What follows belongs to an exercise in optimizing a design on an open flow for small area, a short achievable clock period and few clock cycles per item; a production flow would make more cautious choices.
RTL that was checked went through simulation tests only; none was proved equivalent to the original.
The series may have gaps, and a smaller design here may also do less where the tests do not look.
Function not checked in runs 2 to 10: the RTL went through the layout flow alone.

**Run 1: nets reached from selected ports**

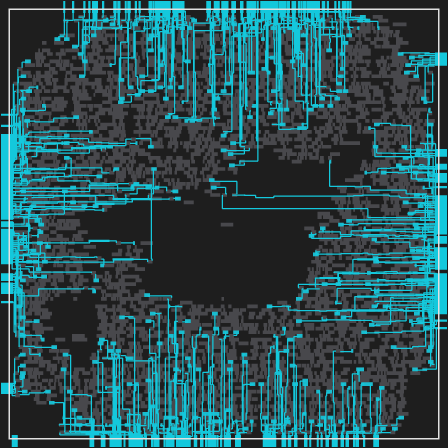
**Run 1: cell sizes after repair**

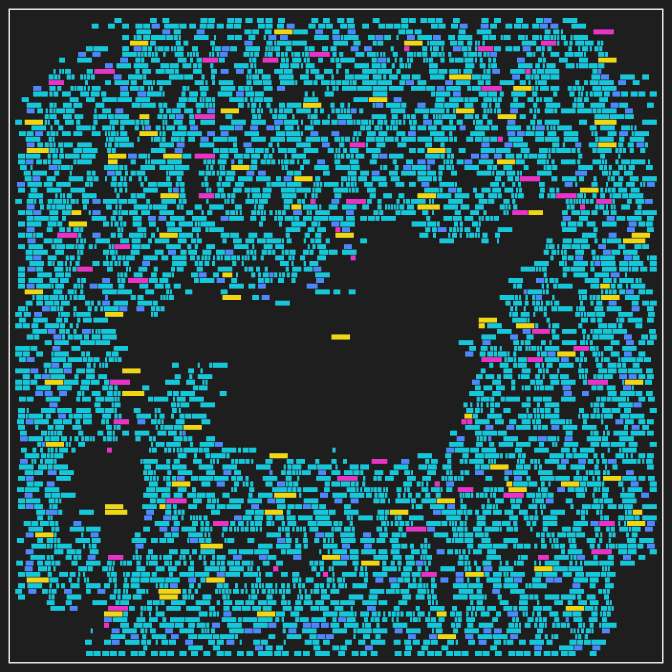
**Run 1: placed cells, one colour a class**

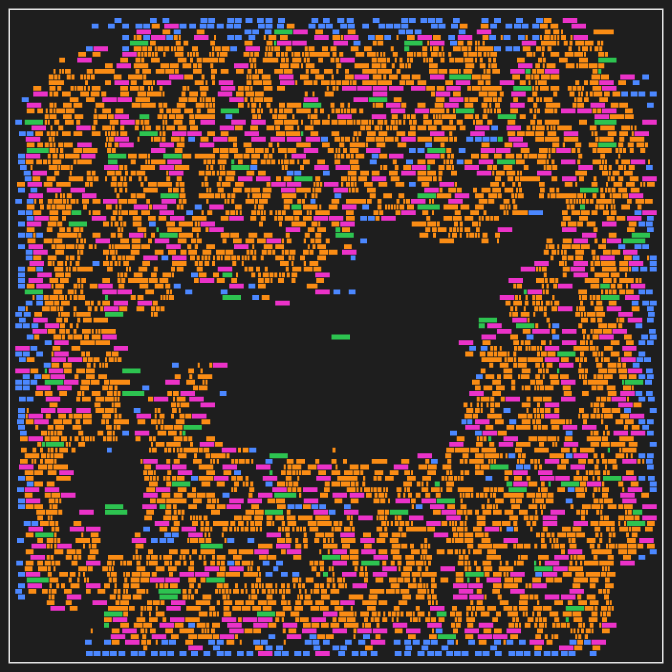
**Run 1: M4 wires**

The bar under the picture is 100 um long. Supply wires on this layer in grey.
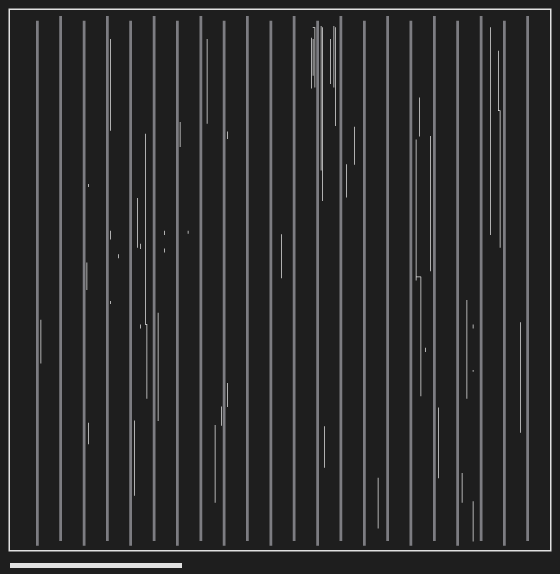
==> flow/design.v <==
`timescale 1ns / 1ps
module convert_to_10 (
    input wire clk,
    input wire rst,
    input wire start,
    input wire [399:0] binary,
    output reg [3:0] decimal,
    output reg valid,
    output reg done
);
    localparam integer W  = 16;                
    localparam integer NB = (392 + W - 1) / W;  
    localparam integer WT = 392 - (NB - 1) * W;  
    reg  [391:0] v;                  
    reg  [2*NB-1:0] p;               
    reg  [3:0] jreg;                 
    reg        ereg;                 
    reg        run;
    reg  [7:0] cnt;
    wire [395:0] a = {1'b0, v, 3'b000};
    wire [395:0] b = {3'b000, v, 1'b0};
    wire [391:0] v_nx;
    wire [2*NB-1:0] p_nx;
    wire [3:0]   j_nx;
    genvar gi;
    generate
        for (gi = 0; gi < NB; gi = gi + 1) begin : blk
            localparam integer LO = gi * W;
            if (gi < NB - 1) begin : mid
                wire [1:0] pp = (gi == 0) ? 2'b00 : p[2*gi +: 2];
                wire [W+1:0] q = {{(W-3){1'b0}}, pp[1], pp[0], pp[1], pp[0], 1'b0};
                wire [W+1:0] s = {2'b00, a[LO +: W]} + {2'b00, b[LO +: W]} + q;
                assign v_nx[LO +: W] = s[W-1:0];
                assign p_nx[2*(gi+1) +: 2] = s[W+1:W];
            end else begin : top
                wire [1:0] pp = p[2*gi +: 2];
                wire [WT+3:0] q = {{(WT-1){1'b0}}, pp[1], pp[0], pp[1], pp[0], 1'b0};
                wire [WT+3:0] s = a[395:LO] + b[395:LO] + q;
                assign v_nx[391:LO] = s[WT-1:0];
                assign j_nx = s[WT+3:WT];
            end
        end
    endgenerate
    assign p_nx[1:0] = 2'b00;
    wire [NB-1:0] g0, pr0;
    generate
        for (gi = 0; gi < NB; gi = gi + 1) begin : gp
            localparam integer LO = gi * W;
            localparam integer HI = (gi < NB - 1) ? LO + W - 1 : 391;
            wire hi1 = &v[HI:LO+2];
            wire v1 = v[LO + 1];
            wire v0 = v[LO];
            wire p1 = (gi == 0) ? 1'b0 : p[2*gi + 1];
            wire p0 = (gi == 0) ? 1'b0 : p[2*gi];
            assign g0[gi]  = hi1 & v1 & (p1 | (p0 & v0));
            assign pr0[gi] = hi1 & ((~p1 & ~p0 & v1 & v0) | (p0 & v1 & ~v0) | (p1 & ~v1 & v0));
        end
    endgenerate
    localparam integer LV = 5;    
    wire [NB-1:0] gl [0:LV];
    wire [NB-1:0] pl [0:LV];
    assign gl[0] = g0;
    assign pl[0] = pr0;
    genvar gl_i, gl_l;
    generate
        for (gl_l = 0; gl_l < LV; gl_l = gl_l + 1) begin : lv
            for (gl_i = 0; gl_i < NB; gl_i = gl_i + 1) begin : el
                if ((gl_i % (2 << gl_l)) == 0 && gl_i + (1 << gl_l) < NB) begin : cmb
                    assign gl[gl_l+1][gl_i] = gl[gl_l][gl_i + (1 << gl_l)] |
                                              (pl[gl_l][gl_i + (1 << gl_l)] & gl[gl_l][gl_i]);
                    assign pl[gl_l+1][gl_i] = pl[gl_l][gl_i + (1 << gl_l)] & pl[gl_l][gl_i];
                end else begin : pass
                    assign gl[gl_l+1][gl_i] = gl[gl_l][gl_i];
                    assign pl[gl_l+1][gl_i] = pl[gl_l][gl_i];
                end
            end
        end
    endgenerate
    wire e = gl[LV][0];
    wire [3:0] digit = jreg + {3'b000, e} + {1'b0, ereg, ereg, 1'b0};
    always @(posedge clk) begin
        if (run) begin
            v <= v_nx;
            p <= p_nx;
        end else begin
            v <= binary[391:0];
            p <= 0;
        end
        jreg <= j_nx;
        ereg <= e;
        decimal <= run ? digit : binary[395:392];
    end
    always @(posedge clk) begin
        if (rst) begin
            run   <= 1'b0;
            cnt   <= 8'd0;
            valid <= 1'b0;
            done  <= 1'b0;
        end else begin
            valid <= start | (run & (cnt >= 8'd2));
            done  <= run & (cnt == 8'd150);
            if (run) begin
                cnt <= cnt + 8'd1;
                if (cnt == 8'd150) run <= 1'b0;
            end else if (start) begin
                run <= 1'b1;
                cnt <= 8'd1;
            end
        end
    end
endmodule
==> flow/run.sh <==
#!/bin/bash
# synth_recipe.tcl (not shown) runs the flow's synth.tcl, then flattens the netlist and writes it again
# the make line also repeats each setting of config.mk as NAME=value (left out here)
make -C /OpenROAD-flow-scripts/flow DESIGN_CONFIG=/design/flow/config.mk WORK_HOME=/design/flow/orfs CLKGATE_MAP_FILE= SYNTH_SCRIPT=/design/flow/synth_recipe.tcl finish
==> flow/config.mk <==
export PLATFORM = sky130hd
export DESIGN_NAME = convert_to_10
export DESIGN_NICKNAME = convert_to_10
export VERILOG_FILES = /design/flow/design.v
export SDC_FILE = /design/flow/constraint.sdc
export NUM_CORES = 4
export LEC_CHECK = 0
export CAP_MARGIN = 20
export CORE_MARGIN = 2
export CORE_UTILIZATION = 40
export SLEW_MARGIN = 20
==> flow/constraint.sdc <==
create_clock -name core_clock -period 10.0 [get_ports {clk}]
set_input_delay 2.0000 -clock core_clock [delete_from_list [all_inputs] [get_ports {clk}]]
set_output_delay 2.0000 -clock core_clock [all_outputs]
set_load 0.01 [all_outputs]
==> summary.md, run 1 <==
| Metric | Value |
|---|---|
| Die Span Y | `~310 um` |
| Syn Area/Cell | `between 9 and 10 sq um` |
| TritonCTS Sinks | `459` |
| Die area | `approximately 100000 sq um` |
| Share of cells above drive strength 1 | `about 11%` |
| DR iter-0 viols | `between 1000 and 1500` |
| Synth cell types | `about 70` |
| CP startpoint | `v[208]` |
| Fraction of registers with async set/reset | `0%` |
| CTS tree | `yes` |
| CP Data Required Time | `about 11 ns` |
| Vias in the first global route | `~30000` |
| Hold slack | `0.504 ns` |
| H-Tree Depth | `2` |
| Commonest cells after routing, fill and taps aside | `655 x ha_1, 458 x dfxtp_1, 404 x clkdlybuf4s50_1` |
| Clock transition at the registers of the reported paths | `0.06 ns` |
| Setup TNS | `0 ns` |
| Largest net degree at the start of global routing | `169` |
| Least-Margin Pin Slew | `slightly above 1 ns` |
| Outcome | `complete, no violations` |
| Startpoint types | `flop` |
| Endpoint class of the critical path | `flop` |
| Ys flop type | `dfxtp_1` |
| Nets | `around 5600` |
| Synth Warn # | `1` |
| Average wire per standard cell | `around 17 um` |
| Synthesized area | `38400 sq um` |
| Setup violators final | `0` |
| Vias per cell | `5.33` |
| Synthesized netlist cell count | `around 4000` |
| HPWL after DPL | `approximately 79000 um` |
| Max clock buf depth | `3` |
| Maxcap violations | `0` |
| CTS Hold Bufs | `0` |
| HP Start | `cnt[3]` |
| Worst Setup Path Type | `flop to flop` |
| Unrepaired setup endpoints after global routing | `no` |
| Maximum clock frequency | `0.215 GHz` |
| Synthesized net count | `~5200` |
| Post-synth EDFFs | `0` |
| Post-CTS Resized | `0` |
| Final cycle utilization of the critical path | `a little under half` |
| Sequential fraction of the synthesis area | `between 20% and 30%` |
| CP Max Fanout | `5` |
| First-pass GRT wire length | `approximately 160000 um` |
| Total grt overflow | `0` |
| Type of the tightest min-delay check | `flop to flop` |
| Clock root cell | `clkbuf_16` |
| Drt pass-1 iters | `7` |
| Final Hold Fails | `0` |
| Cts bufs inserted | `60` |
| Setup Fix Bufs, Post-CTS | `0` |
| Skew final | `around 0.018 ns` |
| Gr usage total | `approximately a fifth` |
| Final Max Tran Viols | `0` |
| Initial Util | `about two fifths` |
| Reg-to-reg startpoint | `v[208]` |
| Rel. slew slack | `31.1%` |
| Die X | `314 um` |
| Crit path DAT | `approximately 5.2 ns` |
Testbench counts for the RTL of run 1, summed over its fixed seeds: cycles 19,328, items 128.
About 'nets reached from selected ports':
[binary] cyan | bits: 400 | direction: input | end cells: 396 | wire: 20.4 mm
# IOs: 409
I/O Buffers: 404

About 'cell sizes after repair':
[_2 cells] blue | cells: 344 | most used: mux2_2
[_3 and _4 cells] magenta | cells: 56
[_6 and larger] yellow | cells: 85 | most used: clkbuf_16
[_0 and _1 cells] cyan | cells: 3992 | most used: ha_1
final worst setup slack: 5.36 ns
number of buffers outside the clock class in the layout: 411

About 'placed cells, one colour a class':
[other buffers and delay cells] blue | cells: 411 | share of their area: 9.3%
[clock drivers and dummy loads] green | cells: 111 | share of their area: 4.8%
[combinational and other logic] orange | cells: 3496 | share of their area: 65%
[flops] magenta | cells: 459 | share of their area: 21%
final instance area: 46000 sq um
num rows: 113
final core utilization: 48.4%
core area: 95000 sq um

About 'M4 wires':
share of all routed wire: 1.8%
main direction: vertical
DR vias: 30600
final WL: 99100 um

run 1: registers in the layout, indices dropped and copies added, names as in the netlist:
| signal | flops |
|---|---|
| v | 392 |
| p | 47 |
| cnt | 8 |
| decimal | 4 |
| jreg | 4 |
| done | 1 |
| ereg | 1 |
| run | 1 |
| valid | 1 |
run 1: path summary, 6_finish.rpt:
path / to / slack [ns] / depth (start not counted)
max: decimal[2] / 5.36 / 13
min: cnt[3] / 0.50 / 2
max reg2reg: decimal[2] / 5.36 / 13
min reg2reg: cnt[3] / 0.50 / 2
run 1: cells in the mapped netlist, types with 3 or more instances:
master / number / area share, %
nand3_1: 68 / 0.89
xor2_1: 25 / 0.57
a21boi_0: 5 / 0.098
or4_1: 21 / 0.41
nand2_1: 222 / 2.2
a2111oi_4: 20 / 1.4
o31ai_1: 26 / 0.51
a211oi_1: 94 / 1.8
or3b_2: 7 / 0.16
a211oi_2: 20 / 0.65
o21ai_0: 168 / 2.2
nor2b_1: 67 / 1.1
xnor2_1: 228 / 5.2
nand4b_1: 3 / 0.068
o21a_1: 27 / 0.53
buf_1: 5 / 0.049
o21bai_1: 45 / 0.88
or3_1: 51 / 0.83
a41oi_1: 25 / 0.57
a31oi_1: 28 / 0.46
nor4_4: 20 / 1.1
a21oi_1: 127 / 1.7
nor3_1: 108 / 1.4
o211ai_1: 32 / 0.63
nor4_1: 39 / 0.64
ha_1: 655 / 21
inv_1: 157 / 1.5
and3_1: 71 / 1.2
and2_1: 5 / 0.081
nor3b_1: 6 / 0.12
a221o_1: 20 / 0.52
o21ai_1: 22 / 0.29
fa_1: 120 / 6.3
a311oi_1: 3 / 0.068
clkbuf_1: 64 / 0.63
dfxtp_1: 459 / 24
mux2i_1: 26 / 0.68
nand4_1: 110 / 1.8
nor2_1: 375 / 3.7
mux2_2: 300 / 8.8
a21o_1: 80 / 1.6
nand3b_1: 6 / 0.12
nand2b_1: 28 / 0.46
run 1: stage by stage:
step | worst slack (ns) | area (sq um) | util [%]
6_report | 5.36 | 46000 | 48.4
5_1_grt | 5.12 | 46000 | 48.4
4_1_cts | 5.29 | 46000 | 48.4
3_5_place_dp | 5.33 | 43800 | 46.1
3_3_place_gp | 5.36 | 43800 | 46.1
2_1_floorplan | 6.88 | 38400 | -
run 1: layout make-up:
type / instances / area (sq um)
inverters: 157 / 597
diodes: 4 / 10.0
repair buffers: 411 / 4110
clock buffers: 79 / 1670
fillers: 8971 / 49000
flip-flops and latches: 459 / 9190
multi-input cells: 3339 / 28300
well taps: 1265 / 1580
clock inverters: 32 / 467
run 1: worst max-delay path, cell delays in order, from the launching register on:
cell and delay, ns:
dfxtp_1 0.45, a21oi_1 0.10, or3_1 0.38, a2111o_1 0.44, o41ai_2 0.42, nor2_1 0.21
nor4_1 0.86, a21oi_1 0.22, o32ai_1 0.25, ha_1 0.27, inv_1 0.06, fa_1 0.37
xnor2_1 0.19, mux2_2 0.29
run 1: metal layers:
metal / track usage (%) / part of all wire, % / vias up
met4: 4.61 / 1.8 / 24
met5: 0 / 0.16 / -
met3: 3.21 / 3.9 / 111
li1: - / - / 15800
met2: 34.5 / 48 / 463
met1: 26.2 / 46 / 14300
run 1: cell families (layout without fill, tap and decap cells):
group           after synthesis  in the layout  synth area share [%]
compound gates              770            770                  14.6
xor+xnor                    253            253                  5.77
fa+ha+maj                   776            776                  27.6
buf+inv                     226            679                  2.21
flops                       459            459                  23.9
mux                         327            327                  9.52
other cells                   0              4                     0
simple gates               1213           1213                  16.3
**Run 1: routing congestion**

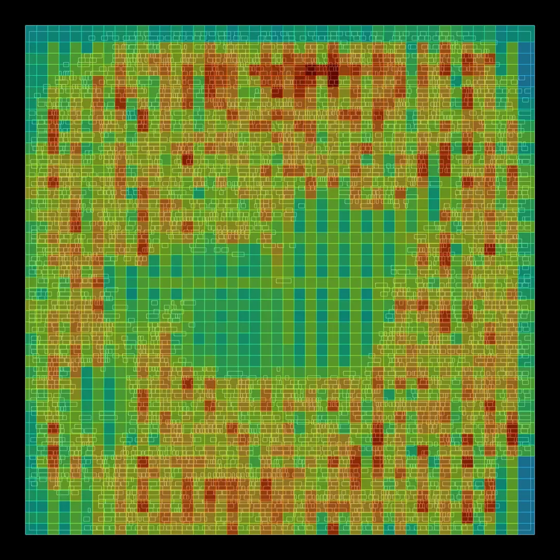

==> run 1 -> run 2 <==
--- a/flow/design.v
+++ b/flow/design.v
@@ -13,8 +13,8 @@
     localparam integer WT = 392 - (NB - 1) * W;  
     reg  [391:0] v;                  
     reg  [2*NB-1:0] p;               
-    reg  [3:0] jreg;                 
-    reg        ereg;                 
+    reg  [3:0] jreg, jreg2;          
+    reg        ereg, ereg2;          
     reg        run;
     reg  [7:0] cnt;
     wire [395:0] a = {1'b0, v, 3'b000};
@@ -56,7 +56,7 @@
             assign pr0[gi] = hi1 & ((~p1 & ~p0 & v1 & v0) | (p0 & v1 & ~v0) | (p1 & ~v1 & v0));
         end
     endgenerate
-    localparam integer LV = 5;    
+    localparam integer LV = (NB > 32) ? 6 : (NB > 16) ? 5 : (NB > 8) ? 4 : 3;   
     wire [NB-1:0] gl [0:LV];
     wire [NB-1:0] pl [0:LV];
     assign gl[0] = g0;
@@ -77,7 +77,7 @@
         end
     endgenerate
     wire e = gl[LV][0];
-    wire [3:0] digit = jreg + {3'b000, e} + {1'b0, ereg, ereg, 1'b0};
+    wire [3:0] digit = jreg2 + {3'b000, ereg} + {1'b0, ereg2, ereg2, 1'b0};
     always @(posedge clk) begin
         if (run) begin
             v <= v_nx;
@@ -86,8 +86,10 @@
             v <= binary[391:0];
             p <= 0;
         end
-        jreg <= j_nx;
-        ereg <= e;
+        jreg  <= j_nx;
+        jreg2 <= jreg;
+        ereg  <= e;
+        ereg2 <= ereg;
         decimal <= run ? digit : binary[395:392];
     end
     always @(posedge clk) begin
@@ -97,11 +99,11 @@
             valid <= 1'b0;
             done  <= 1'b0;
         end else begin
-            valid <= start | (run & (cnt >= 8'd2));
-            done  <= run & (cnt == 8'd150);
+            valid <= start | (run & (cnt >= 8'd3));
+            done  <= run & (cnt == 8'd151);
             if (run) begin
                 cnt <= cnt + 8'd1;
-                if (cnt == 8'd150) run <= 1'b0;
+                if (cnt == 8'd151) run <= 1'b0;
             end else if (start) begin
                 run <= 1'b1;
                 cnt <= 8'd1;
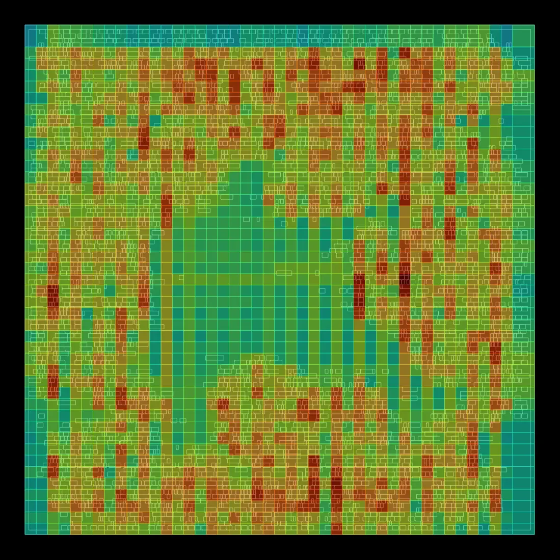
**Above:** run 2 (routing congestion).
grt met3 use: 4.52%
met2 usage in global routing: 33.6%
GR peak layer: met2

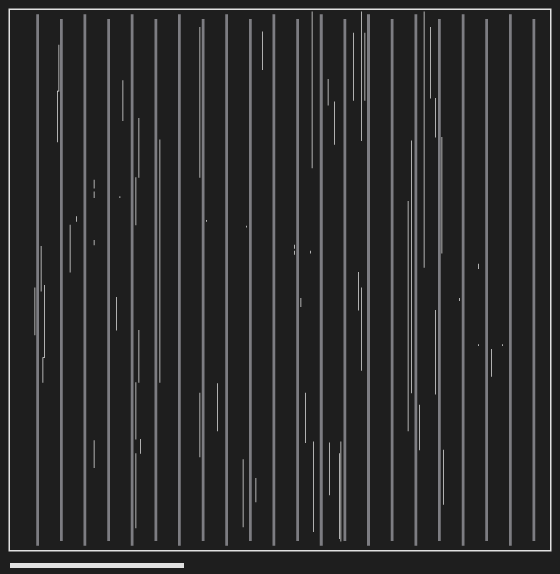
**Above:** run 2 (M4 wires).
The bar under the picture is 100 um long. Supply wires on this layer in grey.
nets with wire on the layer: 32
share of all routed wire: 2.1%
longest straight run: 147 um
main direction: vertical
final WL: 97300 um
DR vias: 30500

==> run 2 against run 1 <==
Net effect: worst hold slack lost 0.18 ns; clock-buffer cell count grew 10; area after synthesis shrank 2.4%; critical endpoint is now v[335]; highest routed layer unchanged.
==> summary.md, run 2 <==
| Metric | Value |
|---|---|
| Outcome | `complete, no violations` |
| Sequential fraction of the synthesis area | `24.8% (+0.85 points)` |
| CP startpoint | `v[320]` |
| Gr usage total | `20.0% (-0.033 points)` |
| Clock transition at the registers of the reported paths | `0.06 ns (about the same)` |
| Vias in the first global route | `30400 (-0.67%)` |
| Total grt overflow | `0 (unchanged)` |
| Skew final | `0.0100 ns (-0.00762 ns)` |
| Crit path DAT | `4.08 ns (-1.10 ns)` |
| Syn Area/Cell | `9.36 sq um (-1.9%)` |
| TritonCTS Sinks | `464 (+1.1%)` |
| Placed Cells | `5599` |
| FILL cells | `8951 (-0.22%)` |
| Least-Margin Pin Slew | `0.992 ns (-0.0418 ns)` |
| Vias per cell | `5.34 (+0.10%)` |
| Max clock buf depth | `3 (unchanged)` |
| Synthesized net count | `5182 (-0.38%)` |
| Reg-to-reg startpoint | `v[320]` |
| CP Max Fanout | `6 (+1)` |
| Non-filler instance count after layout | `roughly 5700` |
| Setup TNS | `0 ns (unchanged)` |
| Place WS | `6.50 ns (+1.17 ns)` |
| Synth cell types | `75 (+10%)` |
| Max reg flops | `392 (unchanged)` |
| HP Start | `jreg[0]` |
| Post-synth EDFFs | `0 (unchanged)` |
| Top post-synthesis cells by area | `dfxtp_1 25%, ha_1 22%, mux2_2 7.7%` |
| Skew-Pair Late Insertion Delay | `between 0.6 and 0.7 ns` |
| Average wire per standard cell | `17.0 um (-1.3%)` |
| Hold slack | `0.326 ns (-0.177 ns)` |
| First-pass GRT wire length | `156000 um (-3.1%)` |
| Post-CTS Resized | `0 (unchanged)` |
| Final cycle utilization of the critical path | `35.2% (-11 points)` |
| Setup Fix Bufs, Post-CTS | `0 (unchanged)` |
| Final core utilization | `48.4% (about the same)` |
| Worst Setup Path Type | `flop to flop` |
| Initial antenna violation count | `22` |
| HPWL after DPL | `76200 um (-3.0%)` |
| Most frequent cell after synthesis | `ha_1` |
| Core area | `93000 sq um (-2.1%)` |
| Endpoint class of the critical path | `flop` |
| Synthesized area | `37500 sq um (-2.4%)` |
| CP Data Required Time | `10.56 ns (+0.02 ns)` |
| Largest net degree at the start of global routing | `151 (-11%)` |
| Die Span Y | `310 um (-1.2%)` |
| Synthesized netlist cell count | `4005 (-0.47%)` |
| # DRC | `0` |
| Cts bufs inserted | `59 (-1.7%)` |
| Share of cells above drive strength 1 | `10.1% (-0.71 points)` |
| Maxcap violations | `0 (unchanged)` |
| Largest regs | `v: 392 flops, p: 47 flops, cnt: 8 flops` |
| CTS tree | `yes` |
| Synth Warn # | `1 (unchanged)` |
| Fin crit period | `3.52 ns` |
| Most flops, register | `v` |
| Commonest cells after routing, fill and taps aside | `654 x ha_1, 463 x dfxtp_1, 404 x clkdlybuf4s50_1` |
| H-Tree Depth | `2 (unchanged)` |
| Final GP Congestion | `just under 0.9` |
| I/O Buffers | `404 (unchanged)` |
| Fraction of registers with async set/reset | `0% (unchanged)` |
| Synth cell count leaders | `654 x ha_1, 464 x dfxtp_1, 294 x nand2_1, 257 x mux2_2, 226 x a21oi_1` |
| Setup violators final | `0 (unchanged)` |
| Top cell type's share of synthesized area | `24.8% (+0.85 points)` |
| Initial Util | `40.3% (-0.13 points)` |
| Num rows | `112 (-0.88%)` |
| Placed cell area | `42900 sq um (-2.1%)` |
| Ys flop type | `dfxtp_1` |
| # IOs | `409 (unchanged)` |
| Drt pass-1 iters | `6 (-1)` |
| Die X | `310 um (-1.2%)` |
| Maximum clock frequency | `0.284 GHz (+32%)` |
| Type of the tightest min-delay check | `flop to flop` |
| Die area | `96100 sq um (-2.4%)` |
| CTS Hold Bufs | `0 (unchanged)` |
| DR iter-0 viols | `1467 (+4.3%)` |
| Rel. slew slack | `33.9% (+2.8 points)` |
| Flops & latches, synth | `~460` |
| Multi-input gate area | `27200 sq um (-4.0%)` |
| Clock root cell | `clkbuf_16` |
| Unrepaired setup endpoints after global routing | `no` |
| Routed Antenna Nets | `0` |
| Final Hold Fails | `0 (unchanged)` |
| Storage cell area | `9290 sq um (+1.1%)` |
| Final Max Tran Viols | `0 (unchanged)` |
| Startpoint types | `flop` |
| Nets | `5583 (-0.41%)` |
| Most common cell after layout, fill and taps aside | `ha_1` |
| Largest area contributor in the netlist | `dfxtp_1` |
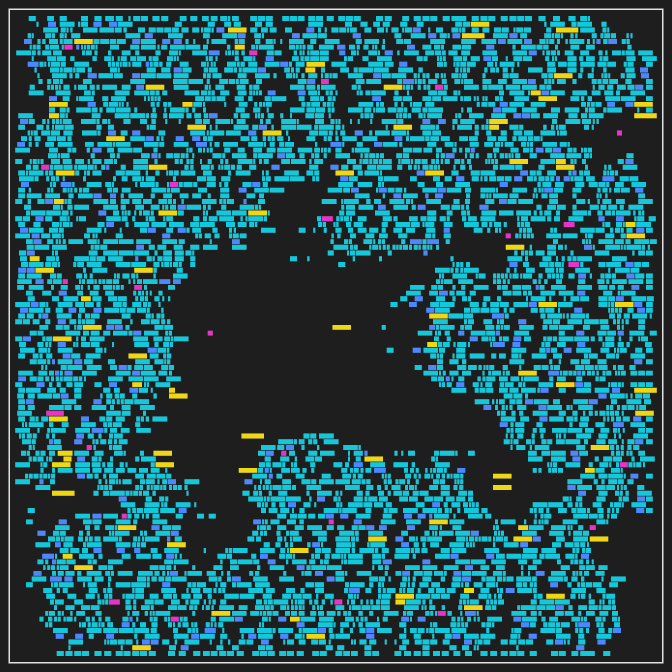
**Above:** run 2 (cell sizes after repair).
[_6 and larger] yellow | cells: 89 | most used: clkbuf_16
[_0 and _1 cells] cyan | cells: 4005 | most used: ha_1
[_2 cells] blue | cells: 337 | most used: mux2_2
[_3 and _4 cells] magenta | cells: 25 | most used: or3_4
final worst setup slack: 6.48 ns
final instance area: 45000 sq um
area grow syn2layout: 20.1%

run 2: changes by cell type after synthesis, sizes merged, moves of 34 or more:
cell | before | now
nand2 | 222 | 294
nor2 | 375 | 202
xnor2 | 228 | 175
and2 | 5 | 48
nand3 | 68 | 130
a211oi | 114 | 42
a21oi | 127 | 230
and3 | 71 | 37
mux2 | 301 | 261
o31ai | 26 | 66
run 2: kinds of logic (layout without fill, tap and decap cells):
logic type / Yosys count / after routing / synth area share (%)
flip-flops: 464 / 464 / 24.8
AND/OR/NAND/NOR: 1115 / 1115 / 14.8
multiplexers: 267 / 267 / 8.04
XOR/XNOR: 211 / 211 / 4.93
buffers and inverters: 261 / 712 / 2.61
other: 0 / 8 / 0
adder cells (fa/ha/maj): 775 / 775 / 28.3
AO/OA/AOI/OAI: 912 / 912 / 16.6
run 2: layout make-up:
type                    instances  area share (%)
well taps                    1254            3.49
clock inverters                22           0.606
inverters                     190            1.60
multi-input cells            3280            60.4
clock buffers                  89            4.05
diodes                          8          0.0445
flip-flops and latches        464            20.6
repair buffers                411            9.13
run 2: per-layer routing:
layer	up-vias	GRT usage, %	part of all wire (%)
li1	15700	-	-
met1	14300	25.6	46
met2	437	33.6	46
met3	133	4.52	5.4
met4	26	5.54	2.1
met5	-	0	0.18
run 2: worst paths after layout:
kind	endpoint	slack, ns	cells past startpoint
min reg2reg	jreg2[0]	0.33	0
max	v[335]	6.48	13
max reg2reg	v[335]	6.48	13
min	jreg2[0]	0.33	0
run 2: critical path, cell delays in order, from the launching register on:
cell	delay [ns]
dfxtp_1	0.38
fa_1	0.53
ha_1	0.19
inv_1	0.07
fa_1	0.46
inv_1	0.08
a21o_1	0.10
a21oi_1	0.11
o211a_1	0.27
or3_4	0.41
a311oi_2	0.30
o21ai_1	0.13
and3_1	0.20
o31ai_2	0.19
**Run 2: placed cells, one colour a class**

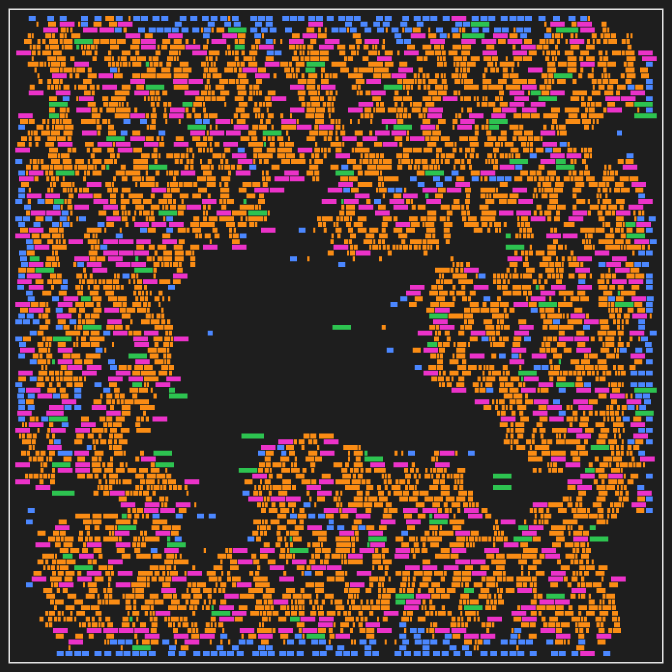

==> run 2 -> run 3 <==
--- a/flow/config.mk
+++ b/flow/config.mk
@@ -5,6 +5,7 @@
 export SDC_FILE = /design/flow/constraint.sdc
 export NUM_CORES = 4
 export LEC_CHECK = 0
+export ABC_AREA = 1
 export CAP_MARGIN = 20
 export CORE_MARGIN = 2
 export CORE_UTILIZATION = 40
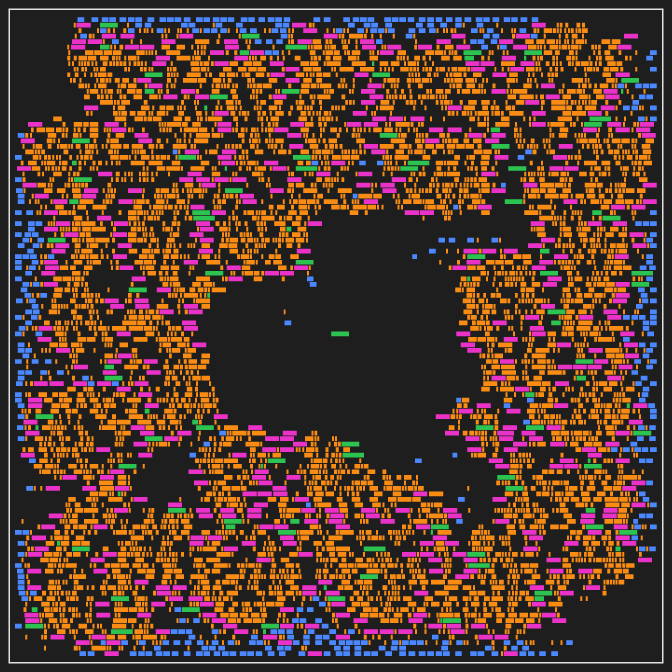
**Above:** run 3 (placed cells, one colour a class).
[combinational and other logic] orange | cells: 4876 | share of their area: 66%
[flops] magenta | cells: 464 | share of their area: 20%
[other buffers and delay cells] blue | cells: 414 | share of their area: 8.9%
[clock drivers and dummy loads] green | cells: 110 | share of their area: 4.7%
num rows: 116
sequential share of cell area: 19.4%

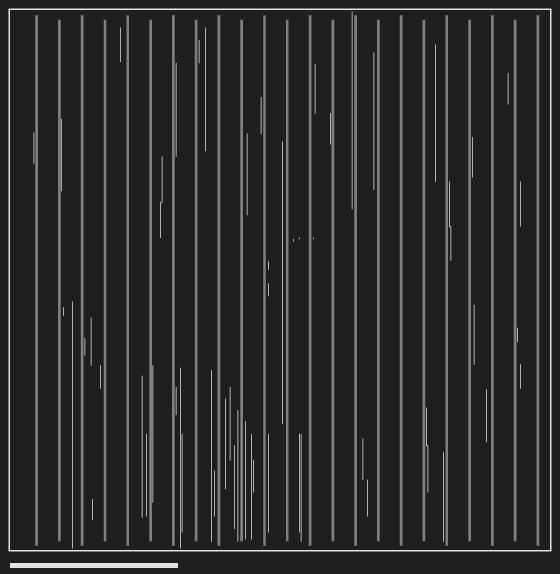
**Above:** run 3 (M4 wires).
The bar under the picture is 100 um long. Supply wires on this layer in grey.
longest straight run: 168 um
nets with wire on the layer: 34
final WL: 107000 um
DR vias: 35700

==> run 3 against run 2 <==
Net effect: still clean on timing, DRC and antenna; first-iteration DRC count down 0.34%; maximum frequency down 1.7%; clock skew is 0.012 ns higher; sequential share of layout area fell by 1.2 points; routed wire length is 9.9% higher; worst setup slack worse by 0.063 ns; utilization is 0.56 points lower; highest routed layer unchanged.
==> summary.md, run 3 <==
| Metric | Value |
|---|---|
| CP max stage cell | `clkdlybuf4s50_1` |
| CP startpoint | `valid` |
| Largest regs | `v: 392 flops, p: 47 flops, cnt: 8 flops` |
| Met1 usage in global routing | `26.1% (+0.57 points)` |
| CTS Hold Bufs | `0 (unchanged)` |
| CTS tree | `yes` |
| Type of the tightest min-delay check | `flop to flop` |
| Multiplexer share of the synthesized area | `0% (-8.0 points)` |
| Outcome | `complete, no violations` |
| Gr usage total | `20.5% (+0.56 points)` |
| TritonCTS Sinks | `464 (unchanged)` |
| Initial antenna violation count | `8 (-64%)` |
| Reg-to-reg endpoint | `v[228]` |
| Die area | `103000 sq um (+7.6%)` |
| Xor/xnor share of the synthesized area | `3.97% (-0.96 points)` |
| CP Max Fanout | `1 (-5)` |
| Worst Reg-to-Reg Cells | `5 (-8)` |
| Adder-cell area share of the yosys netlist | `26.2% (-2.0 points)` |
| Startpoint types | `flop` |
| Most common cell after layout, fill and taps aside | `nand2_1` |
| Critical Path Stages | `1 (-12)` |
| Worst Setup Path Type | `flop to primary output` |
| # DRC | `0 (unchanged)` |
| Synthesized netlist cell count | `5435 (+36%)` |
| Syn Area/Cell | `7.43 sq um (-21%)` |
| Maximum clock frequency | `0.279 GHz (-1.7%)` |
| Crit-path max cell delay | `0.62 ns (+0.09 ns)` |
| I/O Buffers | `404 (unchanged)` |
| Met2 usage in global routing | `36.1% (+2.4 points)` |
| CP bufs+invs | `1 (-1)` |
| Final cycle utilization of the critical path | `35.8% (+0.63 points)` |
| Reg-to-reg startpoint | `run` |
| Critical Path Sink | `valid` |
| Fraction of registers with async set/reset | `0% (unchanged)` |
| Average wire per standard cell | `14.9 um (-12%)` |
| Post-CTS Resized | `0 (unchanged)` |
| HPWL after DPL | `86500 um (+13%)` |
| Largest area contributor in the netlist | `dfxtp_1` |
| Vias in the first global route | `35400 (+17%)` |
| DR iter-0 viols | `1462 (-0.34%)` |
| FILL cells | `9959 (+11%)` |
| Core area | `100000 sq um (+7.5%)` |
| Synth Warn # | `1 (unchanged)` |
| Sequential fraction of the synthesis area | `23.0% (-1.8 points)` |
| Largest net degree at the start of global routing | `125 (-17%)` |
| CP cell instances | `clkdlybuf4s50_1` |
| Nets | `6992 (+25%)` |
| Max clock buf depth | `3 (unchanged)` |
| Crit path DAT | `1.58 ns (-2.50 ns)` |
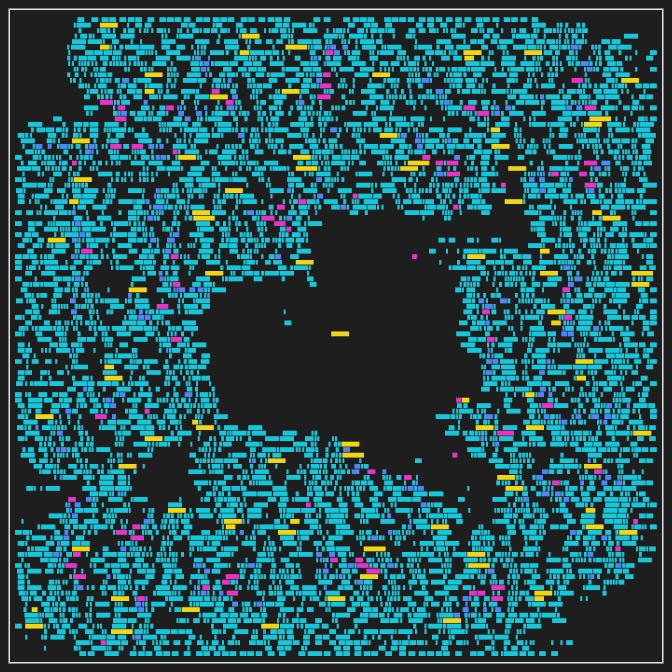
**Above:** run 3 (cell sizes after repair).
[_6 and larger] yellow | cells: 90 | most used: clkbuf_16
[_0 and _1 cells] cyan | cells: 5459 | most used: nand2_1
[_3 and _4 cells] magenta | cells: 78 | most used: nor2_4
[_2 cells] blue | cells: 237 | most used: o21ai_2
area grow syn2layout: 18.5%
final instance area: 47800 sq um
number of buffers outside the clock class in the layout: 414
final worst setup slack: 6.42 ns

## run 3: final cells by class
cell class                      instances  area [sq um]  share of cell area [%]
Tap cell                             1298          1620                    3.40
Clock buffer                           84          1770                    3.71
Antenna cell                            3          7.51                  0.0157
Sequential cell                       464          9290                    19.4
Inverter                              601          2260                    4.73
Multi-Input combinational cell       4275         28300                    59.3
Timing Repair Buffer                  414          4120                    8.61
Clock inverter                         26           398                   0.832
## run 3: cell families after synthesis
kind of cell / Yosys count
AND/OR/NAND/NOR: 2261
AO/OA/AOI/OAI: 1057
adder cells (fa/ha/maj): 774
buffers and inverters: 696
flip-flops: 464
XOR/XNOR: 183
## run 3: stage by stage
step / setup WS (ns) / hold slack (ns) / utilization [%]
finish: 6.42 / 0.327 / 47.8
floorplan: 7.33 / 0.310 / -
detailed placement: 6.71 / 0.312 / 45.6
CTS: 6.35 / 0.327 / 47.8
global route: 6.34 / 0.345 / 47.8
global placement: 6.75 / 0.312 / 45.6
## run 3: worst min-delay path by stage
stage / start / to / slack [ns] / cells past startpoint
floorplan: jreg[0] / jreg2[0] / 0.31 / 0
global placement: jreg[0] / jreg2[0] / 0.31 / 0
detailed placement: jreg[0] / jreg2[0] / 0.31 / 0
CTS: jreg[0] / jreg2[0] / 0.33 / 0
global route: jreg[1] / jreg2[1] / 0.34 / 0
finish: jreg[1] / jreg2[1] / 0.33 / 0
## run 3: per-layer routing
metal	wire length, um	up-vias	share of wire, %
met5	41	-	0.038
met4	2510	8	2.3
met3	4180	135	3.9
met2	50100	467	47
met1	50100	16200	47
li1	-	18900	-
**Run 3: routing congestion**

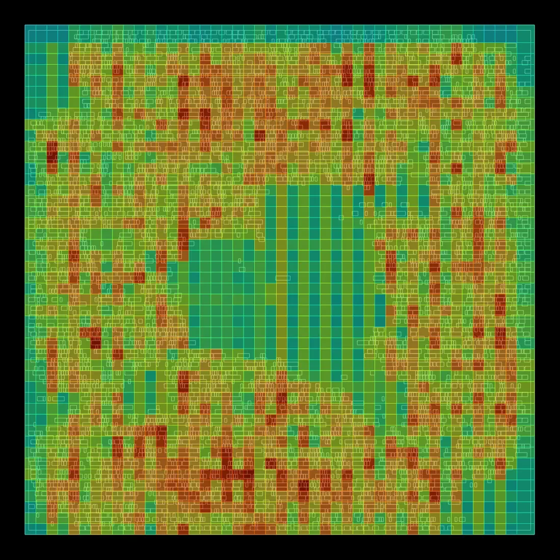

==> run 3 -> run 4 <==
--- a/flow/design.v
+++ b/flow/design.v
@@ -8,7 +8,7 @@
     output reg valid,
     output reg done
 );
-    localparam integer W  = 16;                
+    localparam integer W  = 8;                
     localparam integer NB = (392 + W - 1) / W;  
     localparam integer WT = 392 - (NB - 1) * W;  
     reg  [391:0] v;                  
--- a/flow/config.mk
+++ b/flow/config.mk
@@ -5,7 +5,6 @@
 export SDC_FILE = /design/flow/constraint.sdc
 export NUM_CORES = 4
 export LEC_CHECK = 0
-export ABC_AREA = 1
 export CAP_MARGIN = 20
 export CORE_MARGIN = 2
 export CORE_UTILIZATION = 40
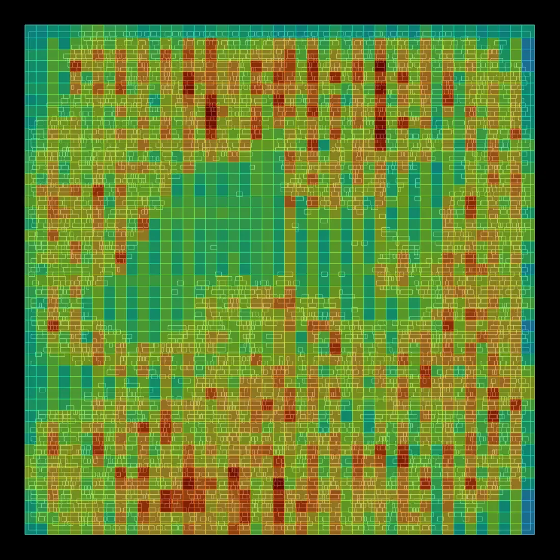
**Above:** run 4 (routing congestion).
final core utilization: 48.9%
average wire per standard cell: 16.2 um
grt met3 use: 4.22%

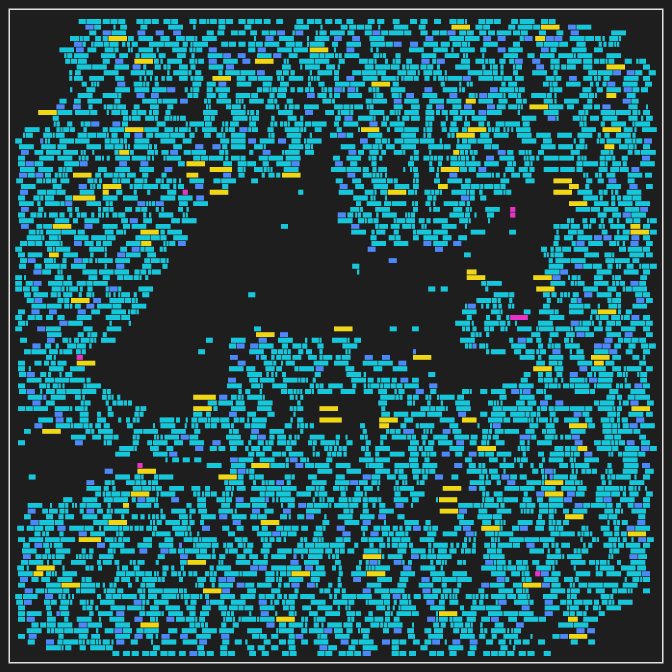
**Above:** run 4 (cell sizes after repair).
[_2 cells] blue | cells: 370 | most used: mux2_2
[_6 and larger] yellow | cells: 99 | most used: clkbuf_16
[_0 and _1 cells] cyan | cells: 3674 | most used: ha_1
[_3 and _4 cells] magenta | cells: 7 | most used: buf_4
final instance area: 45700 sq um
final worst setup slack: 6.42 ns

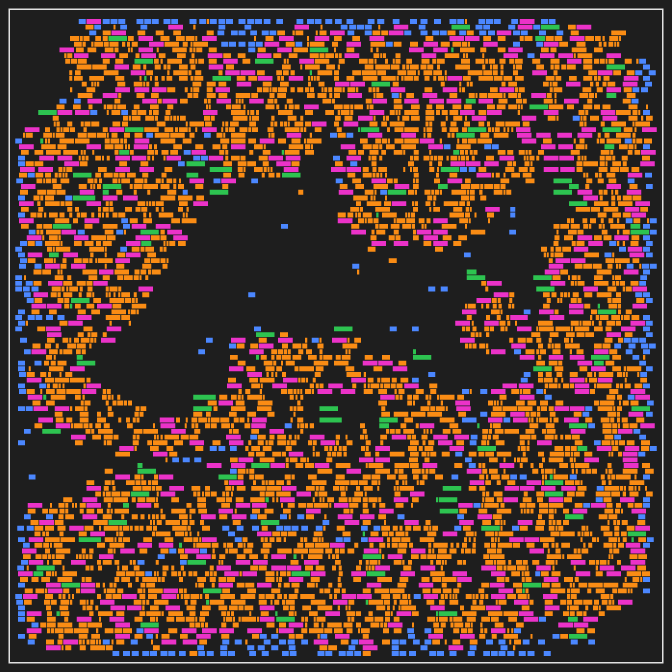
**Above:** run 4 (placed cells, one colour a class).
[flops] magenta | cells: 512 | share of their area: 23%
[clock drivers and dummy loads] green | cells: 126 | share of their area: 5.4%
[combinational and other logic] orange | cells: 3103 | share of their area: 62%
[other buffers and delay cells] blue | cells: 409 | share of their area: 9.3%
num rows: 112
sequential share of cell area: 22.4%
core area: 93500 sq um

==> run 4 against run 3 <==
Net effect: cell area decreased by 4.5%; utilization increased by 1.1 points; routed wire length decreased by 18%; synthesized cell count decreased by 32%; clock-buffer cell count increased by 21; critical endpoint is now ereg; highest routed layer unchanged.
==> summary.md, run 4 <==
| Metric | Value |
|---|---|
| Outcome | `complete, no violations` |
| DR vias | `26900 (-25%)` |
| Final cycle utilization of the critical path | `35.8% (about the same)` |
| # DRC | `0 (unchanged)` |
| Drt pass-1 iters | `5` |
| Die area | `97000 sq um (-6.2%)` |
| Largest regs | `v: 392 flops, p: 95 flops, cnt: 8 flops` |
| Worst Setup Path Type | `flop to flop` |
| Post-CTS Resized | `0 (unchanged)` |
| Area grow syn2layout | `20.8%` |
| Initial antenna violation count | `31 (+23)` |
| Cts bufs inserted | `69` |
| Synthesized netlist cell count | `3672 (-32%)` |
| Vias in the first global route | `28000 (-21%)` |
| H-Tree Depth | `3` |
| Fraction of registers with async set/reset | `0% (unchanged)` |
| Startpoint types | `flop` |
| Syn Area/Cell | `10.3 sq um (+39%)` |
| Place WS | `6.32 ns (-0.385 ns)` |
| Maximum clock frequency | `0.279 GHz (about the same)` |
| CTS Hold Bufs | `0 (unchanged)` |
| Sequential fraction of the synthesis area | `27.1% (+4.1 points)` |
| Type of the tightest min-delay check | `flop to flop` |
| HPWL after DPL | `69900 um (-19%)` |
| I/O Buffers | `404 (unchanged)` |
| CP Max Fanout | `6 (+5)` |
| TritonCTS Sinks | `512 (+10%)` |
| Flops & latches, synth | `just over 500` |
| CTS tree | `yes` |
| Final WL | `87900 um (-18%)` |
| Nets | `5280 (-24%)` |
| Gr usage total | `18.4% (-2.2 points)` |
| Most common cell after layout, fill and taps aside | `ha_1` |
| Setup violators final | `0` |
| Largest area contributor in the netlist | `dfxtp_1` |
| Synth Warn # | `1 (unchanged)` |
| Largest net degree at the start of global routing | `176 (+41%)` |
| Fin crit period | `~3.6 ns` |
| Max clock buf depth | `3 (unchanged)` |
| Crit path DAT | `4.14 ns (+2.56 ns)` |
| DR iter-0 viols | `1017 (-30%)` |
## run 4: kinds of logic after synthesis
logic type               share of synthesized area (%)
AO/OA/AOI/OAI                                     11.9
multiplexers                                      12.2
XOR/XNOR                                          6.83
flip-flops                                        27.1
buffers and inverters                             4.13
adder cells (fa/ha/maj)                           30.6
AND/OR/NAND/NOR                                   7.19
## run 4: per-stage QoR
step	hold slack (ns)	instances	util, %	cell area, sq um
floorplan	0.310	3672	-	37800
global placement	0.311	5278	46.3	43300
detailed placement	0.312	5278	46.3	43300
CTS	0.325	5404	48.8	45600
global route	0.341	5419	48.9	45700
finish	0.324	5422	48.9	45700
## run 4: worst paths after layout
path	end	start	depth (start not counted)	slack (ns)
setup / recovery	ereg	v[216]	9	6.42
hold / removal	jreg2[2]	jreg[2]	0	0.32
setup reg to reg	ereg	v[216]	9	6.42
hold reg to reg	jreg2[2]	jreg[2]	0	0.32
## run 4: area by class of cell
class                   instances  area [sq um]
fillers                      8732         47800
multi-input cells            2744         26000
flip-flops and latches        512         10300
repair buffers                409          4090
clock buffers                 105          2110
well taps                    1254          1570
inverters                     359          1350
clock inverters                21           259
diodes                         18          45.0
## run 4: critical path: stages (launching register included)
cell	delay, ns
dfxtp_1	0.46
or3b_1	0.39
a311oi_2	0.33
nand4_1	0.17
nor4_1	0.51
nand4_1	0.39
a221oi_2	0.51
nor3_1	0.19
o211ai_1	0.37
a22o_1	0.19
## run 4: layer usage
| metal | up-vias | track usage, % | part of all wire [%] |
|---|---|---|---|
| met5 | - | 0 | 0.18 |
| li1 | 13800 | - | - |
| met4 | 26 | 6.06 | 2.7 |
| met1 | 12600 | 23.6 | 46 |
| met3 | 150 | 4.22 | 4.8 |
| met2 | 392 | 30.4 | 47 |
**Run 4: nets reached from selected ports**

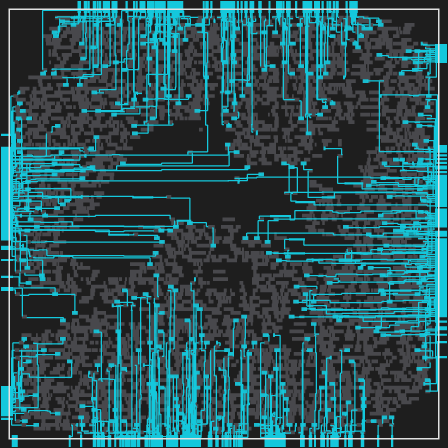

==> run 4 -> run 5 <==
--- a/flow/design.v
+++ b/flow/design.v
@@ -8,7 +8,7 @@
     output reg valid,
     output reg done
 );
-    localparam integer W  = 8;                
+    localparam integer W  = 32;                
     localparam integer NB = (392 + W - 1) / W;  
     localparam integer WT = 392 - (NB - 1) * W;  
     reg  [391:0] v;                  
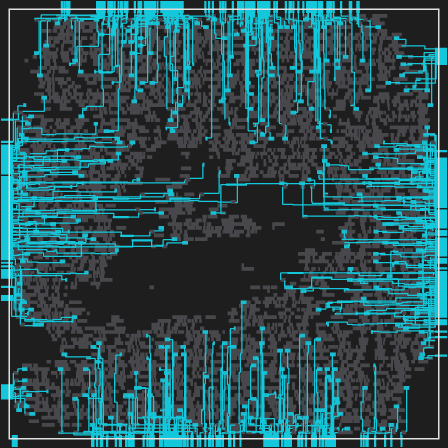
**Above:** run 5 (nets reached from selected ports).
[binary] cyan | bits: 400 | direction: input | end cells: 396 | wire: 20000 um

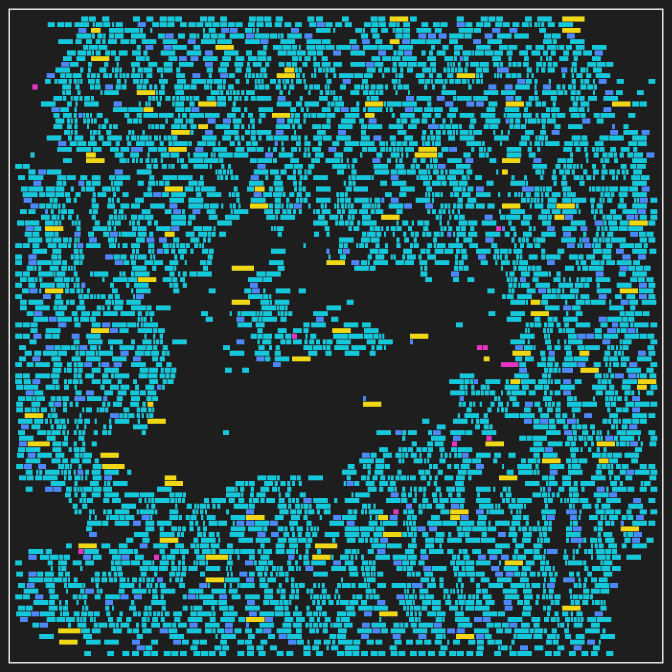
**Above:** run 5 (cell sizes after repair).
[_6 and larger] yellow | cells: 89 | most used: clkbuf_16
[_0 and _1 cells] cyan | cells: 4160 | most used: ha_1
[_3 and _4 cells] magenta | cells: 11 | most used: buf_4
[_2 cells] blue | cells: 356 | most used: mux2_2
number of buffers outside the clock class in the layout: 411
area grow syn2layout: 19.6%
final instance area: 45700 sq um

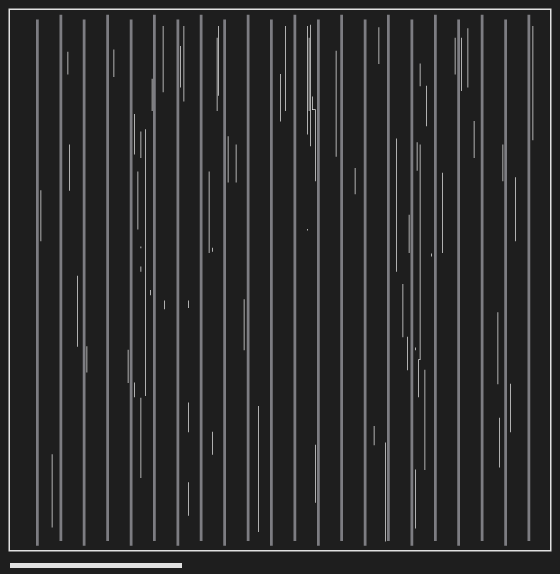
**Above:** run 5 (M4 wires).
The bar under the picture is 100 um long. Supply wires on this layer in grey.
longest straight run: 154 um
share of all routed wire: 2.2%
final WL: 103000 um
DR vias: 32000

==> run 5 against run 4 <==
Net effect: sequential share of layout area fell by 3.2 points; still clean on timing, DRC and antenna; first-iteration DRC count rose by 44%; die area rose by 1.0%.
==> summary.md, run 5 <==
| Metric | Value |
|---|---|
| Outcome | `complete, no violations` |
| Maximum clock frequency | `0.228 GHz (-18%)` |
| Num rows | `113 (+0.89%)` |
| CTS Hold Bufs | `0 (unchanged)` |
| Met1 Wirelength | `48300 um (+20%)` |
| Hold path depth | `0 (unchanged)` |
| Flops & latches, synth | `440 (-14%)` |
| Final core utilization | `48.2% (-0.69 points)` |
| Synthesized netlist cell count | `4183 (+14%)` |
| Largest net degree at the start of global routing | `76 (-57%)` |
| Post-CTS Resized | `0 (unchanged)` |
| Synth Warn # | `1 (unchanged)` |
| Core area | `94900 sq um (+1.5%)` |
| Reg2reg setup slack | `5.61 ns (-0.81 ns)` |
| Max clock buf depth | `3 (unchanged)` |
| Gr usage total | `20.5% (+2.2 points)` |
| Syn Area/Cell | `9.13 sq um (-11%)` |
| Fraction of registers with async set/reset | `0% (unchanged)` |
| Met2 Wirelength | `47300 um (+15%)` |
| Drt pass-1 iters | `5 (unchanged)` |
| HP Start | `jreg[1]` |
| Type of the tightest min-delay check | `flop to flop` |
| Setup violators final | `0 (unchanged)` |
| Average wire per standard cell | `17.5 um (+7.7%)` |
| Startpoint types | `flop` |
| Final cycle utilization of the critical path | `43.9% (+8.1 points)` |
| Hold slack | `0.323 ns (-0.00177 ns)` |
| H-Tree Depth | `2 (-1)` |
| Reg-to-reg endpoint | `v[283]` |
| TritonCTS Sinks | `440 (-14%)` |
| DR iter-0 viols | `1468 (+44%)` |
| CTS tree | `yes` |
| Most common cell after layout, fill and taps aside | `ha_1` |
| Initial antenna violation count | `18 (-42%)` |
| Largest regs | `v: 392 flops, p: 23 flops, cnt: 8 flops` |
| Fin crit period | `4.39 ns (+0.810 ns)` |
| Place WS | `5.63 ns (-0.691 ns)` |
| Worst Setup Path Type | `flop to flop` |
| Nets | `5726 (+8.4%)` |
| I/O Buffers | `404 (unchanged)` |
| Worst Reg-to-Reg Cells | `15 (+6)` |
## run 5: cell count changes after synthesis, moves of 72 or more
cell	previous run	this run
a21o_1	59	201
dfxtp_1	512	440
fa_1	240	60
ha_1	542	698
inv_1	359	179
nand2_1	131	205
nor2_1	106	229
o21ai_0	20	175
o21bai_1	192	59
## run 5: kinds of logic after synthesis
kind of cell / after synthesis / share of synthesized area [%]
flops: 440 / 23.1
xor+xnor: 309 / 7.08
compound gates: 1150 / 19.7
mux: 306 / 8.99
fa+ha+maj: 758 / 26.0
simple gates: 951 / 12.6
buf+inv: 269 / 2.64
## run 5: area by class of cell
cell class | instances | area (sq um)
fill | 9142 | 49200
multi-input combinational | 3474 | 28400
sequential | 440 | 8810
timing repair buffer | 411 | 4100
clock buffer | 84 | 1760
tap | 1265 | 1580
inverter | 179 | 677
clock inverter | 28 | 367
antenna | 9 | 22.5
## run 5: per-layer routing
| layer | GRT usage [%] | up-vias |
|---|---|---|
| met4 | 5.98 | 18 |
| met5 | 0 | - |
| met3 | 3.25 | 152 |
| met2 | 34.2 | 539 |
| met1 | 27.3 | 14900 |
| li1 | - | 16400 |
## run 5: worst max-delay path by stage
stage | start | to | slack, ns | cells after the start
finish | v[254] | v[283] | 5.61 | 15
CTS | v[192] | v[223] | 5.60 | 15
floorplan | v[352] | v[381] | 6.29 | 15
global route | v[190] | v[223] | 5.23 | 15
detailed placement | v[254] | v[281] | 5.63 | 15
global placement | v[254] | v[281] | 5.58 | 15
## run 5: worst max-delay path, stage by stage, from the launching register on
cell and delay (ns):
dfxtp_1 0.41, inv_1 0.13, fa_1 0.54, inv_1 0.04
ha_1 0.20, fa_1 0.46, a21o_1 0.18, a21oi_1 0.22
nor2b_1 0.09, o211a_1 0.25, o21ai_0 0.27, a21oi_1 0.15
o41ai_2 0.64, o21ai_0 0.24, xor2_1 0.19, mux2_2 0.26
## run 5: metrics by stage
stage | cells | cell area, sq um
finish | 5890 | 45700
global route | 5887 | 45700
CTS | 5881 | 45700
detailed placement | 5769 | 43600
global placement | 5769 | 43600
floorplan | 4183 | 38200
**Run 5: placed cells, one colour a class**

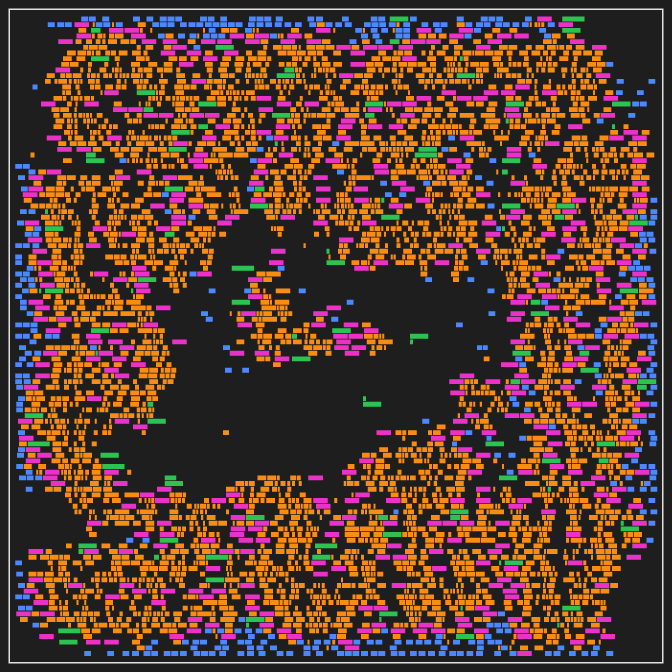

==> run 5 -> run 6 <==
--- a/flow/design.v
+++ b/flow/design.v
@@ -8,7 +8,7 @@
     output reg valid,
     output reg done
 );
-    localparam integer W  = 32;                
+    localparam integer W  = 16;                
     localparam integer NB = (392 + W - 1) / W;  
     localparam integer WT = 392 - (NB - 1) * W;  
     reg  [391:0] v;                  
==> flow/flow/run.sh (new file) <==
#!/bin/bash
# Standard layout, with the port buffers made of the smallest buffer cell.
set -euo pipefail
export BUFFER_PORTS_ARGS="-buffer_cell sky130_fd_sc_hd__buf_1"
bash standard.sh > standard_flow.log 2>&1
==> flow/standard.sh (new file) <==
#!/bin/bash
# synth_recipe.tcl (not shown) runs the flow's synth.tcl, then flattens the netlist and writes it again
# the make line also repeats each setting of config.mk as NAME=value (left out here)
make -C /OpenROAD-flow-scripts/flow DESIGN_CONFIG=/design/flow/config.mk WORK_HOME=/design/flow/orfs CLKGATE_MAP_FILE= SYNTH_SCRIPT=/design/flow/synth_recipe.tcl "${@:-finish}"
removed: flow/run.sh
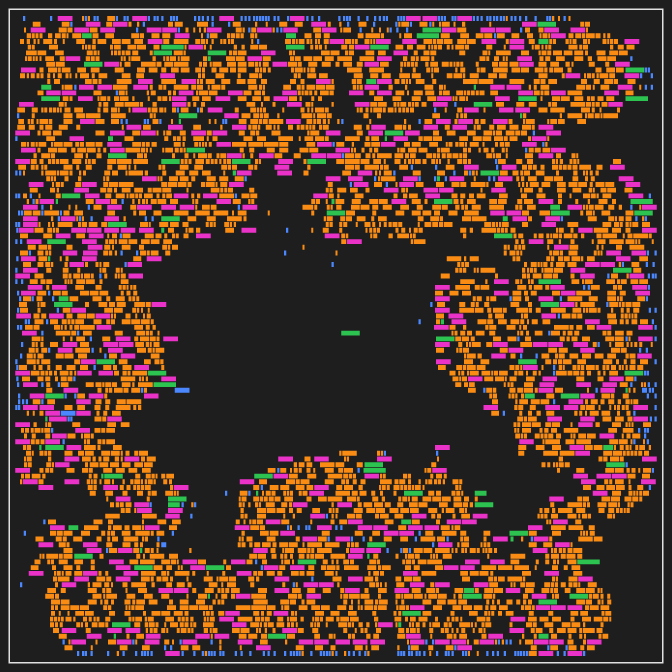
**Above:** run 6 (placed cells, one colour a class).
[other buffers and delay cells] blue | cells: 408 | share of their area: 3.8%
[combinational and other logic] orange | cells: 3470 | share of their area: 68%
[clock drivers and dummy loads] green | cells: 107 | share of their area: 5.0%
[flops] magenta | cells: 464 | share of their area: 23%
final instance area: 42400 sq um
final core utilization: 45.6%
sequential share of cell area: 21.9%
core area: 93000 sq um

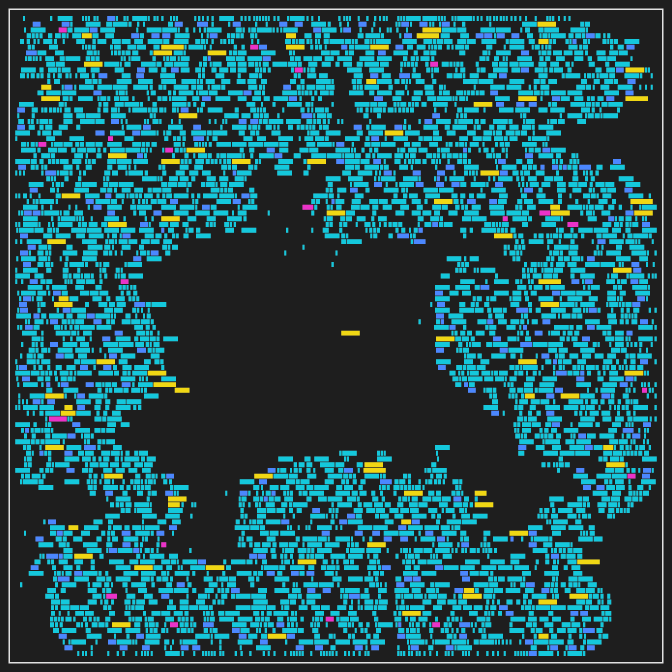
**Above:** run 6 (cell sizes after repair).
[_0 and _1 cells] cyan | cells: 4011 | most used: ha_1
[_6 and larger] yellow | cells: 85 | most used: clkbuf_16
[_2 cells] blue | cells: 333 | most used: mux2_2
[_3 and _4 cells] magenta | cells: 20 | most used: or3_4
number of buffers outside the clock class in the layout: 408
final worst setup slack: 6.46 ns
area grow syn2layout: 13.2%

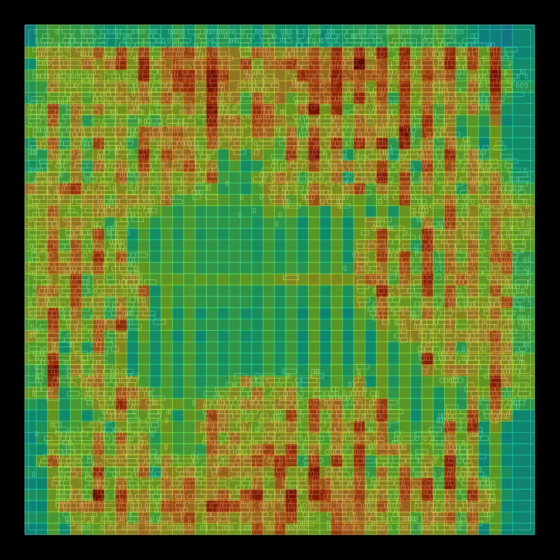
**Above:** run 6 (routing congestion).
met1 usage in global routing: 25.2%
average wire per standard cell: 16.7 um
gr usage total: 19.6%

==> run 6 against run 5 <==
Net effect: sequential share of layout area is 2.6 points higher; critical path depth is 2 lower; cell count is 3.0% lower; critical endpoint is now v[95]; utilization is 2.6 points lower; non-clock buffer count is 3 lower; clock-buffer cell count is 3 higher; routed wire length is 7.2% lower; largest cell class unchanged.
==> summary.md, run 6 <==
| Metric | Value |
|---|---|
| Outcome | `complete, no violations` |
| Largest net degree at the start of global routing | `182 (+140%)` |
| Drt pass-1 iters | `5 (unchanged)` |
| Unrepaired setup endpoints after global routing | `no` |
| Most flops, register | `v` |
| DR iter-0 viols | `1430 (-2.6%)` |
| Final Max Tran Viols | `0` |
| Routed Antenna Nets | `0` |
| Nets | `5579 (-2.6%)` |
| Sequential fraction of the synthesis area | `approximately a quarter` |
| Synth cell types | `75` |
| HPWL after DPL | `74900 um` |
| Die Span Y | `just over 300 um` |
| Worst Reg-to-Reg Cells | `13 (-2)` |
| Met2 usage in global routing | `33.0% (-1.3 points)` |
| Syn Area/Cell | `9.36 sq um (+2.4%)` |
| Multi-input gate area | `27200 sq um (-4.2%)` |
| Startpoint types | `flop` |
| Rel. slew slack | `between 30% and 40%` |
| Total grt overflow | `0` |
| # IOs | `about 400` |
| Synthesized net count | `between 5000 and 6000` |
| GR peak layer | `met2` |
| Synthesized netlist cell count | `4005 (-4.3%)` |
| Synth Warn # | `1 (unchanged)` |
| Least-Margin Pin Slew | `about 1.0 ns` |
| Crit path DAT | `about 4 ns` |
| Share of cells above drive strength 1 | `9.84%` |
| TritonCTS Sinks | `464 (+5.5%)` |
| Flops & latches, synth | `464 (+5.5%)` |
| Initial antenna violation count | `27 (+9)` |
| Fraction of registers with async set/reset | `0% (unchanged)` |
| Final cycle utilization of the critical path | `35.4% (-8.5 points)` |
| Vias in the first global route | `a little over 30000` |
| Setup Fix Bufs, Post-CTS | `0` |
| H-Tree Depth | `2 (unchanged)` |
| Type of the tightest min-delay check | `flop to flop` |
| Max clock buf depth | `3 (unchanged)` |
| Clock root cell | `clkbuf_16` |
| Maximum clock frequency | `0.282 GHz (+24%)` |
| Largest regs | `v: 392 flops, p: 47 flops, cnt: 8 flops` |
| Worst Setup Path Type | `flop to flop` |
| DR vias | `30700 (-4.1%)` |
| Die area | `96100 sq um` |
| Setup violators final | `0 (unchanged)` |
| Grt met3 use | `3.82% (+0.57 points)` |
| Most common cell after layout, fill and taps aside | `ha_1` |
| FILL cells | `9211 (+0.75%)` |
| Final Hold Fails | `0` |
| CTS Hold Bufs | `0 (unchanged)` |
| Final WL | `95400 um (-7.2%)` |
| Commonest cells after routing, fill and taps aside | `654 x ha_1, 463 x dfxtp_1, 404 x buf_1` |
| Top post-synthesis cells by area | `dfxtp_1 25%, ha_1 22%, mux2_2 7.7%` |
| Post-CTS Resized | `0 (unchanged)` |
| Skew final | `about 0.035 ns` |
| Endpoint class of the critical path | `flop` |
| First-pass GRT wire length | `approximately 150000 um` |
| Top cell type's share of synthesized area | `between 20% and 30%` |
| Clock transition at the registers of the reported paths | `~0.06 ns` |
| Num rows | `112 (-0.88%)` |
| Fin crit period | `3.54 ns (-0.846 ns)` |
| Storage cell area | `9290 sq um (+5.5%)` |
| CTS tree | `yes` |
| Max reg flops | `392` |
| Most frequent cell after synthesis | `ha_1` |
| Largest area contributor in the netlist | `dfxtp_1` |
| Hold path depth | `0 (unchanged)` |
| I/O Buffers | `404 (unchanged)` |
run 6: cells by family (layout without fill, tap and decap cells):
| group | count (synthesis) | in the layout | synth area share, % |
|---|---|---|---|
| DFF | 464 | 464 | 24.8 |
| other | 0 | 10 | 0 |
| AOI/OAI and AO/OA | 912 | 912 | 16.6 |
| adders and majority gates | 775 | 775 | 28.3 |
| xor gates and xnor gates | 211 | 211 | 4.93 |
| and+or+nand+nor | 1115 | 1115 | 14.8 |
| muxes | 267 | 267 | 8.04 |
| buffers and inverters | 261 | 705 | 2.61 |
run 6: cell type report:
cell class / count / share of cell area, %
sequential: 464 / 21.9
inverter: 190 / 1.70
timing repair buffer: 408 / 3.70
antenna: 10 / 0.0590
clock buffer: 87 / 4.03
clock inverter: 20 / 0.773
multi-input combinational: 3280 / 64.1
tap: 1254 / 3.70
run 6: critical path: stages, from the launching register on:
cell      delay [ns]
dfxtp_1         0.38
fa_1            0.53
ha_1            0.18
inv_1           0.08
fa_1            0.47
inv_1           0.08
a21o_1          0.10
a21oi_1         0.10
o211a_1         0.27
or3_4           0.41
a311oi_2        0.27
o21ai_1         0.12
and3_1          0.20
o31ai_2         0.25
run 6: path summary, 6_finish.rpt:
path,startpoint,to,slack (ns)
min reg2reg,jreg[1],jreg2[1],0.34
min,jreg[1],jreg2[1],0.34
max,v[80],v[95],6.46
max reg2reg,v[80],v[95],6.46
run 6: stage by stage:
stage | util, % | instance area (sq um) | instances | hold slack, ns | setup slack [ns]
3_5_place_dp | 43.4 | 40400 | 5596 | 0.312 | 6.50
2_1_floorplan | - | 37500 | 4005 | 0.310 | 6.82
5_1_grt | 45.6 | 42400 | 5712 | 0.344 | 6.20
4_1_cts | 45.6 | 42400 | 5703 | 0.339 | 6.48
3_3_place_gp | 43.4 | 40400 | 5596 | 0.316 | 6.54
6_report | 45.6 | 42400 | 5713 | 0.337 | 6.46
run 6: metal layers:
metal,part of all wire [%],wire length (um),vias to the layer above
li1,-,-,15700
met1,46,44300,14400
met2,46,44000,459
met3,4.7,4490,149
met4,2.6,2440,28
met5,0.20,192,-
**Run 6: M4 wires**

The bar under the picture is 100 um long. Supply wires on this layer in grey.
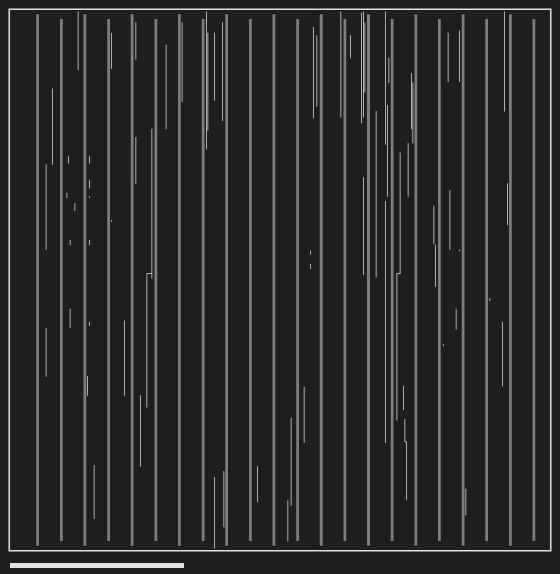

==> run 6 -> run 7 <==
==> flow/flow/run.sh (replaced) <==
#!/bin/bash
# Standard layout, repair_timing aiming at 6.5 ns of setup slack, with the port buffers made of the smallest buffer cell.
set -euo pipefail
export BUFFER_PORTS_ARGS="-buffer_cell sky130_fd_sc_hd__buf_1"
export SETUP_SLACK_MARGIN=6.5
bash standard.sh > standard_flow.log 2>&1
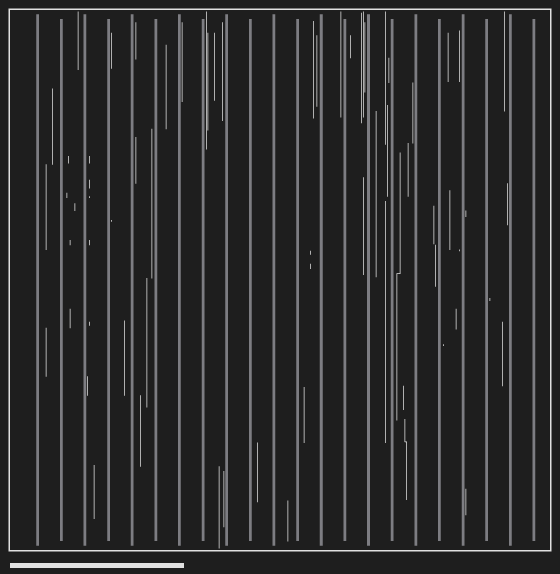
**Above:** run 7 (M4 wires).
The bar under the picture is 100 um long. Supply wires on this layer in grey.
longest straight run: 139 um
wire length on this layer: 2380 um
nets with wire on the layer: 42
main direction: vertical
share of all routed wire: 2.5%
DR vias: 30700
final WL: 96400 um

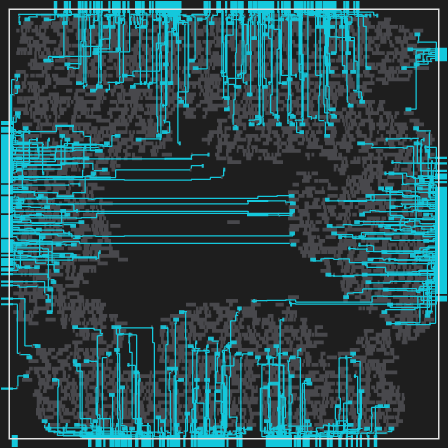
**Above:** run 7 (nets reached from selected ports).
[binary] cyan | bits: 400 | direction: input | end cells: 396 | wire: 18900 um

==> run 7 against run 6 <==
Net effect: still clean; critical path depth unchanged; utilization rose by 0.59 points; sequential share of layout area down 0.17 points; maximum frequency grew 3.5%; die area is the same; largest cell class unchanged.
==> summary.md, run 7 <==
| Metric | Value |
|---|---|
| Least-Margin Pin Slew | `1.01 ns (+0.00808 ns)` |
| Cts bufs inserted | `58` |
| FILL cells | `9177 (-0.37%)` |
| Average wire per standard cell | `16.8 um (+0.52%)` |
| Max clock buf depth | `3 (unchanged)` |
| CP delay by family, top | `adder cells` |
| Die Span Y | `310 um (unchanged)` |
| Type of the tightest min-delay check | `flop to flop` |
| Most flops, register | `v` |
| Place WS | `6.50 ns (unchanged)` |
| Sequential fraction of the synthesis area | `24.8% (unchanged)` |
| Largest regs | `v: 392 flops, p: 47 flops, cnt: 8 flops` |
| Fin crit period | `3.42 ns (-0.121 ns)` |
| HPWL after DPL | `74900 um (unchanged)` |
| Num rows | `112 (unchanged)` |
| Rel. slew slack | `32.9% (-0.54 points)` |
| Maximum clock frequency | `0.292 GHz (+3.5%)` |
| Die area | `96100 sq um (unchanged)` |
| Fraction of registers with async set/reset | `0% (unchanged)` |
| CTS tree | `yes` |
| Most common cell after layout, fill and taps aside | `ha_1` |
| Die X | `about 310 um` |
| Initial antenna violation count | `28 (+3.7%)` |
| Largest area contributor in the netlist | `dfxtp_1` |
| Clock transition at the registers of the reported paths | `0.06 ns (about the same)` |
| Max reg flops | `392 (unchanged)` |
| CP cell instances | `fa_1 > ha_2 > inv_1 > fa_2 > inv_1 > a21o_1 > a21oi_1 > o211a_1 > or3_4 > a311oi_4 > o21ai_1 > and3_1 > o31ai_2` |
| Most frequent cell after synthesis | `ha_1` |
| Unrepaired setup endpoints after global routing | `yes` |
| Skew-Pair Late Insertion Delay | `approximately 0.66 ns` |
| Commonest cells after routing, fill and taps aside | `643 x ha_1, 432 x dfxtp_1, 404 x buf_1` |
| Endpoint class of the critical path | `flop` |
| Drt pass-1 iters | `7 (+2)` |
| # IOs | `409 (unchanged)` |
| DR iter-0 viols | `1386 (-3.1%)` |
| Synthesized netlist cell count | `4005 (unchanged)` |
| Final worst setup slack | `6.58 ns (+0.121 ns)` |
| Final cycle utilization of the critical path | `34.2% (-1.2 points)` |
| Placed Cells | `5596 (unchanged)` |
| Clock root cell | `clkbuf_16` |
| # DRC | `0` |
| Nets | `5604 (+0.45%)` |
| Synth Warn # | `1 (unchanged)` |
| CP Data Required Time | `approximately 11 ns` |
| Startpoint types | `flop` |
| Outcome | `complete, no violations` |
| Total grt overflow | `0 (unchanged)` |
| CP max stage cell | `fa_1` |
| H-Tree Depth | `2 (unchanged)` |
| Storage cell area | `9340 sq um (+0.50%)` |
| Syn Area/Cell | `9.36 sq um (unchanged)` |
| Most common cell on crit path | `inv_1` |
| I/O Buffers | `404 (unchanged)` |
| CP bufs+invs | `2 (unchanged)` |
| Setup violators final | `0 (unchanged)` |
| Final GP Congestion | `about 0.88` |
| TritonCTS Sinks | `464 (unchanged)` |
| Top cell type's share of synthesized area | `24.8% (unchanged)` |
| Largest net degree at the start of global routing | `182 (unchanged)` |
| Maxcap violations | `0` |
| Final Max Tran Viols | `0 (unchanged)` |
| CTS Hold Bufs | `0 (unchanged)` |
| Routed Antenna Nets | `0 (unchanged)` |
| Skew final | `0.0336 ns (-0.00139 ns)` |
| Final Hold Fails | `0 (unchanged)` |
| Synthesized net count | `5182 (unchanged)` |
| Non-filler instance count after layout | `5739 (+0.46%)` |
| Crit path DAT | `3.95 ns (-0.12 ns)` |
| Area grow syn2layout | `14.7%` |
| Flops & latches, synth | `464 (unchanged)` |
| Share of cells above drive strength 1 | `12.2% (+2.4 points)` |
| Core area | `93000 sq um (unchanged)` |
| Top post-synthesis cells by area | `dfxtp_1 25%, ha_1 22%, mux2_2 7.7%` |
| Worst Setup Path Type | `flop to flop` |
| Vias in the first global route | `30500 (+0.079%)` |
| Crit-path max cell delay | `0.55 ns (+0.02 ns)` |
| First-pass GRT wire length | `154000 um (+0.13%)` |
| Synth cell types | `75 (unchanged)` |
| Multi-input gate area | `27500 sq um (+1.2%)` |
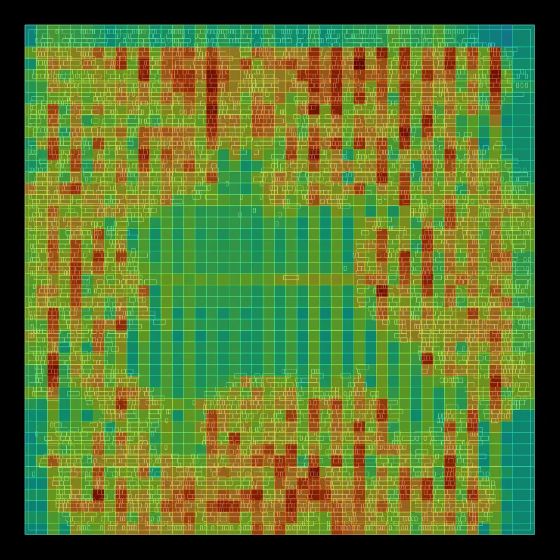
**Above:** run 7 (routing congestion).
grt met3 use: 3.81%
gr usage total: 19.6%

-- run 7: cell counts after synthesis --
No cell type changed its count.
-- run 7: kinds of logic (layout without fill, tap and decap cells) --
kind of cell | Yosys count | after routing | share of synthesized area [%]
AND/OR/NAND/NOR | 1115 | 1115 | 14.8
AO/OA/AOI/OAI | 912 | 912 | 16.6
adder cells (fa/ha/maj) | 775 | 775 | 28.3
flip-flops | 464 | 464 | 24.8
multiplexers | 267 | 267 | 8.04
buffers and inverters | 261 | 730 | 2.61
XOR/XNOR | 211 | 211 | 4.93
other | 0 | 11 | 0
-- run 7: area by class of cell --
class                   instances  area share (%)
diodes                         11          0.0641
clock buffers                  87            3.98
clock inverters                20           0.763
inverters                     190            1.68
multi-input cells            3280            64.0
flip-flops and latches        464            21.7
well taps                    1254            3.65
repair buffers                433            4.09
-- run 7: worst paths after layout --
path | startpoint | slack [ns] | endpoint | depth (start not counted)
worst max-delay path | v[78] | 6.58 | v[95] | 13
worst min register to register | jreg[1] | 0.34 | jreg2[1] | 0
worst max register to register | v[78] | 6.58 | v[95] | 13
worst min-delay path | jreg[1] | 0.34 | jreg2[1] | 0
-- run 7: stage by stage --
step                hold slack, ns  instance area (sq um)  utilization (%)
floorplan                    0.310                  37500                -
detailed placement           0.312                  40400             43.4
global placement             0.316                  40400             43.4
CTS                          0.339                  42400             45.6
global route                 0.344                  43000             46.2
finish                       0.337                  43000             46.2
-- run 7: worst register-to-register path, cell delays in order, from the launching register on --
cell and delay [ns]:
dfxtp_1 0.34, fa_1 0.55, ha_2 0.19, inv_1 0.07, fa_2 0.41, inv_1 0.07
a21o_1 0.10, a21oi_1 0.10, o211a_1 0.26, or3_4 0.43, a311oi_4 0.24, o21ai_1 0.12
and3_1 0.20, o31ai_2 0.25
-- run 7: layer usage --
layer,GRT usage [%],vias to the layer above,part of all wire (%)
li1,-,15700,-
met1,25.3,14400,46
met2,33.0,445,47
met3,3.81,148,4.6
met4,6.21,28,2.5
met5,0,-,0.20
-- run 7: repair_timing --
item | 4_1_cts | 5_1_grt
setup endpoints to repair | 6 | 42
gates resized for setup | 6 | 92
pin swaps | 3 | 46
buffers inserted | 2 | 23
**Run 7: cell sizes after repair**

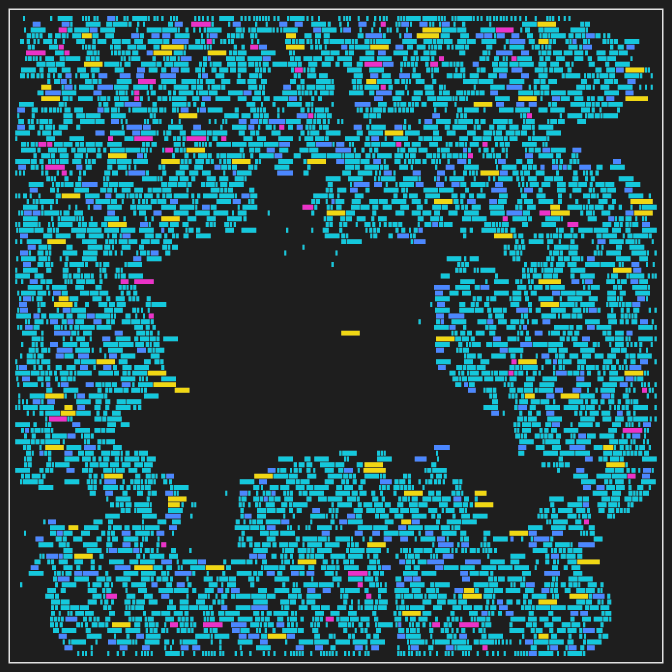

==> run 7 -> run 8 <==
--- a/flow/design.v
+++ b/flow/design.v
@@ -22,20 +22,38 @@
     wire [391:0] v_nx;
     wire [2*NB-1:0] p_nx;
     wire [3:0]   j_nx;
-    genvar gi;
+    genvar gi, gj, gk;
     generate
         for (gi = 0; gi < NB; gi = gi + 1) begin : blk
             localparam integer LO = gi * W;
+            localparam integer N  = (gi < NB - 1) ? W : WT + 4;    
+            wire [1:0]   pp = (gi == 0) ? 2'b00 : p[2*gi +: 2];
+            wire [N-1:0] ab = a[LO +: N];
+            wire [N-1:0] bb = b[LO +: N];
+            wire [N-1:0] qb = {{(N-5){1'b0}}, pp[1], pp[0], pp[1], pp[0], 1'b0};
+            wire [N:0]   x  = {1'b0, ab ^ bb ^ qb};
+            wire [N:0]   y  = {(ab & bb) | (ab & qb) | (bb & qb), 1'b0};
+            wire [N:0]   G [0:5];
+            wire [N:0]   P [0:5];
+            assign G[0] = x & y;
+            assign P[0] = x ^ y;
+            for (gj = 0; gj < 5; gj = gj + 1) begin : lv
+                for (gk = 0; gk <= N; gk = gk + 1) begin : el
+                    if ((gk >> gj) & 1) begin : c
+                        localparam integer J = ((gk >> gj) << gj) - 1;
+                        assign G[gj+1][gk] = G[gj][gk] | (P[gj][gk] & G[gj][J]);
+                        assign P[gj+1][gk] = P[gj][gk] & P[gj][J];
+                    end else begin : n
+                        assign G[gj+1][gk] = G[gj][gk];
+                        assign P[gj+1][gk] = P[gj][gk];
+                    end
+                end
+            end
+            wire [N+1:0] s = {G[5][N], P[0] ^ {G[5][N-1:0], 1'b0}};
             if (gi < NB - 1) begin : mid
-                wire [1:0] pp = (gi == 0) ? 2'b00 : p[2*gi +: 2];
-                wire [W+1:0] q = {{(W-3){1'b0}}, pp[1], pp[0], pp[1], pp[0], 1'b0};
-                wire [W+1:0] s = {2'b00, a[LO +: W]} + {2'b00, b[LO +: W]} + q;
                 assign v_nx[LO +: W] = s[W-1:0];
                 assign p_nx[2*(gi+1) +: 2] = s[W+1:W];
             end else begin : top
-                wire [1:0] pp = p[2*gi +: 2];
-                wire [WT+3:0] q = {{(WT-1){1'b0}}, pp[1], pp[0], pp[1], pp[0], 1'b0};
-                wire [WT+3:0] s = a[395:LO] + b[395:LO] + q;
                 assign v_nx[391:LO] = s[WT-1:0];
                 assign j_nx = s[WT+3:WT];
             end
==> flow/flow/run.sh (replaced) <==
#!/bin/bash
# Standard layout, with the port buffers made of the smallest buffer cell.
set -euo pipefail
export BUFFER_PORTS_ARGS="-buffer_cell sky130_fd_sc_hd__buf_1"
bash standard.sh > standard_flow.log 2>&1
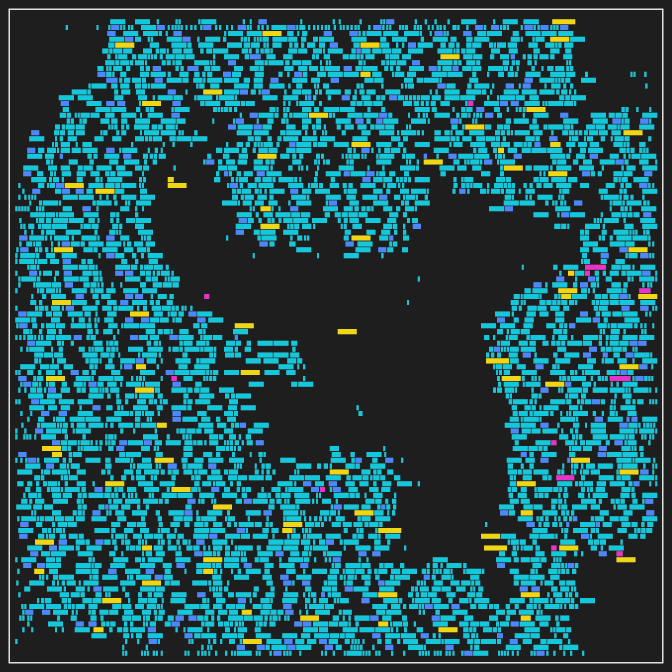
**Above:** run 8 (cell sizes after repair).
[_0 and _1 cells] cyan | cells: 3650 | most used: ha_1
[_3 and _4 cells] magenta | cells: 12 | most used: buf_4
[_6 and larger] yellow | cells: 81 | most used: clkbuf_16
[_2 cells] blue | cells: 312 | most used: mux2_2
number of buffers outside the clock class in the layout: 411
final instance area: 40600 sq um
final worst setup slack: 6.48 ns

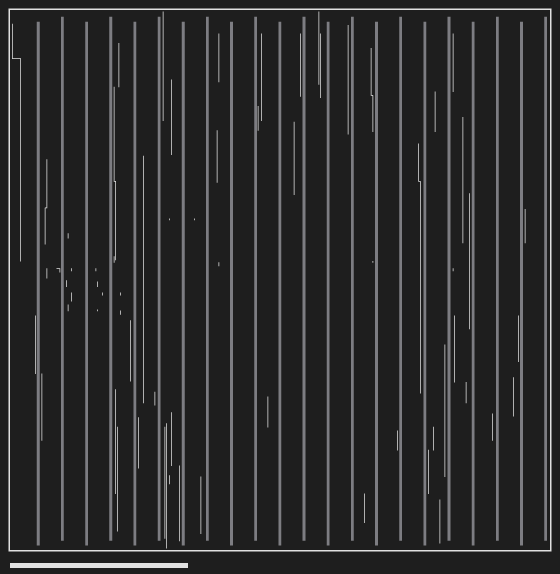
**Above:** run 8 (M4 wires).
The bar under the picture is 100 um long. Supply wires on this layer in grey.
main direction: vertical
wire length on this layer: 2130 um
DR vias: 27100
final WL: 87400 um

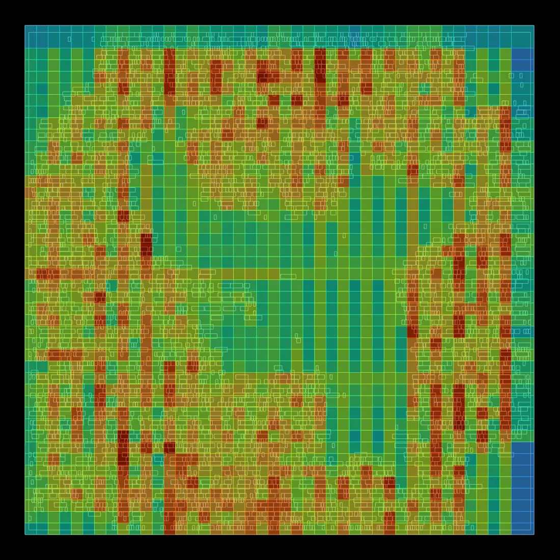
**Above:** run 8 (routing congestion).
gr usage total: 19.0%
grt met3 use: 3.93%
average wire per standard cell: 16.7 um

==> run 8 against run 7 <==
Net effect: via count is 12% lower; worst hold slack worse by 0.012 ns; register-to-register slack worse by 0.096 ns; die area is 4.3% lower; non-clock buffer count is 22 lower; routed wire length is 9.3% lower; maximum frequency is 2.7% lower; sequential share of layout area is 1.2 points higher.
==> summary.md, run 8 <==
| Metric | Value |
|---|---|
| CTS Hold Bufs | `0 (unchanged)` |
| # IOs | `409 (unchanged)` |
| Most frequent cell after synthesis | `ha_1` |
| First-pass GRT wire length | `140000 um (-9.1%)` |
| Type of the tightest min-delay check | `flop to flop` |
| Vias in the first global route | `27500 (-9.7%)` |
| Skew final | `0.0265 ns (-0.00715 ns)` |
| Unrepaired setup endpoints after global routing | `no` |
| Commonest cells after routing, fill and taps aside | `687 x ha_1, 464 x dfxtp_1, 404 x buf_1` |
| Largest regs | `v: 392 flops, p: 48 flops, cnt: 8 flops` |
| # DRC | `0 (unchanged)` |
| Post-synth EDFFs | `0` |
| Share of cells above drive strength 1 | `9.99% (-2.3 points)` |
| Crit path DAT | `4.05 ns (+0.10 ns)` |
| Flops & latches, synth | `465 (+0.22%)` |
| Rel. slew slack | `23.4% (-9.5 points)` |
| Clock transition at the registers of the reported paths | `0.06 ns (about the same)` |
| CTS tree | `yes` |
| I/O Buffers | `404 (unchanged)` |
| Fraction of registers with async set/reset | `0% (unchanged)` |
| Clock root cell | `clkbuf_16` |
| Max clock buf depth | `3 (unchanged)` |
| Die Span Y | `303 um (-2.2%)` |
| Cts bufs inserted | `58 (unchanged)` |
| HPWL after DPL | `70400 um (-6.1%)` |
| H-Tree Depth | `2 (unchanged)` |
| Initial antenna violation count | `30 (+7.1%)` |
| Die area | `92000 sq um (-4.3%)` |
| Synth Warn # | `1 (unchanged)` |
| Routed Antenna Nets | `0 (unchanged)` |
| Setup TNS | `0 ns` |
| Synthesized net count | `4867 (-6.1%)` |
| Initial Util | `approximately two fifths` |
| Total grt overflow | `0 (unchanged)` |
| Fin crit period | `3.52 ns (+0.0962 ns)` |
| Maxcap violations | `0 (unchanged)` |
| GR peak layer | `met2` |
| Critical Path Sink | `p[8]` |
| DR iter-0 viols | `959 (-31%)` |
| Startpoint types | `flop` |
| Final Hold Fails | `0 (unchanged)` |
| Area grow syn2layout | `13.2%` |
| Maximum clock frequency | `0.284 GHz (-2.7%)` |
| Core area | `88600 sq um (-4.7%)` |
| Reg-to-reg endpoint | `p[8]` |
| Post-CTS Resized | `0 (-6)` |
| Die X | `303 um (-2.2%)` |
| CP Data Required Time | `10.53 ns (about the same)` |
| Setup Fix Bufs, Post-CTS | `0 (-2)` |
| Synth cell types | `70 (-6.7%)` |
| Outcome | `complete, no violations` |
| Most flops, register | `v` |
| Max reg flops | `392 (unchanged)` |
| Met2 usage in global routing | `32.4% (-0.60 points)` |
| Ys flop type | `dfxtp_1` |
| Nets | `5272 (-5.9%)` |
| Final Max Tran Viols | `0 (unchanged)` |
| CP startpoint | `v[49]` |
| Final cycle utilization of the critical path | `35.2% (+0.96 points)` |
| Worst Setup Path Type | `flop to flop` |
| Endpoint class of the critical path | `flop` |
| Top cell type's share of synthesized area | `26.0% (+1.2 points)` |
| Vias per cell | `5.17` |
| Final GP Congestion | `0.866 (-1.1%)` |
| Sequential fraction of the synthesis area | `26.0% (+1.2 points)` |
| Place WS | `6.50 ns (-0.00109 ns)` |
| Top post-synthesis cells by area | `dfxtp_1 26%, ha_1 24%, fa_1 9.6%` |
| Num rows | `109 (-2.7%)` |
| Largest net degree at the start of global routing | `92 (-49%)` |
| Drt pass-1 iters | `4 (-3)` |
| Reg2reg setup slack | `6.48 ns (-0.10 ns)` |
| Worst Reg-to-Reg Cells | `12 (-1)` |
| Largest area contributor in the netlist | `dfxtp_1` |
| Synth cell count leaders | `687 x ha_1, 465 x dfxtp_1, 294 x inv_1, 269 x mux2_2, 181 x nand2_1` |
| Syn Area/Cell | `9.94 sq um (+6.2%)` |
| TritonCTS Sinks | `465 (+0.22%)` |
| Reg-to-reg startpoint | `v[49]` |
| Met1 usage in global routing | `24.1% (-1.2 points)` |
| Skew-Pair Late Insertion Delay | `0.66 ns (about the same)` |
| Setup violators final | `0 (unchanged)` |
| Synthesized netlist cell count | `3605 (-10%)` |
| CP Max Fanout | `5` |
| Most common cell after layout, fill and taps aside | `ha_1` |
| Synthesized area | `35800 sq um` |
| Least-Margin Pin Slew | `1.14 ns (+0.132 ns)` |
==> run 8: cell count changes after synthesis, sizes merged, moves of 44 or more <==
cell and delta:
o31ai -44, inv +104, o21ai -76, a21oi -88, fa +52, nand2 -113, nand3 -47, a41oi -48
==> run 8: worst min path at each step <==
stage	from	endpoint	slack, ns	depth (start not counted)
3_3_place_gp	jreg[3]	jreg2[3]	0.31	0
2_1_floorplan	jreg[0]	jreg2[0]	0.31	0
5_1_grt	jreg[3]	jreg2[3]	0.33	0
3_5_place_dp	jreg[2]	jreg2[2]	0.31	0
6_report	jreg[3]	jreg2[3]	0.32	0
4_1_cts	jreg[2]	jreg2[2]	0.33	0
==> run 8: cells by family (layout without fill, tap and decap cells) <==
family,count (synthesis),count (layout),share of synthesized area (%)
other,0,15,0
adder cells (fa/ha/maj),860,860,33.6
XOR/XNOR,221,221,5.40
AO/OA/AOI/OAI,598,598,11.0
buffers and inverters,360,810,3.77
AND/OR/NAND/NOR,823,823,11.5
multiplexers,278,278,8.72
flip-flops,465,465,26.0
==> run 8: critical path, cell delays in order (launching register included) <==
cell	delay, ns
dfxtp_1	0.45
fa_1	0.49
ha_1	0.33
a211oi_1	0.34
o21ai_0	0.22
a31o_2	0.27
o41a_1	0.37
nand4_1	0.11
nand3_1	0.11
o21ai_0	0.23
nand2b_1	0.09
ha_1	0.26
and2_1	0.15
==> run 8: final cells by class <==
class / instances / area, sq um
Sequential cell: 465 / 9310
Multi-Input combinational cell: 2780 / 25200
Antenna cell: 15 / 37.5
Timing Repair Buffer: 411 / 1570
Fill cell: 8656 / 48100
Clock buffer: 89 / 1720
Tap cell: 1165 / 1460
Clock inverter: 16 / 203
Inverter: 294 / 1110
==> run 8: per-layer routing <==
| metal | vias to the layer above | wire length [um] |
|---|---|---|
| met1 | 12700 | 39500 |
| li1 | 13800 | - |
| met3 | 137 | 4490 |
| met2 | 411 | 41100 |
| met5 | - | 177 |
| met4 | 28 | 2130 |
==> run 8: stage by stage <==
step / instance area, sq um / instances / hold WS (ns) / util, %
after CTS: 40500 / 5220 / 0.325 / 45.7
final: 40600 / 5235 / 0.324 / 45.8
after global placement: 38600 / 5115 / 0.313 / 43.6
after floorplan: 35800 / 3605 / 0.310 / -
after global routing: 40600 / 5228 / 0.331 / 45.8
after detailed placement: 38600 / 5115 / 0.312 / 43.6
**Run 8: nets reached from selected ports**

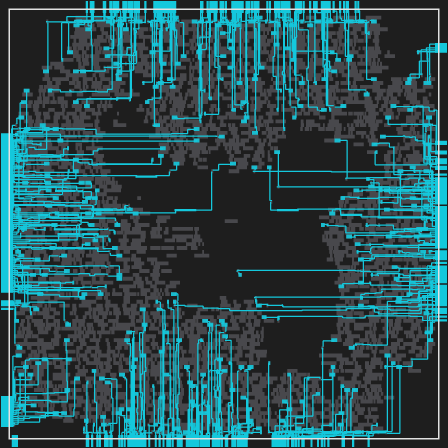

==> run 8 -> run 9 <==
==> flow/flow/run.sh (replaced) <==
#!/bin/bash
# Standard layout, repair_timing aiming at 7.5 ns of setup slack, with the port buffers made of the smallest buffer cell.
set -euo pipefail
export BUFFER_PORTS_ARGS="-buffer_cell sky130_fd_sc_hd__buf_1"
export SETUP_SLACK_MARGIN=7.5
bash standard.sh > standard_flow.log 2>&1
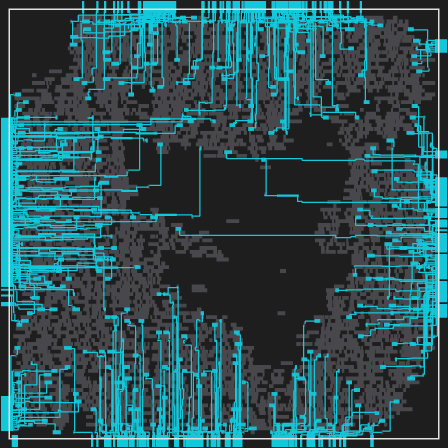
**Above:** run 9 (nets reached from selected ports).
[binary] cyan | bits: 400 | direction: input | end cells: 396 | wire: 19200 um

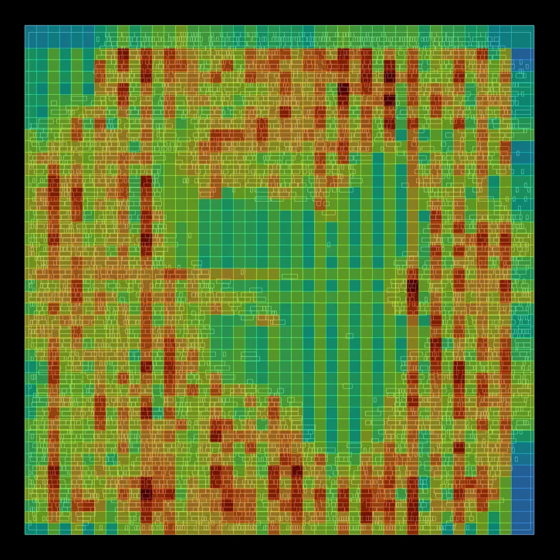
**Above:** run 9 (routing congestion).
grt met3 use: 4.56%
met2 usage in global routing: 35.5%
final core utilization: 53.3%

==> run 9 against run 8 <==
Net effect: sequential share of layout area decreased by 2.5 points; global-route usage increased by 1.7 points; worst setup slack improved by 0.42 ns; routed wire length increased by 13%; utilization increased by 7.5 points; non-clock buffer count increased by 314; highest routed layer unchanged.
==> summary.md, run 9 <==
| Metric | Value |
|---|---|
| Outcome | `complete, no violations` |
| Synth cell count leaders | `687 x ha_1, 465 x dfxtp_1, 294 x inv_1, 269 x mux2_2, 181 x nand2_1` |
| Most frequent cell after synthesis | `ha_1` |
| CP Data Required Time | `8.00 ns (-2.53 ns)` |
| Initial antenna violation count | `38 (+27%)` |
| Hold slack | `0.318 ns (-0.00652 ns)` |
| First-pass GRT wire length | `153000 um (+9.3%)` |
| CP max stage cell | `dfxtp_2` |
| DR vias | `29100 (+7.3%)` |
| Synth Warn # | `1 (unchanged)` |
| Final Max Tran Viols | `0 (unchanged)` |
| Most common cell after layout, fill and taps aside | `ha_1` |
| Share of cells above drive strength 1 | `32.1% (+22 points)` |
| Ys flop type | `dfxtp_1` |
| Top cell type's share of synthesized area | `26.0% (unchanged)` |
| Max reg flops | `392 (unchanged)` |
| Fraction of registers with async set/reset | `0% (unchanged)` |
| Largest net degree at the start of global routing | `85 (-7.6%)` |
| Commonest cells after routing, fill and taps aside | `613 x ha_1, 398 x buf_1, 301 x dfxtp_1` |
| Hold Crit Endpoint | `jreg2[2]` |
| # IOs | `409 (unchanged)` |
| Core area | `88600 sq um (unchanged)` |
| Clock transition at the registers of the reported paths | `0.06 ns (about the same)` |
| CTS tree | `yes` |
| Crit path DAT | `1.10 ns (-2.95 ns)` |
| Final cycle utilization of the critical path | `31.0% (-4.2 points)` |
| FILL cells | `7905 (-8.7%)` |
| Routed Antenna Nets | `0 (unchanged)` |
| Top post-synthesis cells by area | `dfxtp_1 26%, ha_1 24%, fa_1 9.6%` |
| Maximum clock frequency | `0.322 GHz (+13%)` |
| Synthesized area | `35800 sq um (unchanged)` |
| Initial Util | `40.4% (unchanged)` |
| Endpoint class of the critical path | `primary output` |
| # DRC | `0 (unchanged)` |
| Vias in the first global route | `30000 (+9.1%)` |
| Num rows | `109 (unchanged)` |
| HP Start | `jreg[2]` |
| Synthesized netlist cell count | `3605 (unchanged)` |
| Rel. slew slack | `30.9% (+7.5 points)` |
| CP bufs+invs | `1 (+1)` |
| I/O Buffers | `404 (unchanged)` |
| CP Max Fanout | `1 (-4)` |
| Drt pass-1 iters | `5 (+1)` |
| Flops & latches, synth | `465 (unchanged)` |
| Max clock buf depth | `3 (unchanged)` |
| Setup TNS | `0 ns (unchanged)` |
| Post-synth EDFFs | `0 (unchanged)` |
| Die Span Y | `303 um (unchanged)` |
| Worst Setup Path Type | `flop to primary output` |
| Skew final | `0.0289 ns (+0.00239 ns)` |
| Reg-to-reg startpoint | `p[47]` |
| Final Hold Fails | `0 (unchanged)` |
| Hold path depth | `0 (unchanged)` |
| Unrepaired setup endpoints after global routing | `yes` |
| Largest area contributor in the netlist | `dfxtp_1` |
| Crit-path max cell delay | `0.35 ns (-0.14 ns)` |
| Setup violators final | `0 (unchanged)` |
| CP cell instances | `buf_6` |
| Reg-to-reg endpoint | `p[48]` |
| Clock root cell | `clkbuf_16` |
| Reg2reg setup slack | `6.92 ns (+0.44 ns)` |
| Cts bufs inserted | `58 (unchanged)` |
| Fin crit period | `3.10 ns (-0.416 ns)` |
| Least-Margin Pin Slew | `1.04 ns (-0.103 ns)` |
| Most flops, register | `v` |
| Synth cell types | `70 (unchanged)` |
| Final GP Congestion | `0.867 (+0.10%)` |
| Vias per cell | `5.24 (+1.3%)` |
| DR iter-0 viols | `965 (+0.63%)` |
| Final worst setup slack | `6.90 ns (+0.416 ns)` |
| Die X | `303 um (unchanged)` |
| HPWL after DPL | `70800 um (+0.66%)` |
| Syn Area/Cell | `9.94 sq um (unchanged)` |
| Gr usage total | `20.7% (+1.7 points)` |
| Largest regs | `v: 392 flops, p: 48 flops, cnt: 8 flops` |
| H-Tree Depth | `2 (unchanged)` |
| Skew-Pair Late Insertion Delay | `0.68 ns (+0.02 ns)` |
| Maxcap violations | `0 (unchanged)` |
| Synthesized net count | `4867 (unchanged)` |
| TritonCTS Sinks | `465 (unchanged)` |
| Die area | `92000 sq um (unchanged)` |
| Startpoint types | `flop` |
| CP delay by family, top | `flip-flops` |
| Nets | `5586 (+6.0%)` |
| Final WL | `98600 um (+13%)` |
| Total grt overflow | `0 (unchanged)` |
| Worst Reg-to-Reg Cells | `11 (-1)` |
| CTS Hold Bufs | `0 (unchanged)` |
| Sequential fraction of the synthesis area | `26.0% (unchanged)` |
| Placed cell area | `39100 sq um (+1.3%)` |
| Type of the tightest min-delay check | `flop to flop` |
| Average wire per standard cell | `17.8 um (+6.4%)` |
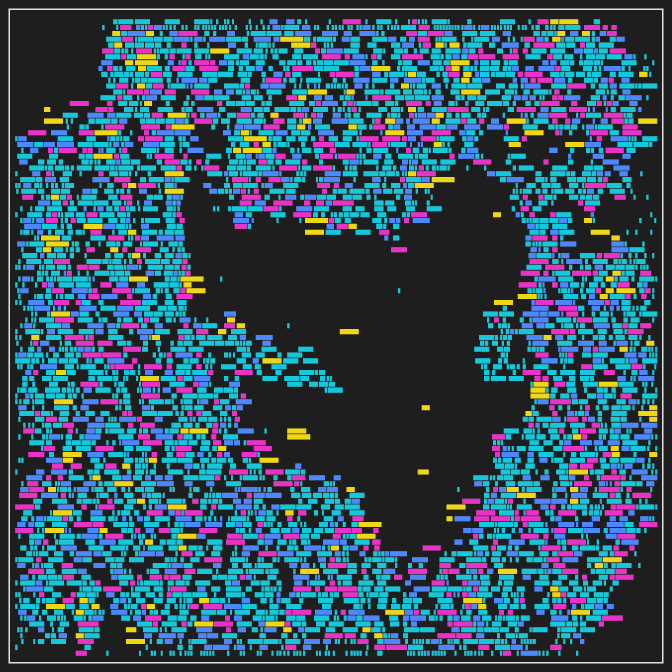
**Above:** run 9 (cell sizes after repair).
[_0 and _1 cells] cyan | cells: 2966 | most used: ha_1
[_2 cells] blue | cells: 687 | most used: mux2_2
[_3 and _4 cells] magenta | cells: 543 | most used: buf_4
[_6 and larger] yellow | cells: 174 | most used: buf_6
final instance area: 47200 sq um
area grow syn2layout: 31.9%

## run 9: worst max path at each step
stage                      start  endpoint  slack (ns)  cells after the start
after floorplan           v[207]     p[28]        7.04                     11
after detailed placement     run    v[383]        6.56                      4
final                       done      done        6.90                      1
after global routing       p[27]     p[28]        6.75                     11
after global placement       run    v[383]        6.56                      4
after CTS                   done      done        6.84                      1
## run 9: metal layers
metal | vias to the layer above | GRT usage [%] | routed length (um)
li1 | 14400 | - | -
met1 | 13900 | 25.4 | 42400
met2 | 481 | 35.5 | 47800
met3 | 206 | 4.56 | 5030
met4 | 48 | 7.40 | 3140
met5 | - | 0 | 275
## run 9: cell type report
class | count | area (sq um) | area share (%)
sequential | 465 | 9650 | 20.4
clock buffer | 76 | 1620 | 3.43
timing repair buffer | 725 | 4310 | 9.13
antenna | 13 | 32.5 | 0.0689
tap | 1165 | 1460 | 3.09
inverter | 294 | 1120 | 2.38
multi-input combinational | 2780 | 28600 | 60.5
clock inverter | 30 | 458 | 0.969
## run 9: cell families (layout without fill, tap and decap cells)
kind of cell	after synthesis	after routing	synth area share [%]
AO/OA/AOI/OAI	598	598	11.0
XOR/XNOR	221	221	5.40
adder cells (fa/ha/maj)	860	860	33.6
buffers and inverters	360	1125	3.77
flip-flops	465	465	26.0
multiplexers	278	278	8.72
other	0	13	0
AND/OR/NAND/NOR	823	823	11.5
## run 9: repair_timing
item	in CTS	in global routing
pin swaps	265	205
endpoints found under the setup margin	311	254
buffers inserted	209	103
endpoints found under the hold margin	0	0
gates resized for setup	471	377
## run 9: through the flow
| stage | std cells |
|---|---|
| after detailed placement | 5117 |
| final | 5548 |
| after global routing | 5547 |
| after global placement | 5117 |
| after floorplan | 3605 |
| after CTS | 5432 |
## run 9: worst reg2reg max path: stages, from the launching register on
cell,delay (ns)
dfxtp_4,0.36
fa_1,0.61
ha_4,0.23
a211oi_4,0.27
o21a_1,0.22
o31ai_4,0.08
o41a_1,0.36
a41o_1,0.22
o21ai_2,0.14
nand2b_1,0.08
ha_2,0.24
and2_1,0.15
**Run 9: M4 wires**

The bar under the picture is 100 um long. Supply wires on this layer in grey.
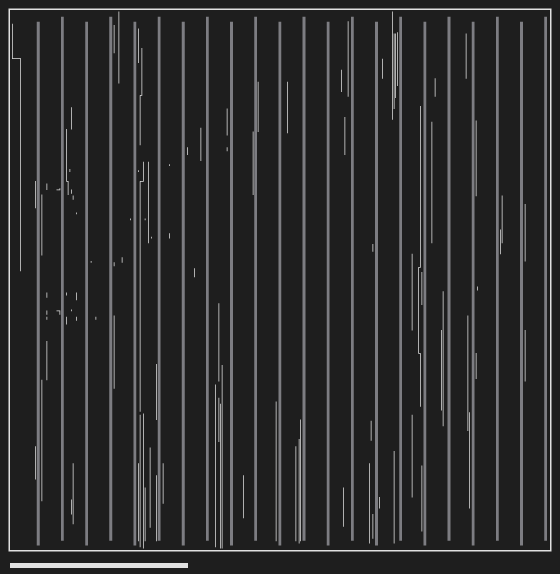

==> run 9 -> run 10 <==
==> flow/flow/run.sh (replaced) <==
#!/bin/bash
# Standard layout, repair_timing aiming at 6.5 ns of setup slack, with the port buffers made of the smallest buffer cell.
set -euo pipefail
export BUFFER_PORTS_ARGS="-buffer_cell sky130_fd_sc_hd__buf_1"
export SETUP_SLACK_MARGIN=6.5
bash standard.sh > standard_flow.log 2>&1
--- a/flow/config.mk
+++ b/flow/config.mk
@@ -7,5 +7,7 @@
 export LEC_CHECK = 0
 export CAP_MARGIN = 20
 export CORE_MARGIN = 2
-export CORE_UTILIZATION = 40
+export CORE_UTILIZATION = 55
+export CTS_BUF_LIST = sky130_fd_sc_hd__clkbuf_4 sky130_fd_sc_hd__clkbuf_8
+export PLACE_DENSITY = 0.7
 export SLEW_MARGIN = 20
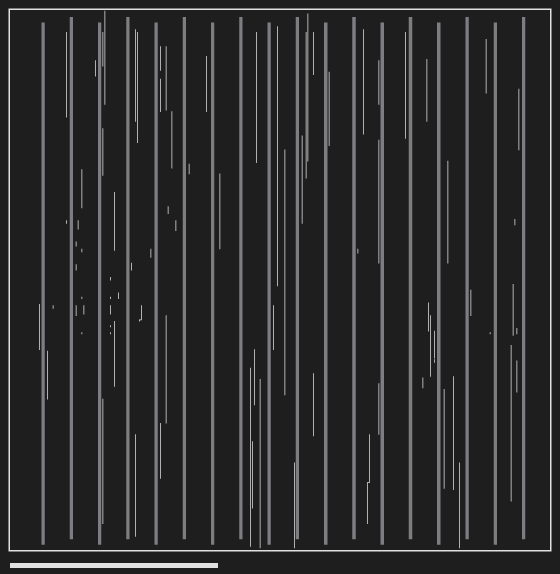
**Above:** run 10 (M4 wires).
The bar under the picture is 100 um long. Supply wires on this layer in grey.
main direction: vertical
nets with wire on the layer: 52
share of all routed wire: 2.8%
final WL: 83100 um
DR vias: 27500

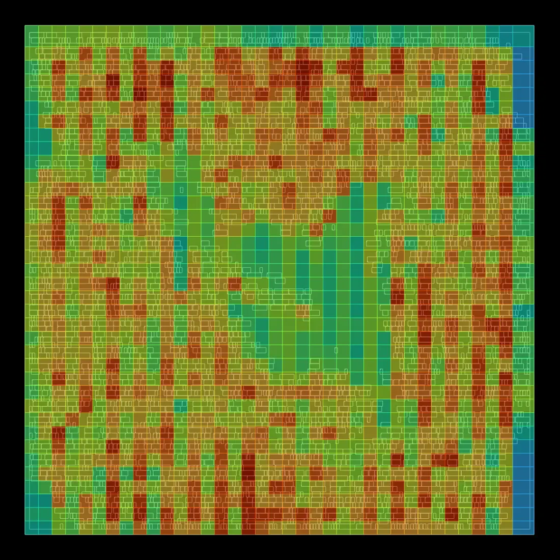
**Above:** run 10 (routing congestion).
met2 usage in global routing: 41.6%
final core utilization: 62.7%
gr usage total: 24.8%
met1 usage in global routing: 30.8%
grt met3 use: 6.82%

==> run 10 against run 9 <==
Net effect: sequential cell count unchanged; non-clock buffer count shrank 312; via count decreased by 5.4%; sequential share of layout area grew 2.6 points; cell count down 10%; critical path depth increased by 13; still clean on timing, DRC and antenna.
==> summary.md, run 10 <==
| Metric | Value |
|---|---|
| Total grt overflow | `0 (unchanged)` |
| Startpoint types | `flop` |
| Worst Setup Path Type | `flop to flop` |
| Average wire per standard cell | `16.7 um (-6.2%)` |
| Syn Area/Cell | `9.94 sq um (unchanged)` |
| Setup violators final | `0 (unchanged)` |
| CP bufs+invs | `4 (+3)` |
| First-pass GRT wire length | `135000 um (-12%)` |
| Share of cells above drive strength 1 | `12.1% (-20 points)` |
| Synthesized area | `35800 sq um (unchanged)` |
| Routed Antenna Nets | `0 (unchanged)` |
| Flops & latches, synth | `465 (unchanged)` |
| Top post-synthesis cells by area | `dfxtp_1 26%, ha_1 24%, fa_1 9.6%` |
| CTS tree | `yes` |
| H-Tree Depth | `3 (+1)` |
| Synth cell count leaders | `687 x ha_1, 465 x dfxtp_1, 294 x inv_1, 269 x mux2_2, 181 x nand2_1` |
| Area grow syn2layout | `12.8%` |
| Maxcap violations | `0 (unchanged)` |
| Fin crit period | `3.40 ns (+0.294 ns)` |
| Core area | `64500 sq um (-27%)` |
| Skew final | `0.0376 ns (+0.00869 ns)` |
| Skew-Pair Late Insertion Delay | `0.70 ns (+0.02 ns)` |
| Sequential fraction of the synthesis area | `26.0% (unchanged)` |
| Unrepaired setup endpoints after global routing | `yes` |
| Crit-path max cell delay | `0.59 ns (+0.24 ns)` |
| Commonest cells after routing, fill and taps aside | `687 x ha_1, 458 x dfxtp_1, 404 x buf_1` |
| Max clock buf depth | `3 (unchanged)` |
| Largest area contributor in the netlist | `dfxtp_1` |
| Synth Warn # | `1 (unchanged)` |
| Die area | `67200 sq um (-27%)` |
| Placed Cells | `4803 (-6.1%)` |
| CP delay by family, top | `adder cells` |
| Cts bufs inserted | `90 (+55%)` |
| Most common cell after layout, fill and taps aside | `ha_1` |
| Synthesized netlist cell count | `3605 (unchanged)` |
| Endpoint class of the critical path | `flop` |
| Outcome | `complete, no violations` |
| Synthesized net count | `4867 (unchanged)` |
| Post-synth EDFFs | `0 (unchanged)` |
| Vias per cell | `5.51 (+5.2%)` |
| TritonCTS Sinks | `465 (unchanged)` |
| Most flops, register | `v` |
| # IOs | `409 (unchanged)` |
| Crit path DAT | `3.97 ns (+2.87 ns)` |
| CTS Hold Bufs | `0 (unchanged)` |
| Clock root cell | `clkbuf_8` |
| Nets | `5306 (-5.0%)` |
| Maximum clock frequency | `0.294 GHz (-8.7%)` |
| I/O Buffers | `404 (unchanged)` |
| Final Hold Fails | `0 (unchanged)` |
| Max reg flops | `392 (unchanged)` |
| Most frequent cell after synthesis | `ha_1` |
| Vias in the first global route | `27600 (-8.1%)` |
| CP Max Fanout | `3 (+2)` |
| HPWL after DPL | `65200 um (-7.9%)` |
| Final GP Congestion | `0.874 (+0.74%)` |
| Initial antenna violation count | `37 (-2.6%)` |
| Num rows | `93 (-15%)` |
| Synth cell types | `70 (unchanged)` |
| Largest regs | `v: 392 flops, p: 48 flops, cnt: 8 flops` |
| CP cell instances | `inv_1 > fa_1 > inv_1 > ha_1 > o21a_1 > a2111oi_4 > nor4_2 > nor3_2 > buf_4 > buf_4 > o31ai_1 > a21oi_1 > xnor2_1 > mux2_2` |
| Largest net degree at the start of global routing | `202 (+140%)` |
| Least-Margin Pin Slew | `1.11 ns (+0.0768 ns)` |
| Die Span Y | `259 um (-15%)` |
| Non-filler instance count after layout | `4986 (-10%)` |
| Final Max Tran Viols | `0 (unchanged)` |
| DR iter-0 viols | `1188 (+23%)` |
| Top cell type's share of synthesized area | `26.0% (unchanged)` |
| Die X | `259 um (-15%)` |
| Fraction of registers with async set/reset | `0% (unchanged)` |
| FILL cells | `5463 (-31%)` |
| Clock transition at the registers of the reported paths | `0.06 ns (about the same)` |
| Drt pass-1 iters | `5 (unchanged)` |
| Final cycle utilization of the critical path | `34.0% (+2.9 points)` |
| Initial Util | `55.6% (+15 points)` |
| # DRC | `0 (unchanged)` |
| Ys flop type | `dfxtp_1` |
| Type of the tightest min-delay check | `flop to flop` |
| Rel. slew slack | `25.8% (-5.1 points)` |
| CP Data Required Time | `10.57 ns (+2.57 ns)` |
| CP max stage cell | `fa_1` |
| Setup TNS | `0 ns (unchanged)` |
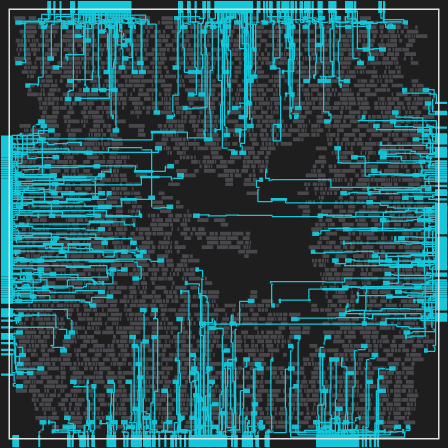
**Above:** run 10 (nets reached from selected ports).
[binary] cyan | bits: 400 | direction: input | end cells: 396 | wire: 16400 um

run 10: stage by stage:
stage / setup WS [ns] / hold slack (ns) / area, sq um
2_1_floorplan: 6.78 / 0.310 / 35800
3_3_place_gp: 6.38 / 0.313 / 38200
3_5_place_dp: 6.34 / 0.312 / 38200
4_1_cts: 6.50 / 0.307 / 40300
5_1_grt: 6.42 / 0.331 / 40400
6_report: 6.60 / 0.308 / 40400
run 10: final cells by class:
class                   instances  area [sq um]  area share [%]
well taps                     855          1070            2.65
multi-input cells            2780         25200            62.4
inverters                     294          1110            2.74
repair buffers                413          1600            3.97
diodes                         14          35.0          0.0867
flip-flops and latches        465          9320            23.1
clock inverters                10          92.6           0.229
clock buffers                 155          1960            4.84
run 10: final timing paths:
kind,start,end,slack [ns],cells past startpoint
max,v[83],v[94],6.60,14
min,jreg[2],jreg2[2],0.31,0
max reg2reg,v[83],v[94],6.60,14
min reg2reg,jreg[2],jreg2[2],0.31,0
run 10: cells by family after synthesis:
logic type | Yosys count | synth area share, %
AOI/OAI and AO/OA | 598 | 11.0
adders and majority gates | 860 | 33.6
buffers and inverters | 360 | 3.77
and+or+nand+nor | 823 | 11.5
xor gates and xnor gates | 221 | 5.40
muxes | 278 | 8.72
DFF | 465 | 26.0
run 10: what timing repair did:
action / in CTS / in global routing
cloned: 0 / 0
buffers inserted: 0 / 4
setup endpoints to repair: 54 / 81
gates resized for setup: 4 / 34
pin swaps: 1 / 5
run 10: layer usage:
layer / share of wire [%] / routed length, um / GRT usage (%) / vias up
met5: 0.32 / 267 / 0 / -
met4: 2.8 / 2330 / 7.81 / 42
met3: 6.0 / 4980 / 6.82 / 186
met2: 47 / 38700 / 41.6 / 474
met1: 44 / 36800 / 30.8 / 12900
li1: - / - / - / 13900

==> layout pictures side by side <==
Nets reached from selected ports.
picture 1
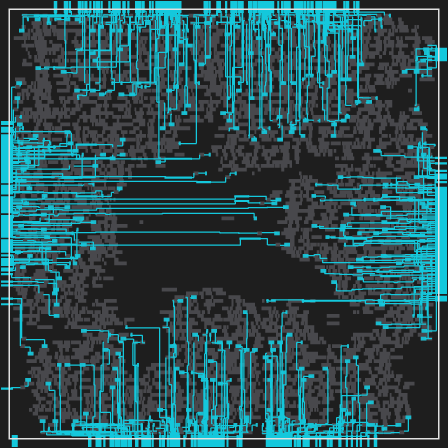
picture 2
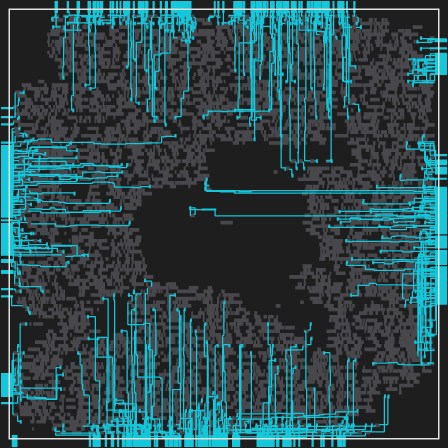
- most cells: picture 2
- picture 2 = run 3
- picture 1 = run 2


## Gallery

Placed cells, one colour a class.
(a)
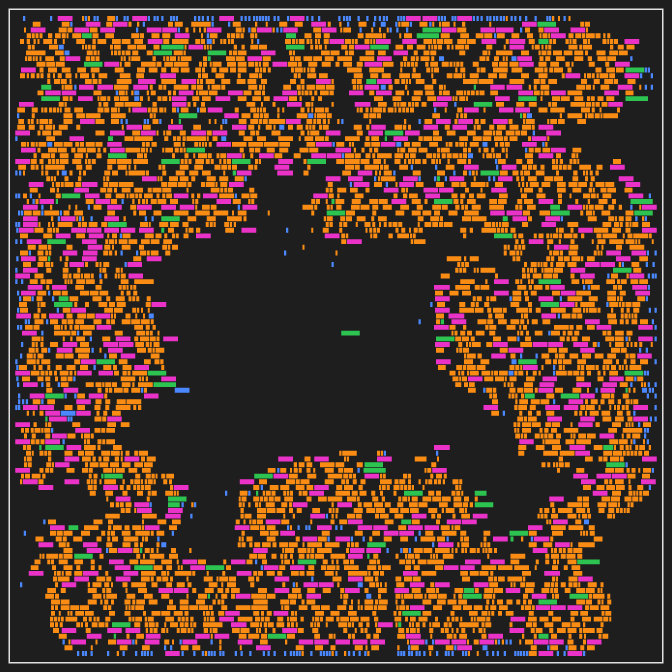
(b)
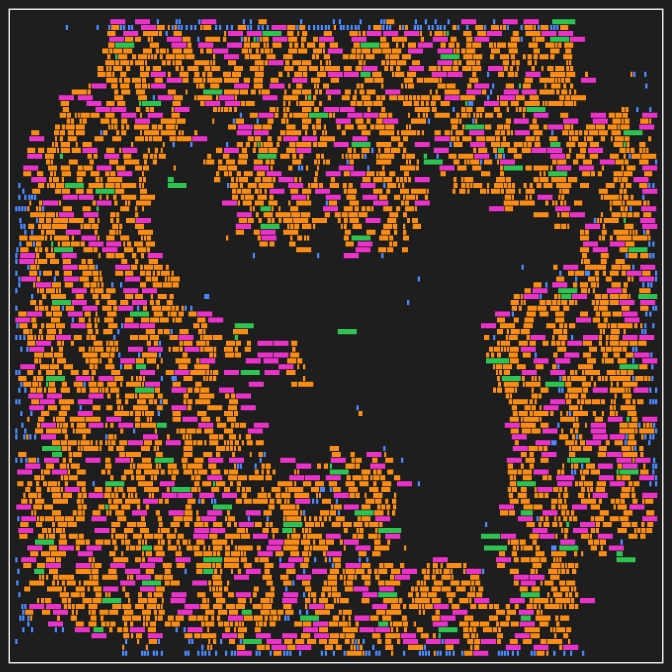
(c)
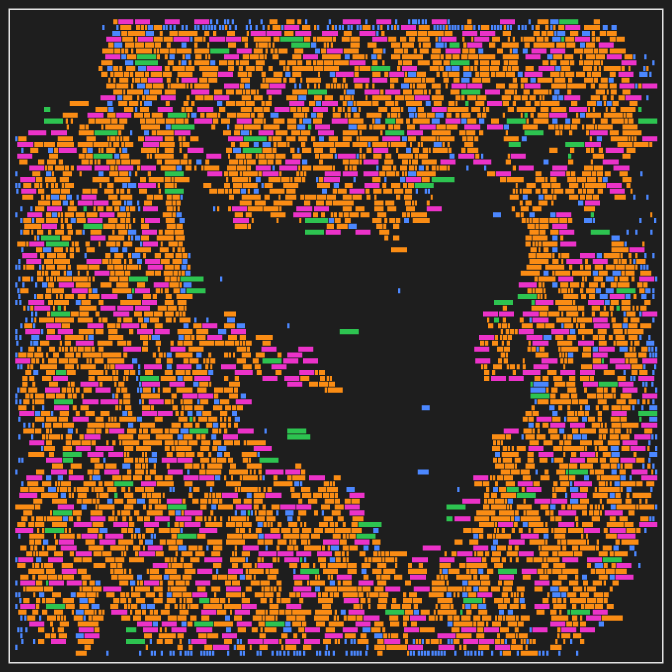
(a) -> run 7
(c) -> run 9
(b) -> run 8
The one with the highest utilization is (c).

Key to (a):
[combinational and other logic] orange | cells: 3470 | share of their area: 68%
[clock drivers and dummy loads] green | cells: 107 | share of their area: 4.9%
[flops] magenta | cells: 464 | share of their area: 23%
[other buffers and delay cells] blue | cells: 433 | share of their area: 4.3%

## static timing again, ports no longer ideal
How much do the figures lean on ideal ports? The routed layouts below were timed once more, with nothing changed but the port constraints.
Step 1 assumes that a clkbuf_16 drives the clock port and a buf_2 every other input.
Step 2, shift: input delay + t, output delay - t, t = (earliest + latest rising clock arrival at the registers) / 2. This alone moves slack from input paths to output paths.
Three values: ideal, step 1, step 2; two values: the first two.
| run | t (ns) | setup WS [ns] | hold WS [ns] |
|---|---|---|---|
| run 1 | 0.713 | 5.357 / 5.357 / 5.357 | 0.504 / 0.504 / 0.504 |
| run 2 | 0.711 | 6.482 / 6.423 / 6.482 | 0.326 / 0.326 / 0.326 |
| run 3 | 0.720 | 6.419 / 6.351 / 6.601 | 0.327 / 0.327 / 0.327 |
| run 4 | 0.683 | 6.421 / 6.397 / 6.421 | 0.324 / 0.324 / 0.324 |
| run 5 | 0.724 | 5.611 / 5.611 / 5.611 | 0.323 / 0.323 / 0.323 |
| run 6 | 0.709 | 6.456 / 6.456 / 6.456 | 0.337 / 0.337 / 0.337 |
| run 7 | 0.710 | 6.577 / 6.577 / 6.577 | 0.337 / 0.337 / 0.337 |
| run 8 | 0.708 | 6.481 / 6.481 / 6.481 | 0.324 / 0.324 / 0.324 |
| run 9 | 0.727 | 6.897 / 6.828 / 6.923 | 0.318 / 0.318 / 0.318 |
| run 10 | 0.746 | 6.602 / 6.602 / 6.602 | 0.308 / 0.308 / 0.308 |
After both steps setup and hold are still met in every run listed.
